What follows belongs to an exercise in optimizing a design on an open flow for small area; a production flow would make more cautious choices. The RTL was checked by simulation tests, not by an equivalence proof against the original design. Some runs may be left out. An edit can pass the tests and still lose a function that they never use.

File: config.mk
export PLATFORM = sky130hd
export DESIGN_NAME = day_time
export DESIGN_NICKNAME = day_time
export VERILOG_FILES = /design/flow/design.v
export SDC_FILE = /design/flow/constraint.sdc
export NUM_CORES = 4
export LEC_CHECK = 0
export CAP_MARGIN = 20
export CORE_MARGIN = 2
export CORE_UTILIZATION = 40
export SLEW_MARGIN = 20
File: constraint.sdc
create_clock -name core_clock -period 15.0 [get_ports {clk}]
set_input_delay 3.0000 -clock core_clock [delete_from_list [all_inputs] [get_ports {clk}]]
set_output_delay 3.0000 -clock core_clock [all_outputs]
set_load 0.01 [all_outputs]
File: design.v
`timescale 1ns / 1ps
module day_time(Out, clk_1s, clk_5ms, up, down, clk, control, change, reset);
input  clk;
input up, down, change, reset;
output reg [5:0]control;
output reg[6:0]Out;
output reg clk_1s;
output reg clk_5ms;
reg [27:0] counter;
reg [6:0] counter1;
reg [7:0]sec;  
reg [7:0]min;
reg [7:0]hour;
reg [7:0]day;  
reg [7:0]month;
reg [3:0]c_sec;  
reg [3:0]dv_sec;
reg [3:0]c_min;
reg [3:0]dv_min;
reg [3:0]c_hour;
reg [3:0]dv_hour;
reg [3:0]c_day;  
reg [3:0]dv_day;
reg [3:0]c_month;  
reg [3:0]dv_month;
reg [2:0]count;   
wire tick_1s  = (counter == 28'd500) && !clk_1s;
wire tick_5ms = (counter1 == 7'd100) && !clk_5ms;
always @(posedge clk)  
begin
	if (reset) begin
		counter <= 28'b0;
		clk_1s <= 1'b0;
	end else begin
		counter <= counter + 1;
		if (counter == 28'd500)  
			begin
				counter <= 28'b0;
				clk_1s <= ~clk_1s;
			end
	end
end
always @(posedge clk)  
begin
	if (reset) begin
		counter1 <= 7'b0;
		clk_5ms <= 1'b0;
	end else begin
		counter1 <= counter1 + 1;
		if (counter1 == 7'd100)  
			begin
				counter1 <= 7'b0;
				clk_5ms <= ~clk_5ms;
			end
	end
end
function [3:0]mod_10;  
	input [5:0]number;
	begin
		mod_10 = (number >= 50) ? 5:((number>=40)?4:((number>=30)?3:((number>=20)?2:((number>=10)?1:0))));
	end
endfunction
function [6:0]number_led7seg; 
	input [3:0]num;
	begin
		number_led7seg = (num == 4'd0) ? 7'b1000000:((num == 4'd1)?7'b1111001:((num == 4'd2)?7'b0100100:((num==4'd3)?7'b0110000:((num==4'd4)?7'b0011001:((num == 4'd5)?7'b0010010:((num == 4'd6)?7'b0000010:((num == 4'd7)?7'b1111000:((num == 4'd8)?7'b0000000:7'b0010000))))))));
	end
endfunction
reg [7:0] n_sec, n_min, n_hour, n_day, n_month;
reg [3:0] n_c_sec, n_dv_sec, n_c_min, n_dv_min, n_c_hour, n_dv_hour;
reg [3:0] n_c_day, n_dv_day, n_c_month, n_dv_month;
always @(*)
begin
	n_sec = sec; n_min = min; n_hour = hour; n_day = day; n_month = month;
	n_sec = n_sec + 1; 
	if (down && !change)  
		begin
			n_hour = n_hour + 1;
			if(n_hour == 24)
				n_hour = 0;	
		end
	if (up && !change)  
		begin
			n_min = n_min +1;
			if(n_min == 60)
				n_min = 0;	
		end
	if (down && change)  
		begin
			n_day = n_day + 1;
			if(n_day == 30)
				n_day = 0;	
		end
	if (up && change)  
		begin
			n_month = n_month +1;
			if(n_month > 12)
				n_month = 0;	
		end
	if(n_sec == 60)
		begin
			 n_sec = 0;   
			 n_min = n_min + 1;
			 if(n_min == 60)
				begin
					 n_min = 0;   
					 n_hour = n_hour + 1;
				end
				if(n_hour == 24)
				begin
					n_hour = 0;
					n_day = n_day + 1;
				end	
		end	
	if(n_month == 1 || n_month == 3 || n_month == 5 || n_month == 7|| n_month == 8||n_month == 10||n_month == 12)begin
		if(n_day == 31)   
			begin
			 n_day = 0;   
			 n_month = n_month + 1;
			 if(n_month == 12)
				begin
					 n_month = 0;   
				end
			end
	end
	else if (n_month == 4 || n_month == 6 || n_month == 9 || n_month == 11)begin
		if(n_day == 30)   
			begin
			 n_day = 0;   
			 n_month = n_month + 1;
			 if(n_month == 12)
				begin
					 n_month = 0;   
				end
			end
	end
	else begin
		if(n_day == 28)  
			begin
			 n_day = 0;   
			 n_month = n_month + 1;
			 if(n_month == 12)
				begin
					 n_month = 0;   
				end
			end
	end
	n_c_sec = mod_10(n_sec[5:0]); 
	n_dv_sec = n_sec - n_c_sec*10;	
	n_c_min = mod_10(n_min[5:0]); 
	n_dv_min = n_min - n_c_min*10;
	n_c_hour = mod_10(n_hour[5:0]); 
	n_dv_hour = n_hour - n_c_hour*10;
	n_c_day = mod_10(n_day[5:0]);   
	n_dv_day = n_day - n_c_day*10;
	n_c_month = mod_10(n_month[5:0]); 
	n_dv_month = n_month - n_c_month*10;
end
always @(posedge clk)
begin
	if (reset) begin
		sec <= 0; min <= 0; hour <= 0; day <= 0; month <= 0;
		c_sec <= 0; dv_sec <= 0; c_min <= 0; dv_min <= 0;
		c_hour <= 0; dv_hour <= 0; c_day <= 0; dv_day <= 0;
		c_month <= 0; dv_month <= 0;
	end else if (tick_1s) begin
		sec <= n_sec; min <= n_min; hour <= n_hour; day <= n_day; month <= n_month;
		c_sec <= n_c_sec; dv_sec <= n_dv_sec; c_min <= n_c_min; dv_min <= n_dv_min;
		c_hour <= n_c_hour; dv_hour <= n_dv_hour; c_day <= n_c_day; dv_day <= n_dv_day;
		c_month <= n_c_month; dv_month <= n_dv_month;
	end
end
always @ (posedge clk)
begin
	if (reset) begin
		Out <= 7'b1111111;
		control <= 6'b000000;
		count <= 3'b000;
	end else if (tick_5ms) begin
	if (!change)begin    
		if(count == 3'b101)
			begin
				case (c_hour)
					4'd0: Out <= 7'b1000000;
					4'd1: Out <= 7'b1111001;
					4'd2: Out <= 7'b0100100;
					default: ;
				endcase
				control <= 6'b000001;
			end
		else if (count == 3'b100)
			begin
				Out <= number_led7seg(dv_hour);	
				control <= 6'b000010;
			end
		else if (count == 3'b011)
			begin
				Out <= number_led7seg(c_min);	
				control <= 6'b000100;
			end
		else if (count == 3'b010)
			begin
				Out <= number_led7seg(dv_min);		
				control <= 6'b001000;
			end
		else if (count == 3'b001)
			begin
				Out <= number_led7seg(c_sec);	
				control <= 6'b010000;
			end
		else if (count == 3'b000)
			begin
				Out <= number_led7seg(dv_sec);	
				control <= 6'b100000;
			end
	end 
	else if (change)
	begin    
		if(count == 3'b101)
			begin
				case (c_day)
					4'd0: Out <= 7'b1000000;
					4'd1: Out <= 7'b1111001;
					4'd2: Out <= 7'b0100100;
					4'd3: Out <= 7'b0110000;
					default: ;
				endcase
				control <= 6'b000001;
			end
		else if (count == 3'b100)
			begin
				Out <= number_led7seg(dv_day);	
				control <= 6'b000010;
			end
		else if (count == 3'b011)
			begin
				Out <= number_led7seg(c_month);	
				control <= 6'b000100;
			end
		else if (count == 3'b010)
			begin
				Out <= number_led7seg(dv_month);		
				control <= 6'b001000;
			end
		else if (count == 3'b001)
			begin
				Out <= 7'b0100100;	  
				control <= 6'b010000;
			end
		else if (count == 3'b000)
			begin
				Out <= 7'b0100100;	  
				control <= 6'b100000;
			end
	end 
	if(count == 3'b101)
		count <= 3'b000;
	else
		count <= count + 3'b001;
	end
end
endmodule
File: run.sh
#!/bin/bash
# synth_recipe.tcl (not shown) runs the flow's synth.tcl, then flattens the netlist and writes it again
# the make line also repeats each setting of config.mk as NAME=value (left out here)
make -C /OpenROAD-flow-scripts/flow DESIGN_CONFIG=/design/flow/config.mk WORK_HOME=/design/flow/orfs CLKGATE_MAP_FILE= SYNTH_SCRIPT=/design/flow/synth_recipe.tcl finish
**Run 1: clock distribution**

Scale: 3 px per um.
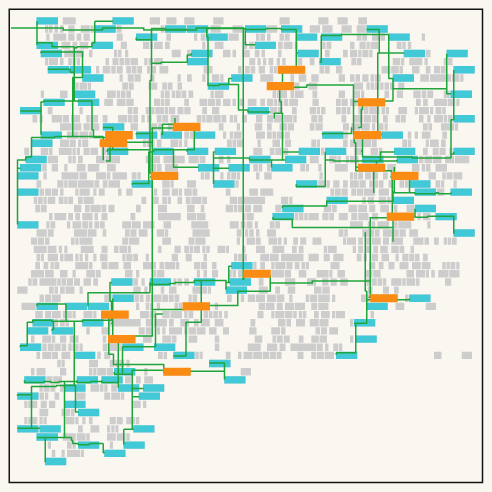
[orange] cells driving clock nets | count: 17
[green] clock wires | length: 2200 um
[cyan] flip-flops | count: 123
routed clock nets	18

**Run 1: where the registers sit**

Scale: 4 px per um.
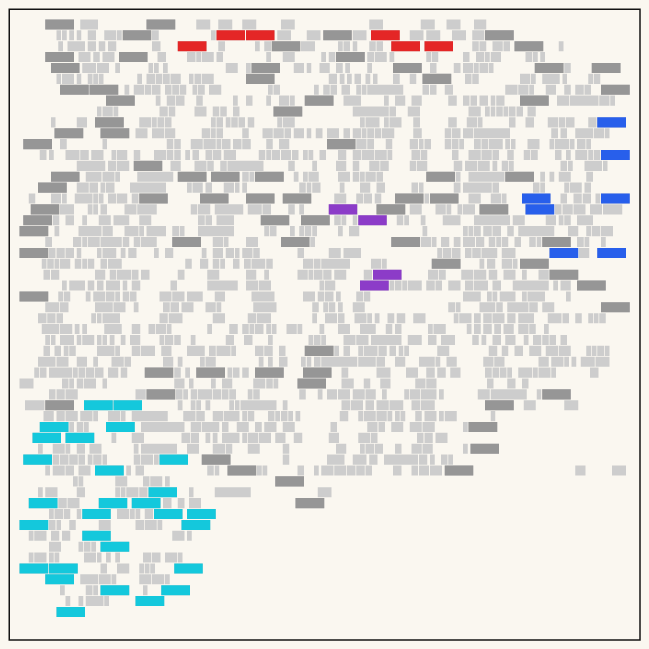
color	netlist name	sequential cells
red	`control`	6
blue	`sec`	7
purple	`dv_hour`	4
cyan	`counter`	28
not colored	78
fraction of area in registers: 23.9%
Util after Layout: 44.3%
Reg area: 2460 um^2

==> run summary, run 1 <==
Syn Area/Cell 7.29 um^2; Synth top cells by count nor2_1, nand2_1, dfxtp_1, a21oi_1, nand3_1; Starting Density 40.4%; M3 GR Usage 3.19%; Highest Signal Layer met4; Detailed Route Iter0 Violations 640; status finished clean; layout cells sized above 1 6.17%; Final Slew Violations 0; area grow syn2layout 9.64%; Placed Instances 1551; post-CTS setup buffer count 0; Ant. Diodes 0; cts hold-fix bufs 0; period utilization 62.3%; worst path cell trace clkdlybuf4s50_1 > buf_4 > nor2b_1 > mux2i_1 > nor2_1 > ha_1 > nand3_1 > o2bb2ai_1 > o211a_1 > nand2_1 > o31ai_4 > and2_2 > a21oi_2 > nor4_4 > nand2_2 > o22a_2 > a32oi_1 > nor3b_1 > nor2_1 > ha_1 > fa_1 > xor2_1 > o31ai_1 > or3b_1; via count 8940; Ys Warns 1; Horiz. Die Dim 157 um; Worst Path Max Fanout 28; post-synth top area share 26.2%; Design Area, Final 10300 um^2; global-route wire length before repair 39.0 mm; DR pass1 iterations 5; routability congestion estimate 0.864; Reg clk slew, reported paths 70 ps; largest stage delay on the critical path 630 ps; nets 1286; placed cell areas 9720 um^2; slowest CP cell nor2b_1; H-tree depth 4; Antenna Nets Post-Route 0; final WL 23.5 mm; sequential area share after synthesis 26.2%; number of synthesized flops with an enable pin 0; Num CTS Buffers 17; Crit path max-delay family simple AND/OR/NAND/NOR gates; GRT Util Overall 19.3%; total routed wire length on the met1 layer 11.7 mm; Synthesized Nets 1324; num ports 20; # rows 56; slew margin rel. 32.0%; pre-CTS setup slack 5370 ps; Final Hold Vio Count 0; RSZ-0062 raised after global routing false; crit path launch type primary input; Die Ht 157 um; Final Setup Violations 0; insertion delay to the later sink of the worst-skew pair 440 ps; largest net degree at the start of global routing 70; CTS root buf clkbuf_16; CTS tree yes; final std cells w/o fill 1583; CP endpoint kind flip-flop; Post-synth top flop dfxtp_1; worst hold margin 462 ps; post-synth top area cell dfxtp_1; cts repair resizes 0; met2 wire length 10.7 mm; type of the worst setup path in2reg; synth unique cells 95; WL met3 786 um; global route total overflow 0; die area 24700 um^2; min-delay worst type reg2reg; Clock Sinks 123; Remaining DRCs 0; vias in the first global route 7984; DP Wirelength 16.3 mm; Post-Syn Area 9400 um^2; setup TNS 0 ps; synthesized flop and latch total 123; WP data required 15320 ps; max_cap viols 0; asr flop ratio synth 0%; critical path buffer and inverter count 2
**Run 1: zoomed window**

Window x 103 to 133, y 103 to 133 um. Cells in gray, sequential cells in the stronger gray; small squares are vias.
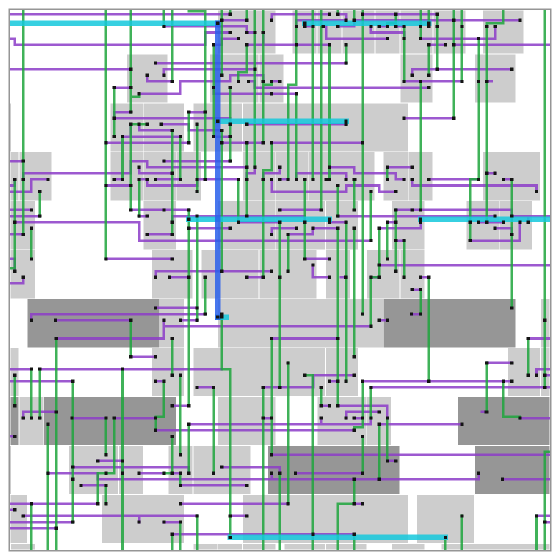
color	layer
purple	met1
green	met2
cyan	met3
blue	met4
cells with their middle in the window	66
netlist names of flops here include	`dv_min` (3), `sec` (2)
most frequent	a21oi_1 (10), nor2_1 (8), nand2_1 (7)
sequential cells in the window	6

**Run 1: routing congestion map**

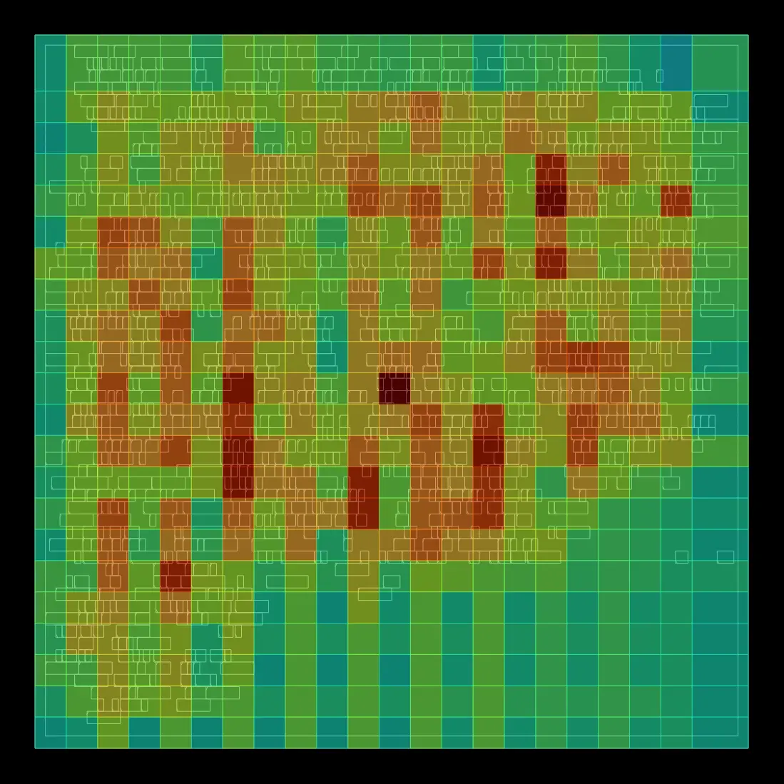
routed len/inst: 14.8 um
gr busiest metal: met2
met1 Usage GRT: 26.5%
M2 GR Usage: 31.1%

[run 1: layout make-up]
type	instances	area [um^2]
repair buffers	24	223
inverters	34	128
fillers	2378	13000
clock buffers	18	439
well taps	319	399
flip-flops and latches	123	2460
multi-input cells	1051	6500
clock inverters	14	149
[run 1: logic make-up (layout without fill, tap and decap cells)]
| logic type | count (synthesis) | in the layout | share of synthesized area, % |
|---|---|---|---|
| muxes | 20 | 20 | 2.25 |
| adders and majority gates | 31 | 31 | 4.50 |
| xor gates and xnor gates | 97 | 97 | 9.20 |
| DFF | 123 | 123 | 26.2 |
| AOI/OAI and AO/OA | 320 | 320 | 22.6 |
| and+or+nand+nor | 583 | 583 | 30.6 |
| buffers and inverters | 115 | 90 | 4.70 |
[run 1: worst paths after layout]
check | end | cells past startpoint | startpoint | slack, ps
max | dv_month[3]$_SDFFE_PP0P_ | 24 | change | 5660
min | counter1[0]$_SDFF_PP0_ | 1 | counter1[0]$_SDFF_PP0_ | 460
max reg2reg | dv_month[3]$_SDFFE_PP0P_ | 25 | dv_min[0]$_SDFFE_PP0P_ | 7950
min reg2reg | counter1[0]$_SDFF_PP0_ | 1 | counter1[0]$_SDFF_PP0_ | 460
[run 1: placed cells by master (no fill, tap or decap), types with 6 or more instances in the layout]
cell type / Yosys / final
mux2_2: 6 / 6
o21ai_0: 57 / 57
a31oi_1: 19 / 19
o21a_1: 7 / 7
clkbuf_16: 0 / 17
a211oi_1: 31 / 31
a21oi_1: 95 / 95
or3_1: 7 / 7
or2_2: 7 / 7
o211ai_1: 14 / 14
nand3_1: 70 / 70
and2_1: 12 / 12
inv_6: 0 / 6
nor3_1: 45 / 45
o31ai_1: 8 / 8
ha_1: 25 / 25
inv_1: 33 / 33
nand2b_1: 36 / 35
nor2_1: 168 / 168
nand4_1: 16 / 16
and3_1: 20 / 20
a21o_1: 6 / 6
xor2_1: 47 / 47
nand2_1: 135 / 135
nor4_1: 18 / 18
mux2i_1: 13 / 13
nor3b_1: 6 / 6
or4_1: 6 / 6
dfxtp_1: 123 / 123
xnor2_1: 48 / 48
o22ai_1: 11 / 11
a22oi_1: 6 / 6
clkdlybuf4s50_1: 0 / 18
[run 1: registers in the layout, summed over array words and instances (netlist names), 6 cells and up]
signal and count:
hour 7, day 7, control 6, min 7, sec 7, counter1 7
counter 28, Out 7, month 7
==> run 2: a larger rewrite; changed files in full <==
==> design.v <==
module divs(input clk, input reset, output reg clk_1s, output reg clk_5ms, output tick_1s, output tick_5ms, output ph_b);
reg [8:0] lf1;
reg [6:0] lf2;
wire term1 = &{lf1[7:5], lf1[3:0]};
wire term2 = &{lf2[6:4], lf2[2], lf2[0]};
wire clr1 = reset | term1;
wire clr2 = reset | term2;
always @(posedge clk) begin
	lf1 <= clr1 ? 9'b111111101 : {lf1[7:0], ~(lf1[8] ^ lf1[3])};
	lf2 <= clr2 ? 7'b0000101   : {lf2[5:0], ~(lf2[6] ^ lf2[0])};
	clk_1s  <= ~reset & (clk_1s ^ term1);
	clk_5ms <= ~reset & (clk_5ms ^ term2);
end
assign tick_1s  = term1 & ~clk_1s;
assign ph_b = clk_1s & (&{lf1[8:7], lf1[5:2], lf1[0]});
assign tick_5ms = term2 & ~clk_5ms;
endmodule
module tk(input clk, input reset, input tick_1s, input ph_b, input up, input down, input change,
  output reg [5:0] sec, output reg [5:0] min, output reg [4:0] hour, output reg [7:0] day, output reg [7:0] month);
wire b_min   = tick_1s & up   & ~change;
wire b_hour  = tick_1s & down & ~change;
wire b_day   = tick_1s & down &  change;
wire b_month = tick_1s & up   &  change;
wire c_sec  = ph_b & (sec == 6'd0);
wire e_min  = b_min | c_sec;
wire c_min  = c_sec & (min == 6'd59);
wire e_hour = b_hour | c_min;
wire c_hour = c_min & (hour == 5'd23);
wire e_day  = b_day | c_hour;
wire [5:0] sec_i = sec + tick_1s;
wire [5:0] min_i = min + e_min;
wire [4:0] hour_i = hour + e_hour;
wire [7:0] day_i = day + e_day;
wire m31 = (month == 8'd1) | (month == 8'd3) | (month == 8'd5) | (month == 8'd7) |
           (month == 8'd8) | (month == 8'd10) | (month == 8'd12);
wire m30 = (month == 8'd4) | (month == 8'd6) | (month == 8'd9) | (month == 8'd11);
wire roll = ph_b & (m31 ? (day_i == 8'd31) : m30 ? (day_i == 8'd30) : (day_i == 8'd28));
wire e_month = b_month | roll;
wire [7:0] month_i = month + e_month;
wire clr_sec = reset | (tick_1s & sec == 6'd59);
wire clr_min = reset | (e_min & min == 6'd59);
wire clr_hour = reset | (e_hour & hour == 5'd23);
wire clr_day = reset | (b_day & day == 8'd29) | roll;
wire clr_month = reset | (b_month & (month >= 8'd12)) | (roll & month == 8'd11);
always @(posedge clk) begin
	sec <= clr_sec ? 6'd0 : sec_i;
	min <= clr_min ? 6'd0 : min_i;
	hour <= clr_hour ? 5'd0 : hour_i;
	day <= clr_day ? 8'd0 : day_i;
	month <= clr_month ? 8'd0 : month_i;
end
endmodule
module disp(input clk, input reset, input tick_5ms, input change, input [5:0] sec, input [5:0] min, input [4:0] hour, input [7:0] day, input [7:0] month,
  output [6:0] Out, output [5:0] control);
reg [2:0] ds;
reg [3:0] oc;
wire [2:0] cnt = (ds == 3'd7) ? 3'd0 : ds;
wire [5:0] v = change ? (cnt[2] ? day[5:0] : cnt[1] ? month[5:0] : 6'd22)
                      : (cnt[2] ? {1'b0, hour} : cnt[1] ? min : sec);
wire [2:0] tens = (v >= 6'd50) ? 3'd5 : (v >= 6'd40) ? 3'd4 : (v >= 6'd30) ? 3'd3 :
                  (v >= 6'd20) ? 3'd2 : (v >= 6'd10) ? 3'd1 : 3'd0;
wire [3:0] units = v - tens * 4'd10;
wire [3:0] dig = cnt[0] ? {1'b0, tens} : units;
wire hold = (cnt == 3'd5) & tens[2];
always @(posedge clk) begin
	if (reset) begin
		ds <= 3'd7;
		oc <= 4'd15;
	end else if (tick_5ms) begin
		ds <= (cnt == 3'd5) ? 3'd0 : cnt + 3'd1;
		if (!hold) oc <= dig;
	end
end
assign control = (ds == 3'd1) ? 6'b100000 : (ds == 3'd2) ? 6'b010000 :
                 (ds == 3'd3) ? 6'b001000 : (ds == 3'd4) ? 6'b000100 :
                 (ds == 3'd5) ? 6'b000010 : (ds == 3'd0) ? 6'b000001 : 6'b000000;
assign Out = (oc == 4'd0) ? 7'b1000000 : (oc == 4'd1) ? 7'b1111001 :
             (oc == 4'd2) ? 7'b0100100 : (oc == 4'd3) ? 7'b0110000 :
             (oc == 4'd4) ? 7'b0011001 : (oc == 4'd5) ? 7'b0010010 :
             (oc == 4'd6) ? 7'b0000010 : (oc == 4'd7) ? 7'b1111000 :
             (oc == 4'd8) ? 7'b0000000 : (oc == 4'd15) ? 7'b1111111 : 7'b0010000;
endmodule
module day_time(Out, clk_1s, clk_5ms, up, down, clk, control, change, reset);
input clk, up, down, change, reset;
output [5:0] control; output [6:0] Out; output clk_1s, clk_5ms;
wire t1, t5, pb; wire [5:0] sec, min; wire [4:0] hour; wire [7:0] day, month;
divs u_d(.clk(clk), .reset(reset), .clk_1s(clk_1s), .clk_5ms(clk_5ms), .tick_1s(t1), .tick_5ms(t5), .ph_b(pb));
tk u_t(.clk(clk), .reset(reset), .tick_1s(t1), .ph_b(pb), .up(up), .down(down), .change(change), .sec(sec), .min(min), .hour(hour), .day(day), .month(month));
disp u_p(.clk(clk), .reset(reset), .tick_5ms(t5), .change(change), .sec(sec), .min(min), .hour(hour), .day(day), .month(month), .Out(Out), .control(control));
endmodule
==> config.mk <==
export PLATFORM = sky130hd
export DESIGN_NAME = day_time
export DESIGN_NICKNAME = day_time
export VERILOG_FILES = /design/flow/design.v
export SDC_FILE = /design/flow/constraint.sdc
export NUM_CORES = 4
export LEC_CHECK = 0
export ABC_AREA = 1
export CAP_MARGIN = 20
export CORE_MARGIN = 2
export CORE_UTILIZATION = 40
export SLEW_MARGIN = 20
**Run 2: where the registers sit**

Scale: 6 px per um.
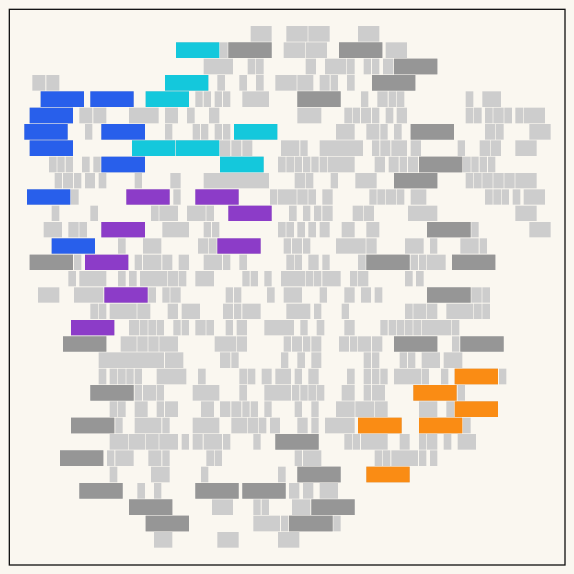
color	netlist name	sequential cells
blue	`u_d.lf1`	9
cyan	`u_d.lf2`	7
purple	`u_t.month`	8
orange	`u_t.sec`	6
Util after Layout: 47.5%
Reg area: 1160 um^2

**Run 2: zoomed window**

Window x 54 to 84, y 54 to 84 um. Cells in gray, sequential cells in the stronger gray; small squares are vias.
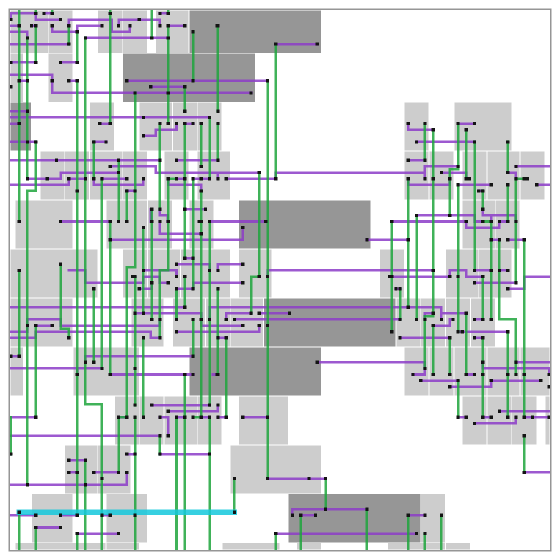
color	layer
cyan	met3
green	met2
purple	met1
most frequent	nand2_1 (16), inv_1 (10), nor2_1 (9)
netlist names of flops here include	`u_p.oc` (4)
cells with their middle in the window	74
sequential cells in the window	6

**Run 2: clock distribution**

Scale: 4 px per um.
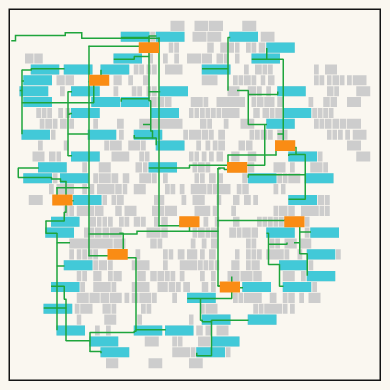
[orange] cells driving clock nets | count: 9
[cyan] flip-flops | count: 58
[green] clock wires | length: 834 um
routed clock nets	10
Layout Skew: 9.87 ps

==> run 2 against run 1 <==
Area after synthesis shrank 67%. Clock skew shrank 2.4 ps. Highest routed layer unchanged. Cell count shrank 64%.
==> run summary, run 2 <==
DP Wirelength 4.97 mm (-70%); largest family of logic cells by synthesized area simple AND/OR/NAND/NOR gates; Worst path depth 17 (-29%); total routed wire length on the met1 layer 2.98 mm (-75%); Reg clk slew, reported paths 70 ps (about the same); vias in the first global route 2656 (-67%); Highest Signal Layer met4; CP endpoint kind flip-flop; routability congestion estimate 0.868 (+0.39%); Horiz. Die Dim 92.4 um (-41%); Top reg by flops u_d.lf1; setup TNS 0 ps (unchanged); Final Slew Violations 0 (unchanged); post-synth top area share 37.2% (+11 points); Synthesized Nets 461 (-65%); Ant. Diodes 0 (unchanged); CTS tree yes; Remaining DRCs 0 (unchanged); largest stage delay on the critical path 580 ps (-50 ps); commonest non-fill, non-tap cells in the layout nand2_1, nor2_1, inv_1, dfxtp_1, nand3_1; FF-to-FF End u_t.month[6]$_SDFF_PP0_; nets 485 (-62%); r2r setup slk 11260 ps (+3310 ps); global route total overflow 0 (unchanged); type of the worst setup path in2reg; Clock Sinks 58 (-53%); num ports 20 (unchanged); via count 2683 (-70%); worst hold margin 416 ps (-45.8 ps); crit path to u_t.month[6]$_SDFF_PP0_; Post-Syn Area 3120 um^2 (-67%); Worst Path Max Fanout 6 (-79%); Post-synth top flop dfxtp_1; insertion delay to the later sink of the worst-skew pair 350 ps (-90 ps); Starting Density 40.9% (+0.45 points); biggest regs u_d.lf1: 9 flops, u_t.day: 8 flops, u_t.month: 8 flops; Synth Area in Adders 5.85% (+1.3 points); min-delay worst type reg2reg; Antenna Nets Post-Route 0 (unchanged); Detailed Route Iter0 Violations 113 (-82%); layout cells sized above 1 9.34% (+3.2 points); fill count 781 (-67%); Worst setup startpoint change; Synth Area in Compound Gates 7.93% (-15 points); WL met3 201 um (-74%); post-CTS setup buffer count 0 (unchanged); worst path cell trace clkdlybuf4s50_1 > nand3_1 > o21ai_0 > ha_1 > ha_1 > nand4_1 > xor2_1 > nand4_1 > nor2_1 > nand4_1 > nand2_1 > ha_1 > ha_1 > nand3_1 > nor3_1 > xnor2_1 > nor2_1; met2 wire length 3.12 mm (-71%); crit path launch type primary input; max_cap viols 0 (unchanged); critical path buffer and inverter count 1 (-1); routed len/inst 11.2 um (-24%); Final Hold Vio Count 0 (unchanged); asr flop ratio synth 0% (unchanged); final std cells w/o fill 573 (-64%); RSZ-0062 raised after global routing false; commonest non-fill, non-tap cell in the layout nand2_1; Die Ht 92.4 um (-41%); slowest CP cell clkdlybuf4s50_1; Placed Instances 557 (-64%); synth unique cells 37 (-61%); Post-Synth Simple-Gate Area 31.5% (+0.89 points); sequential area share after synthesis 37.2% (+11 points); FF-to-FF Start u_d.lf1[5]$_SDFF_PP1_; cts repair resizes 0 (unchanged); mux share of post-synthesis cell area 0.320% (-1.9 points); largest net degree at the start of global routing 15 (-79%); Num CTS Buffers 9 (-8); synthesized flop and latch total 58 (-53%); cts hold-fix bufs 0 (unchanged); pre-CTS setup slack 8830 ps (+3460 ps); die area 8530 um^2 (-66%); Syn Area/Cell 7.07 um^2 (-3.1%); # rows 32 (-43%); DR pass1 iterations 4 (-1); f_max 172 MHz; slew margin rel. 32.9% (+0.96 points); final WL 6.44 mm (-73%); H-tree depth 3 (-1); status finished clean; CTS root buf clkbuf_8; number of synthesized flops with an enable pin 0 (unchanged); Crit path max-delay family simple AND/OR/NAND/NOR gates; area grow syn2layout 16.3%; Synth Area in XOR/XNOR 7.01% (-2.2 points); Synth top cells by count nand2_1, nor2_1, inv_1, dfxtp_1, nand3_1; WP data required 15230 ps (-90 ps); global-route wire length before repair 11.6 mm (-70%); period utilization 38.9% (-23 points); Ys Warns 3 (+2); Largest register FFs 9 (-68%); GRT Util Overall 17.3% (-2.0 points); I/O Buffers 19
-- run 2: changes by cell type in the layout (fill, tap and decap cells not counted), sizes merged, moves of 34 or more --
cell,previous run,this run
a21oi,96,15
dfxtp,123,58
inv,42,76
nand2,136,85
nand2b,36,0
nor2,168,70
nor3,45,9
o21ai,58,15
xnor2,49,4
-- run 2: stage by stage --
stage	util [%]	area, um^2
after global placement	44.6	3410
after detailed placement	44.6	3410
after floorplan	-	3120
after CTS	47.5	3630
after global routing	47.5	3630
final	47.5	3630
-- run 2: per-layer routing --
layer / global-route usage [%] / vias up
li1: - / 1443
met5: 0 / -
met2: 30.0 / 31
met4: 7.46 / 0
met3: 4.72 / 13
met1: 20.0 / 1196
-- run 2: cell type report --
class,count,area (um^2),area share [%]
multi-input cells,302,1640,45.2
flip-flops and latches,58,1160,32.0
inverters,76,285,7.85
repair buffers,19,190,5.23
well taps,102,128,3.51
clock buffers,9,124,3.41
clock inverters,7,103,2.82
-- run 2: how the worst min path moves through the flow --
stage                                     start                    end  cells past startpoint
after floorplan           u_d.lf2[1]$_SDFF_PP0_  u_d.lf2[2]$_SDFF_PP1_                      1
after global placement    u_d.lf2[1]$_SDFF_PP0_  u_d.lf2[2]$_SDFF_PP1_                      1
after detailed placement  u_d.lf2[1]$_SDFF_PP0_  u_d.lf2[2]$_SDFF_PP1_                      1
after CTS                 u_d.lf2[3]$_SDFF_PP0_  u_d.lf2[4]$_SDFF_PP0_                      2
after global routing      u_d.lf2[3]$_SDFF_PP0_  u_d.lf2[4]$_SDFF_PP0_                      2
final                     u_d.lf2[3]$_SDFF_PP0_  u_d.lf2[4]$_SDFF_PP0_                      2
-- run 2: cells by family (layout without fill, tap and decap cells) --
logic type                 count (synthesis)  count (layout)
DFF                                       58              58
AOI/OAI and AO/OA                         39              39
buffers and inverters                     82             111
and+or+nand+nor                          223             223
xor gates and xnor gates                  25              25
muxes                                      1               1
adders and majority gates                 14              14
==> inputs of run 3 (changes only) <==
--- a/config.mk
+++ b/config.mk
@@ -8,5 +8,9 @@
 export ABC_AREA = 1
 export CAP_MARGIN = 20
 export CORE_MARGIN = 2
-export CORE_UTILIZATION = 40
+export CORE_UTILIZATION = 60
+export CTS_BUF_LIST = sky130_fd_sc_hd__clkbuf_4
+export CTS_CLUSTER_DIAMETER = 100
+export CTS_CLUSTER_SIZE = 60
+export PLACE_DENSITY = 0.8
 export SLEW_MARGIN = 20
**Run 3: wires at chosen ports, followed through buffers**

Scale: 10 px per um.
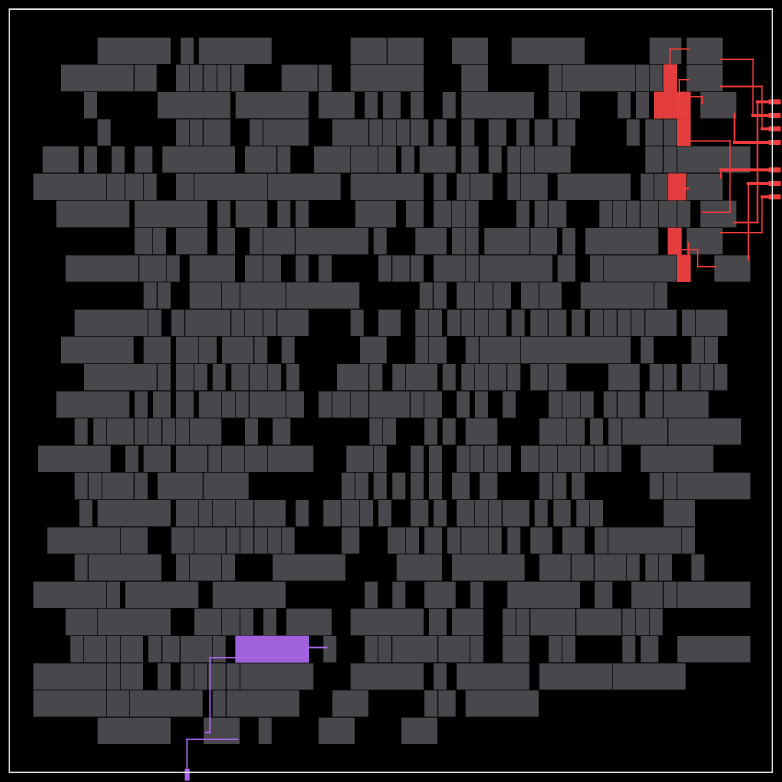
color	port	direction	edge	end cells	buffers	wire
purple	`clk_1s`	output	bottom	1	1	28.6 um
red	`Out`	output	right	7	7	99.3 um
I/O Buffers: 19
num ports: 20

**Run 3: where the registers sit**

Scale: 8 px per um.
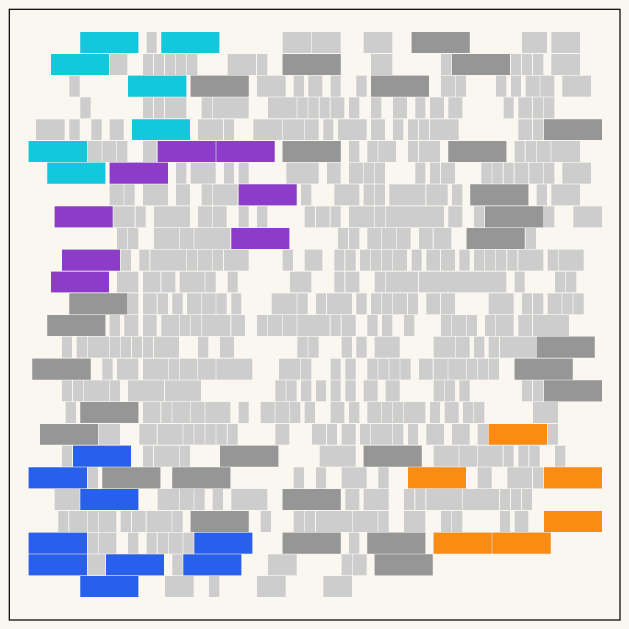
color	netlist name	sequential cells
orange	`u_t.sec`	6
purple	`u_t.month`	8
cyan	`u_d.lf2`	7
blue	`u_d.lf1`	9
not colored	28
Util after Layout: 68.8%

**Run 3: zoomed window**

Window x 42 to 72, y 42 to 72 um. Cells in gray, sequential cells in the stronger gray; small squares are vias.
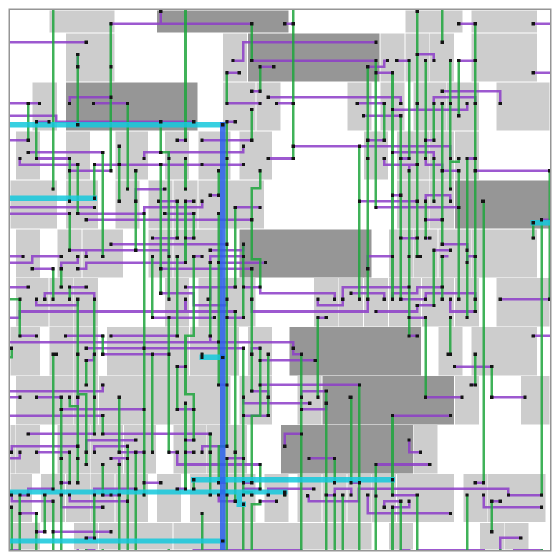
color	layer
green	met2
cyan	met3
purple	met1
blue	met4
cells with their middle in the window	105
netlist names of flops here include	`u_p.oc` (3), `u_t.min` (3)
most frequent	nand2_1 (28), inv_1 (14), nand3_1 (14)
sequential cells in the window	7

==> run 3 against run 2 <==
Via count increased by 1.8%. Die area down 32%. Still clean. Worst hold slack worse by 2.9 ps. Flip-flop and latch count is the same. Design area down 3.9%.
==> run summary, run 3 <==
status finished clean; Final Hold Vio Count 0 (unchanged); CP endpoint kind flip-flop; setup TNS 0 ps (unchanged); min-delay worst type reg2reg; Syn Area/Cell 7.07 um^2 (unchanged); number of synthesized flops with an enable pin 0 (unchanged); DR pass1 iterations 4 (unchanged); post-synth top area share 37.2% (unchanged); routability congestion estimate 0.956 (+10%); max_cap viols 0 (unchanged); Largest register FFs 9 (unchanged); cts repair resizes 0 (unchanged); GRT Util Overall 23.0% (+5.7 points); Worst Path Max Fanout 6 (unchanged); period utilization 38.4% (-0.50 points); Remaining DRCs 0 (unchanged); hold path start u_d.lf2[3]$_SDFF_PP0_; Clock Sinks 58 (unchanged); Final Slew Violations 0 (unchanged); CTS tree yes; largest stage delay on the critical path 580 ps (about the same); type of the worst setup path in2reg; routed len/inst 11.3 um (+0.74%); worst path cell trace clkdlybuf4s50_1 > nand3_1 > o21ai_0 > ha_1 > ha_1 > nand4_1 > xor2_1 > nand4_1 > nor2_1 > nand4_1 > nand2_1 > ha_1 > nand3_1 > nor3_1 > nand3_1 > xor2_1 > nor2_1; Synthesized Nets 461 (unchanged); pre-CTS setup slack 8860 ps (+29.8 ps); Ant. Diodes 0 (unchanged); synthesized flop and latch total 58 (unchanged); CTS root buf clkbuf_4; slew margin rel. 37.1% (+4.2 points); asr flop ratio synth 0% (unchanged); commonest non-fill, non-tap cells in the layout nand2_1, nor2_1, inv_1, dfxtp_1, nand3_1; Detailed Route Iter0 Violations 106 (-6.2%); sequential area share after synthesis 37.2% (unchanged); Synth top cells by count nand2_1, nor2_1, inv_1, dfxtp_1, nand3_1; global route total overflow 0 (unchanged); critical path buffer and inverter count 1 (unchanged); WP data required 15290 ps (+60 ps); Num CTS Buffers 9 (unchanged); Worst setup startpoint change; via count 2730 (+1.8%); Antenna Nets Post-Route 0 (unchanged); layout cells sized above 1 8.94% (-0.41 points); FF-to-FF Start u_d.lf1[5]$_SDFF_PP1_; die area 5800 um^2 (-32%); biggest regs u_d.lf1: 9 flops, u_t.day: 8 flops, u_t.month: 8 flops; insertion delay to the later sink of the worst-skew pair 400 ps (+50 ps); Top reg by flops u_d.lf1; RSZ-0062 raised after global routing false; final WL 6.12 mm (-5.1%); largest net degree at the start of global routing 15 (unchanged); # rows 26 (-19%); nets 485 (unchanged); crit path launch type primary input; Post-Syn Area 3120 um^2 (unchanged); DP Wirelength 4.65 mm (-6.4%); post-CTS setup buffer count 0 (unchanged)
-- run 3: worst reg2reg max path: cells and delay by family (launching register included) --
kind / cells / cell delay (ps)
and+or+nand+nor: 14 / 1770
adders and majority gates: 4 / 920
xor gates and xnor gates: 2 / 370
DFF: 1 / 330
AOI/OAI and AO/OA: 1 / 130
-- run 3: cells by family after synthesis --
family,count (synthesis),share of synthesized area [%]
and+or+nand+nor,223,31.5
AOI/OAI and AO/OA,39,7.93
xor gates and xnor gates,25,7.01
muxes,1,0.320
buffers and inverters,82,10.3
DFF,58,37.2
adders and majority gates,14,5.85
-- run 3: area by class of cell --
type | instances | area (um^2) | area share, %
clock inverter | 4 | 43.8 | 1.25
tap | 70 | 87.6 | 2.51
clock buffer | 11 | 82.6 | 2.36
sequential | 58 | 1160 | 33.2
timing repair buffer | 19 | 190 | 5.44
multi-input combinational | 302 | 1640 | 47.0
inverter | 76 | 285 | 8.17
-- run 3: per-stage QoR --
step	cells	hold WS (ps)	util (%)	area (um^2)
after floorplan	442	393	-	3120
after global placement	525	395	66.3	3370
after detailed placement	525	400	66.3	3370
after CTS	540	415	68.8	3490
after global routing	540	454	68.8	3490
final	540	413	68.8	3490
-- run 3: path summary, 6_finish.rpt --
path | end | slack (ps) | depth (start not counted)
max | u_t.month[7]$_SDFF_PP0_ | 9240 | 17
min | u_d.lf2[4]$_SDFF_PP0_ | 410 | 2
max reg2reg | u_t.month[7]$_SDFF_PP0_ | 11370 | 21
min reg2reg | u_d.lf2[4]$_SDFF_PP0_ | 410 | 2
-- run 3: per-layer routing --
metal / vias to the layer above / GRT usage [%] / wire length [um] / part of all wire, %
li1: 1442 / - / - / -
met1: 1230 / 28.5 / 2880 / 47
met2: 48 / 38.1 / 2860 / 47
met3: 10 / 5.69 / 283 / 4.6
met4: 0 / 10.4 / 93 / 1.5
met5: - / 0 / 0 / 0
==> inputs of run 4 (changes only) <==
--- a/config.mk
+++ b/config.mk
@@ -9,8 +9,8 @@
 export CAP_MARGIN = 20
 export CORE_MARGIN = 2
 export CORE_UTILIZATION = 60
-export CTS_BUF_LIST = sky130_fd_sc_hd__clkbuf_4
-export CTS_CLUSTER_DIAMETER = 100
-export CTS_CLUSTER_SIZE = 60
+export CTS_BUF_LIST = sky130_fd_sc_hd__clkbuf_2 sky130_fd_sc_hd__clkbuf_4
+export CTS_CLUSTER_DIAMETER = 60
+export CTS_CLUSTER_SIZE = 20
 export PLACE_DENSITY = 0.8
 export SLEW_MARGIN = 20
**Run 4: routing congestion map**

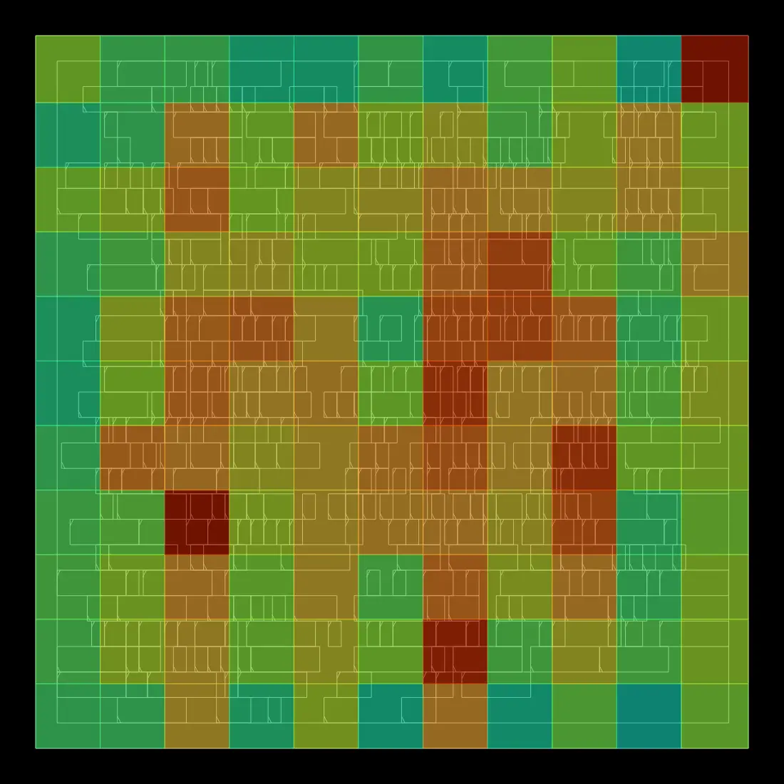
M3 GR Usage: 5.69%
GRT Util Overall: 23.0%
routed len/inst: 11.3 um
M2 GR Usage: 38.1%
met1 Usage GRT: 28.5%

**Run 4: clock distribution**

Scale: 6 px per um.
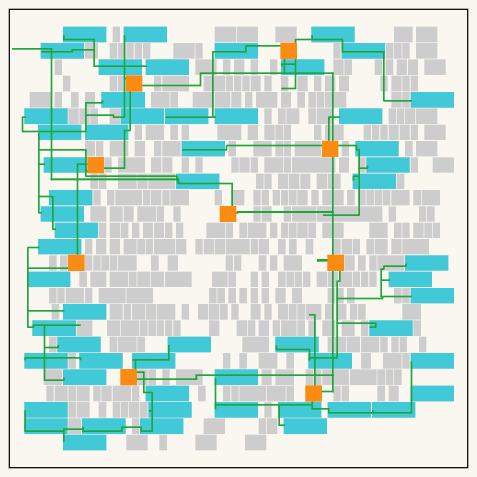
[cyan] flip-flops | count: 58
[green] clock wires | length: 765 um
[orange] cells driving clock nets | count: 9
routed clock nets	10
flops lie	widely spread
Layout Skew: 7.72 ps
insertion delay to the later sink of the worst-skew pair: 400 ps

==> run 4 against run 3 <==
Sequential share of layout area unchanged. Clock skew unchanged. Synthesized cell count unchanged. Setup slack did not move. Via count unchanged. Largest cell class unchanged. Still clean.
==> run summary, run 4 <==
nets 485 (unchanged); RSZ-0062 raised after global routing false; status finished clean; num ports 20 (unchanged); r2r setup slk 11370 ps (about the same); sequential area share after synthesis 37.2% (unchanged); Worst Path Max Fanout 6 (unchanged); worst hold margin 413 ps (unchanged); Synth top cells by count nand2_1, nor2_1, inv_1, dfxtp_1, nand3_1; Util after Layout 68.8% (unchanged); cts repair resizes 0 (unchanged); type of the worst setup path in2reg; post-synth top area share 37.2% (unchanged); global route total overflow 0 (unchanged); via count 2730 (unchanged); commonest non-fill, non-tap cells in the layout nand2_1, nor2_1, inv_1, dfxtp_1, nand3_1; Antenna Nets Post-Route 0 (unchanged); setup TNS 0 ps (unchanged); Final Slew Violations 0 (unchanged); die area 5800 um^2 (unchanged); Placed Instances 525 (unchanged); top cells by area, synth dfxtp_1, nand2_1, nor2_1, inv_1, nand3_1; min-delay worst type reg2reg; CTS root buf clkbuf_4; Reg2Reg Depth 21 (unchanged); Post-Syn Area 3120 um^2 (unchanged); max_cap viols 0 (unchanged); I/O Buffers 19 (unchanged); asr flop ratio synth 0% (unchanged); final std cells w/o fill 540 (unchanged); biggest regs u_d.lf1: 9 flops, u_t.day: 8 flops, u_t.month: 8 flops; CTS tree yes; cell depth of the worst min-delay path 2 (unchanged); # rows 26 (unchanged); Remaining DRCs 0 (unchanged); DR pass1 iterations 4 (unchanged); period utilization 38.4% (unchanged); CP endpoint kind flip-flop; final WL 6.12 mm (unchanged); crit path launch type primary input; Detailed Route Iter0 Violations 106 (unchanged); Largest register FFs 9 (unchanged); post-CTS setup buffer count 0 (unchanged); Ant. Diodes 0 (unchanged); synthesized flop and latch total 58 (unchanged); Synthesized Nets 461 (unchanged); Num CTS Buffers 9 (unchanged); Top reg by flops u_d.lf1; largest net degree at the start of global routing 15 (unchanged); layout cells sized above 1 8.94% (unchanged)
run 4: final timing paths:
kind                    startpoint                 endpoint
min          u_d.lf2[3]$_SDFF_PP0_    u_d.lf2[4]$_SDFF_PP0_
max reg2reg  u_d.lf1[5]$_SDFF_PP1_  u_t.month[7]$_SDFF_PP0_
max                         change  u_t.month[7]$_SDFF_PP0_
min reg2reg  u_d.lf2[3]$_SDFF_PP0_    u_d.lf2[4]$_SDFF_PP0_
run 4: critical path, stage by stage:
cell and delay [ps]:
clkdlybuf4s50_1 580, nand3_1 140, o21ai_0 130, ha_1 240, ha_1 220, nand4_1 130, xor2_1 220, nand4_1 120
nor2_1 100, nand4_1 170, nand2_1 110, ha_1 170, nand3_1 120, nor3_1 270, nand3_1 130, xor2_1 150
nor2_1 60
run 4: final cells by class:
type                            instances  area (um^2)  share of cell area, %
Multi-Input combinational cell        302         1640                   47.0
Sequential cell                        58         1160                   33.2
Inverter                               76          285                   8.17
Timing Repair Buffer                   19          190                   5.44
Tap cell                               70         87.6                   2.51
Clock buffer                           11         82.6                   2.36
Clock inverter                          4         43.8                   1.25
run 4: logic make-up (layout without fill, tap and decap cells):
| logic type | Yosys count | count (layout) | synth area share (%) |
|---|---|---|---|
| multiplexers | 1 | 1 | 0.320 |
| flip-flops | 58 | 58 | 37.2 |
| XOR/XNOR | 25 | 25 | 7.01 |
| buffers and inverters | 82 | 110 | 10.3 |
| adder cells (fa/ha/maj) | 14 | 14 | 5.85 |
| AND/OR/NAND/NOR | 223 | 223 | 31.5 |
| AO/OA/AOI/OAI | 39 | 39 | 7.93 |
run 4: metrics by stage:
step           cell area, um^2  setup slack (ps)
4_1_cts                   3490              9310
5_1_grt                   3490              8950
3_3_place_gp              3370              9030
3_5_place_dp              3370              8860
6_report                  3490              9240
2_1_floorplan             3120              9800
run 4: metal layers:
| metal | share of wire [%] | track usage [%] |
|---|---|---|
| met5 | 0 | 0 |
| met4 | 1.5 | 10.4 |
| met3 | 4.6 | 5.69 |
| met2 | 47 | 38.1 |
| met1 | 47 | 28.5 |
==> inputs of run 5 (changes only) <==
==> flow/run.sh (new file) <==
#!/bin/bash
# Standard layout, with buf_1 port buffers and a clock tree without dummy loads.
set -euo pipefail
CTS="-sink_clustering_enable -repair_clock_nets -dont_use_dummy_load -buf_list sky130_fd_sc_hd__clkbuf_8 -root_buf sky130_fd_sc_hd__clkbuf_8 -sink_clustering_size 60 -sink_clustering_max_diameter 200"
for t in synth floorplan place cts route finish; do
  bash standard.sh "BUFFER_PORTS_ARGS=-buffer_cell sky130_fd_sc_hd__buf_1" "CTS_ARGS=$CTS" $t > log_$t.txt 2>&1
done
==> standard.sh (new file) <==
#!/bin/bash
# synth_recipe.tcl (not shown) runs the flow's synth.tcl, then flattens the netlist and writes it again
# the make line also repeats each setting of config.mk as NAME=value (left out here)
make -C /OpenROAD-flow-scripts/flow DESIGN_CONFIG=/design/flow/config.mk WORK_HOME=/design/flow/orfs CLKGATE_MAP_FILE= SYNTH_SCRIPT=/design/flow/synth_recipe.tcl "${@:-finish}"
--- a/config.mk
+++ b/config.mk
@@ -9,8 +9,5 @@
 export CAP_MARGIN = 20
 export CORE_MARGIN = 2
 export CORE_UTILIZATION = 60
-export CTS_BUF_LIST = sky130_fd_sc_hd__clkbuf_2 sky130_fd_sc_hd__clkbuf_4
-export CTS_CLUSTER_DIAMETER = 60
-export CTS_CLUSTER_SIZE = 20
 export PLACE_DENSITY = 0.8
 export SLEW_MARGIN = 20
removed: run.sh
**Run 5: clock distribution**

Scale: 6 px per um.
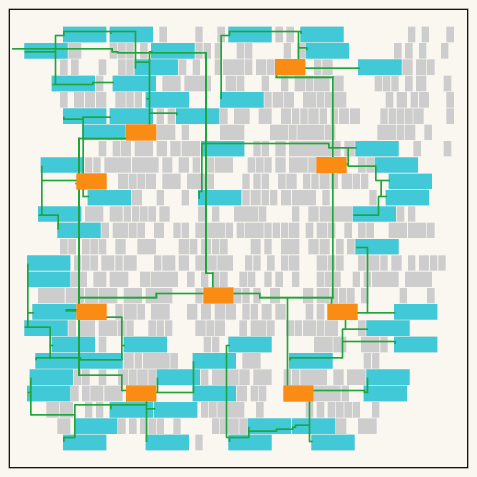
[orange] cells driving clock nets | count: 9
[cyan] flip-flops | count: 58
[green] clock wires | length: 680 um
routed clock nets	10
flops lie	widely spread
Layout Skew: 16.3 ps
insertion delay to the later sink of the worst-skew pair: 340 ps

**Run 5: where the registers sit**

Scale: 8 px per um.
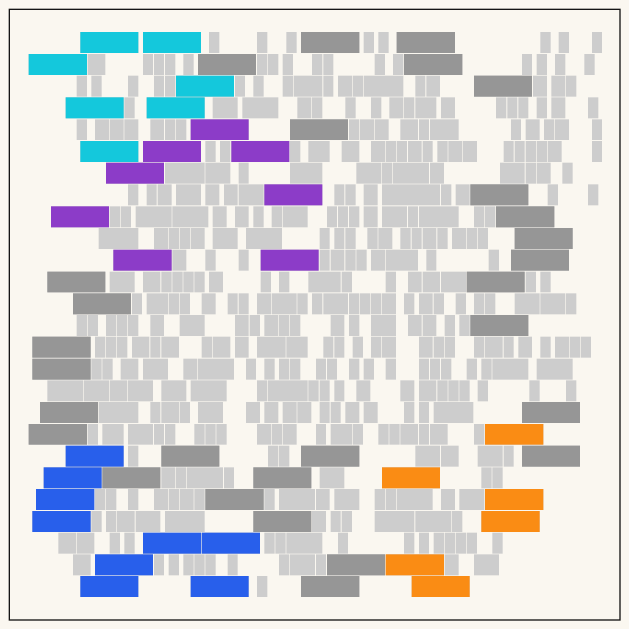
color	netlist name	sequential cells
purple	`u_t.month`	8
orange	`u_t.sec`	6
blue	`u_d.lf1`	9
cyan	`u_d.lf2`	7
not colored	28
fraction of area in registers: 34.4%
Util after Layout: 66.4%

**Run 5: routing congestion map**

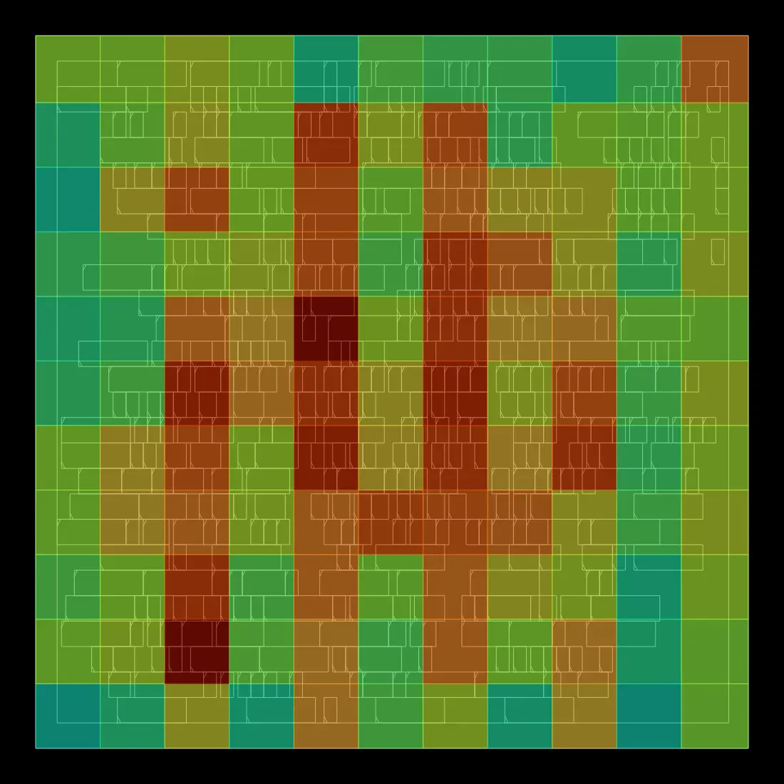
M2 GR Usage: 37.7%
GRT Util Overall: 22.8%
met1 Usage GRT: 27.4%
routed len/inst: 11.5 um

==> run 5 against run 4 <==
Critical endpoint unchanged. Critical path depth is 1 higher. Non-clock buffer count stayed put. Count of clock-buffer cells in the layout is 2 lower. Area after synthesis stayed put. Largest cell class unchanged. Critical path type unchanged. Die area stayed put. Via count is 1.2% higher.
==> run summary, run 5 <==
status finished clean; Horiz. Die Dim 76.2 um; Detailed Route Iter0 Violations 139 (+31%); crit path launch type primary input; I/O Buffers 19 (unchanged); cts repair resizes 0 (unchanged); pre-CTS setup slack 9250 ps (+391 ps); RSZ-0062 raised after global routing false; hold path start u_d.lf2[3]$_SDFF_PP0_; Reg area 1160 um^2 (unchanged); maximum buffer depth of the clock tree 2; Placed Instances 525 (unchanged); Remaining DRCs 0 (unchanged); H-tree depth 3; M3 GR Usage 4.86% (-0.83 points); Ys Warns 3; Clock Sinks 58; Final Slew Violations 0 (unchanged); # rows 26 (unchanged); Worst Slack Setup Final 9540 ps (+300 ps); post-synth top area share 37.2% (unchanged); post-CTS setup buffer count 0 (unchanged); Post-Syn Instances 442; synthesized flop and latch total 58 (unchanged); Largest register FFs 9 (unchanged); top-count cell post-synth nand2_1; global route total overflow 0 (unchanged); area taken by multi-input logic gates 1640 um^2 (unchanged); layout cells sized above 1 7.97% (-0.96 points); setup TNS 0 ps (unchanged); post-synth top area cell dfxtp_1; biggest regs u_d.lf1: 9 flops, u_t.day: 8 flops, u_t.month: 8 flops; Reg2Reg Depth 22 (+4.8%); f_max 183 MHz; worst hold margin 410 ps (-2.97 ps); Post-synth top flop dfxtp_1; Final Hold Vio Count 0; DP Wirelength 4.69 mm; routability congestion estimate 0.939; asr flop ratio synth 0% (unchanged); DR pass1 iterations 5 (+1); max_cap viols 0 (unchanged); Starting Density 61.6%; post-layout min period 5460 ps; Design Area, Final 3370 um^2 (-3.5%); commonest non-fill, non-tap cell in the layout nand2_1; FF-to-FF Start u_d.lf1[2]$_SDFF_PP1_; antenna violations before repair 0; min-delay worst type reg2reg; area grow syn2layout 7.93%; Top reg by flops u_d.lf1; largest net degree at the start of global routing 15 (unchanged); number of synthesized flops with an enable pin 0; final std cells w/o fill 534 (-1.1%); worst path arrival time 5670 ps; vias per std cell 5.18; hold endpoint u_d.lf2[4]$_SDFF_PP0_; Final Setup Violations 0; CP endpoint kind flip-flop; sequential area share after synthesis 37.2% (unchanged); Worst Path Max Fanout 6 (unchanged); fill count 475; WP data required 15210 ps; gr busiest metal met2; vias in the first global route 2503; Synth top cells by count nand2_1, nor2_1, inv_1, dfxtp_1, nand3_1; num ports 20 (unchanged); Ant. Diodes 0 (unchanged); Syn Area/Cell 7.07 um^2; r2r setup slk 11370 ps (about the same); Reg clk slew, reported paths 60 ps; Worst-Margin Slew 973 ps; Synthesized Nets 461 (unchanged); placed cell areas 3250 um^2 (-3.5%); cell depth of the worst min-delay path 2 (unchanged); global-route wire length before repair 10.6 mm; die area 5800 um^2 (unchanged); commonest non-fill, non-tap cells in the layout nand2_1, nor2_1, inv_1, dfxtp_1, nand3_1; type of the worst setup path in2reg; cts hold-fix bufs 0; synth unique cells 37; Core Area 5070 um^2; Die Ht 76.2 um; period utilization 36.4% (-2.0 points); CTS tree yes; final WL 6.14 mm (+0.38%); FF-to-FF End u_t.month[7]$_SDFF_PP0_; Post-Syn Area 3120 um^2 (unchanged); top cells by area, synth dfxtp_1, nand2_1, nor2_1, inv_1, nand3_1; nets 485 (unchanged); Antenna Nets Post-Route 0 (unchanged); CTS root buf clkbuf_8; via count 2764 (+1.2%); Num CTS Buffers 9 (unchanged); slew margin rel. 34.3%
==> run 5: metrics by stage <==
step | utilization (%)
3_5_place_dp | 64.0
4_1_cts | 66.4
6_report | 66.4
3_3_place_gp | 64.0
2_1_floorplan | -
5_1_grt | 66.4
==> run 5: worst max path at each step <==
stage,start,end,slack (ps),cells after the start
after floorplan,down,u_t.month[7]$_SDFF_PP0_,9800,16
after global placement,change,u_t.month[7]$_SDFF_PP0_,9420,18
after detailed placement,change,u_t.month[7]$_SDFF_PP0_,9250,18
after CTS,change,u_t.month[7]$_SDFF_PP0_,9580,18
after global routing,change,u_t.month[6]$_SDFF_PP0_,9150,18
final,change,u_t.month[7]$_SDFF_PP0_,9540,18
==> run 5: logic make-up (layout without fill, tap and decap cells) <==
group	count (synthesis)	in the layout	share of synthesized area (%)
AND/OR/NAND/NOR	223	223	31.5
buffers and inverters	82	104	10.3
flip-flops	58	58	37.2
AO/OA/AOI/OAI	39	39	7.93
XOR/XNOR	25	25	7.01
adder cells (fa/ha/maj)	14	14	5.85
multiplexers	1	1	0.320
==> run 5: routing by layer <==
layer	wire length, um	up-vias	part of all wire (%)
met1	2840	1271	46
met3	246	12	4.0
li1	-	1434	-
met5	0	-	0
met4	130	0	2.1
met2	2930	47	48
==> run 5: final cells by class <==
type,instances,area share (%)
well taps,70,2.60
multi-input cells,302,48.7
clock buffers,9,3.67
repair buffers,19,2.12
flip-flops and latches,58,34.4
inverters,76,8.46
==> run 5: critical path, cell delays in order <==
cell and delay [ps]:
buf_1 200, nand3_1 150, o21ai_0 120, ha_1 240, ha_1 230, nand2_1 90
xor2_1 160, nor2_1 90, nand4_1 100, nor2_1 100, nand4_1 170, nand2_1 120
ha_1 170, nand3_1 110, nor3_1 270, nand3_1 130, xor2_1 150, nor2_1 60
==> inputs of run 6 (changes only) <==
==> flow/run.sh (replaced) <==
#!/bin/bash
# Standard layout, with buf_1 port buffers and a clock tree without dummy loads.
set -euo pipefail
CTS="-sink_clustering_enable -repair_clock_nets -dont_use_dummy_load -buf_list sky130_fd_sc_hd__clkbuf_4 -sink_clustering_size 30 -sink_clustering_max_diameter 100"
for t in synth floorplan place cts route finish; do
  bash standard.sh "BUFFER_PORTS_ARGS=-buffer_cell sky130_fd_sc_hd__buf_1" "CTS_ARGS=$CTS" $t > log_$t.txt 2>&1
done
**Run 6: zoomed window**

Window x 42 to 72, y 42 to 72 um. Cells in gray, sequential cells in the stronger gray; small squares are vias.
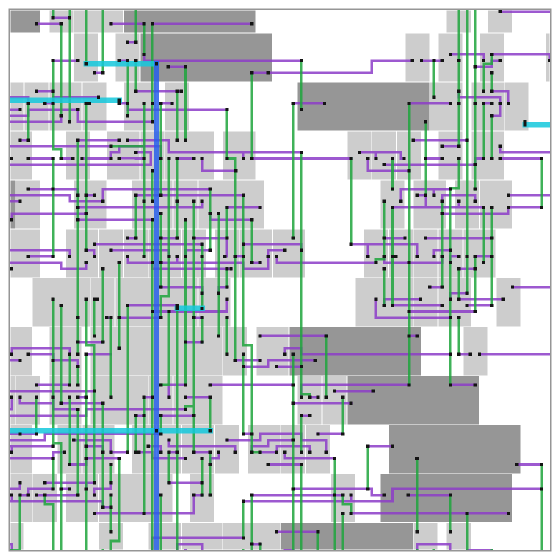
color	layer
cyan	met3
purple	met1
green	met2
blue	met4
cells with their middle in the window	98
sequential cells in the window	7
netlist names of flops here include	`u_p.oc` (4), `u_t.min` (3)
most frequent	nand2_1 (23), nand3_1 (14), inv_1 (13)

**Run 6: wires at chosen ports, followed through buffers**

Scale: 10 px per um.
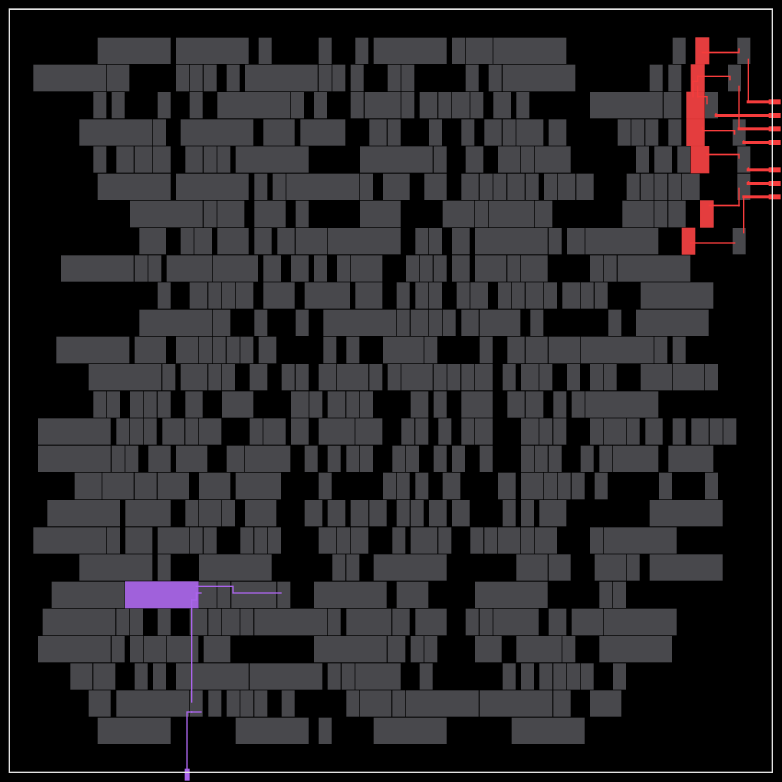
color	port	direction	edge	end cells	buffers	wire
purple	`clk_1s`	output	bottom	1	1	27.9 um
red	`Out`	output	right	7	7	61.5 um

**Run 6: routing congestion map**

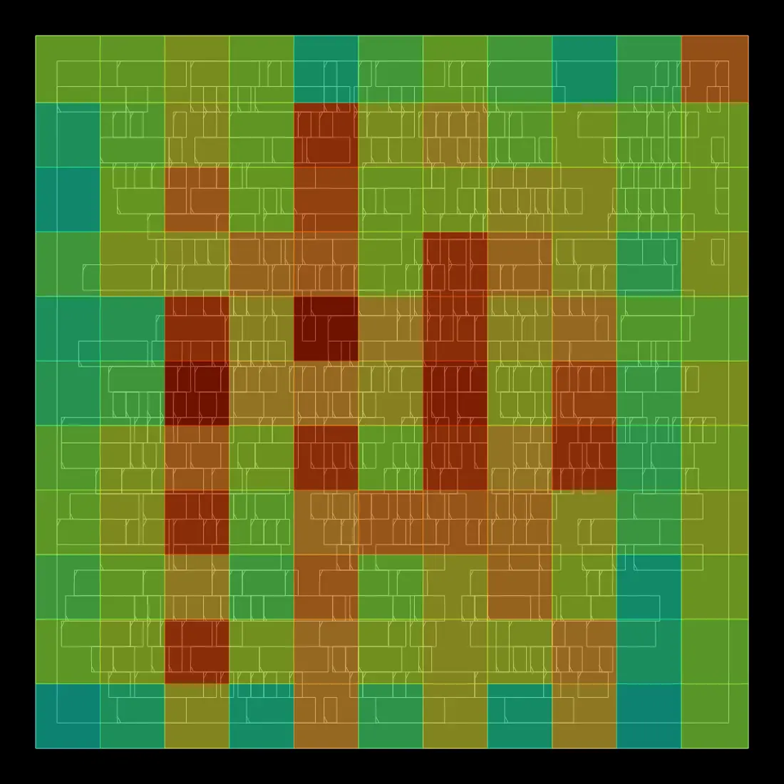
met1 Usage GRT: 27.4%
M2 GR Usage: 37.2%
routed len/inst: 11.3 um
Util after Layout: 65.3%
GRT Util Overall: 22.7%

==> run 6 against run 5 <==
Still clean. First-iteration DRC count is 3.6% lower. Non-clock buffer count stayed put. Synthesized cell count stayed put. Critical path depth stayed put. Count of clock-buffer cells in the layout stayed put. Global-route usage is 0.13 points lower. Critical path type unchanged. Critical endpoint unchanged.
==> run summary, run 6 <==
status finished clean; top cells by area, synth dfxtp_1, nand2_1, nor2_1, inv_1, nand3_1; Horiz. Die Dim 76.2 um (unchanged); cts hold-fix bufs 0 (unchanged); Starting Density 61.6% (unchanged); Ys Warns 3 (unchanged); number of synthesized flops with an enable pin 0 (unchanged); Detailed Route Iter0 Violations 134 (-3.6%); layout cells sized above 1 7.97% (unchanged); Remaining DRCs 0 (unchanged); H-tree depth 3 (unchanged); post-synth top area share 37.2% (unchanged); pre-CTS setup slack 9250 ps (unchanged); RSZ-0062 raised after global routing false; via count 2747 (-0.62%); crit path launch type primary input; type of the worst setup path in2reg; Post-Syn Instances 442 (unchanged); post-layout min period 5350 ps (-109 ps); final WL 6.06 mm (-1.3%); synth unique cells 37 (unchanged); Ant. Diodes 0 (unchanged); period utilization 35.6% (-0.73 points); post-synth top area cell dfxtp_1; synthesized flop and latch total 58 (unchanged); Die Ht 76.2 um (unchanged); Worst-Margin Slew 992 ps (+19.4 ps); post-CTS setup buffer count 0 (unchanged); commonest non-fill, non-tap cell in the layout nand2_1; antenna violations before repair 0 (unchanged); Clock Sinks 58 (unchanged); Layout Skew 26.1 ps (+9.79 ps); nets 485 (unchanged); global route total overflow 0 (unchanged); maximum buffer depth of the clock tree 2 (unchanged); largest net degree at the start of global routing 15 (unchanged); Top reg by flops u_d.lf1; CTS root buf clkbuf_4; die area 5800 um^2 (unchanged); vias in the first global route 2511 (+0.32%); slew margin rel. 33.0% (-1.3 points); Core Area 5070 um^2 (unchanged); max_cap viols 0 (unchanged); DR pass1 iterations 4 (-1); Worst Slack Setup Final 9650 ps (+109 ps); Crit path max-delay family simple AND/OR/NAND/NOR gates; DP Wirelength 4.69 mm (unchanged); vias per std cell 5.14 (-0.62%); worst path cell trace buf_1 > nand3_1 > o21ai_0 > ha_1 > ha_1 > nand2_1 > xor2_1 > nor2_1 > nand4_1 > nor2_1 > nand4_1 > nand2_1 > ha_1 > nand3_1 > nor3_1 > nand3_1 > xor2_1 > nor2_1; Largest register FFs 9 (unchanged); Synth top cells by count nand2_1, nor2_1, inv_1, dfxtp_1, nand3_1; Final Setup Violations 0 (unchanged); Reg clk slew, reported paths 90 ps (+30 ps); commonest non-fill, non-tap cells in the layout nand2_1, nor2_1, inv_1, dfxtp_1, nand3_1; top-count cell post-synth nand2_1; biggest regs u_d.lf1: 9 flops, u_t.day: 8 flops, u_t.month: 8 flops; cts repair resizes 0 (unchanged); Syn Area/Cell 7.07 um^2 (unchanged); WP data required 15290 ps (+80 ps); # rows 26 (unchanged); Post-Syn Area 3120 um^2 (unchanged); routability congestion estimate 0.939 (unchanged); Final Slew Violations 0 (unchanged); worst path arrival time 5640 ps (-30 ps); Final Hold Vio Count 0 (unchanged); Post-synth top flop dfxtp_1; sequential area share after synthesis 37.2% (unchanged); largest stage delay on the critical path 270 ps (about the same); Antenna Nets Post-Route 0 (unchanged); CP endpoint kind flip-flop; CTS tree yes; Worst Path Max Fanout 6 (unchanged); global-route wire length before repair 10.6 mm (-0.45%); area grow syn2layout 6.13%; setup TNS 0 ps (unchanged); critical path buffer and inverter count 1 (unchanged); Num CTS Buffers 9 (unchanged); f_max 187 MHz (+2.0%); I/O Buffers 19 (unchanged); min-delay worst type reg2reg; insertion delay to the later sink of the worst-skew pair 410 ps (+70 ps); num ports 20 (unchanged); asr flop ratio synth 0% (unchanged); Synthesized Nets 461 (unchanged); slowest CP cell nor3_1
[run 6: kinds of logic (layout without fill, tap and decap cells)]
logic type | Yosys count | in the layout | synth area share [%]
adders and majority gates | 14 | 14 | 5.85
muxes | 1 | 1 | 0.320
AOI/OAI and AO/OA | 39 | 39 | 7.93
DFF | 58 | 58 | 37.2
buffers and inverters | 82 | 104 | 10.3
xor gates and xnor gates | 25 | 25 | 7.01
and+or+nand+nor | 223 | 223 | 31.5
[run 6: through the flow]
| stage | area, um^2 | hold WS, ps | util (%) | instances |
|---|---|---|---|---|
| global route | 3320 | 429 | 65.3 | 534 |
| CTS | 3320 | 420 | 65.3 | 534 |
| detailed placement | 3250 | 398 | 64.0 | 525 |
| global placement | 3250 | 394 | 64.0 | 525 |
| floorplan | 3120 | 393 | - | 442 |
| finish | 3320 | 416 | 65.3 | 534 |
[run 6: final cells by class]
type,instances,area [um^2]
Clock buffer,9,67.6
Multi-Input combinational cell,302,1640
Fill cell,486,1760
Timing Repair Buffer,19,71.3
Inverter,76,285
Sequential cell,58,1160
Tap cell,70,87.6
[run 6: final timing paths]
path,start,to,slack (ps),depth (start not counted)
setup / recovery,change,u_t.month[7]$_SDFF_PP0_,9650,18
hold / removal,u_d.lf2[3]$_SDFF_PP0_,u_d.lf2[4]$_SDFF_PP0_,420,2
setup reg to reg,u_d.lf1[2]$_SDFF_PP1_,u_t.month[7]$_SDFF_PP0_,11390,22
hold reg to reg,u_d.lf2[3]$_SDFF_PP0_,u_d.lf2[4]$_SDFF_PP0_,420,2
[run 6: tightest hold or removal path, cell delays in order (launching register included)]
cell     delay (ps)
dfxtp_1         310
inv_1            40
nor2_1           30
[run 6: routing by layer]
metal | global-route usage [%] | part of all wire (%) | wire [um] | vias to the layer above
met1 | 27.4 | 46 | 2770 | 1241
met2 | 37.2 | 48 | 2890 | 60
li1 | - | - | - | 1437
met5 | 0 | 0 | 0 | -
met3 | 6.28 | 4.9 | 296 | 9
met4 | 11.5 | 1.7 | 101 | 0

==> what the ideal ports hide <==
In the flow no input, the clock included, has a driving cell. The finished layouts below were timed again as built, in two steps.
Step 1, drivers: a clkbuf_16 drives clk and a buf_2 each remaining input, both assumed.
Step 2 also shifts input and output timing later by t, the mid clock arrival at the registers, as if the neighbouring blocks saw the same clock.
Three values: ideal, step 1, step 2; two values: the first two.
| run | shift t [ns] | slack for setup (ns) | worst setup path after step 2 | clock arrival spread, ns | cell pins on the clock port's net |
|---|---|---|---|---|---|
| run 1 | 0.481 | 5.662 / 5.688 / 5.207 | input to register | 0.012 / 0.012 | 1 |
| run 2 | 0.375 | 9.169 / 9.179 / 8.804 | input to register | 0.010 / 0.010 | 1 |
| run 3 | 0.425 | 9.245 / 9.247 / 8.822 | input to register | 0.008 / 0.008 | 1 |
| run 4 | 0.425 | 9.245 / 9.247 / 8.822 | input to register | 0.008 / 0.008 | 1 |
| run 5 | 0.361 | 9.545 / 9.540 / 9.178 | input to register | 0.017 / 0.017 | 1 |
| run 6 | 0.425 | 9.654 / 9.643 / 9.218 | input to register | 0.026 / 0.027 | 1 |
After both steps setup and hold are still met in every run listed. The setup slack of run 1, which loses most, moves by +0.026 ns with the drivers and by -0.455 ns with both steps.
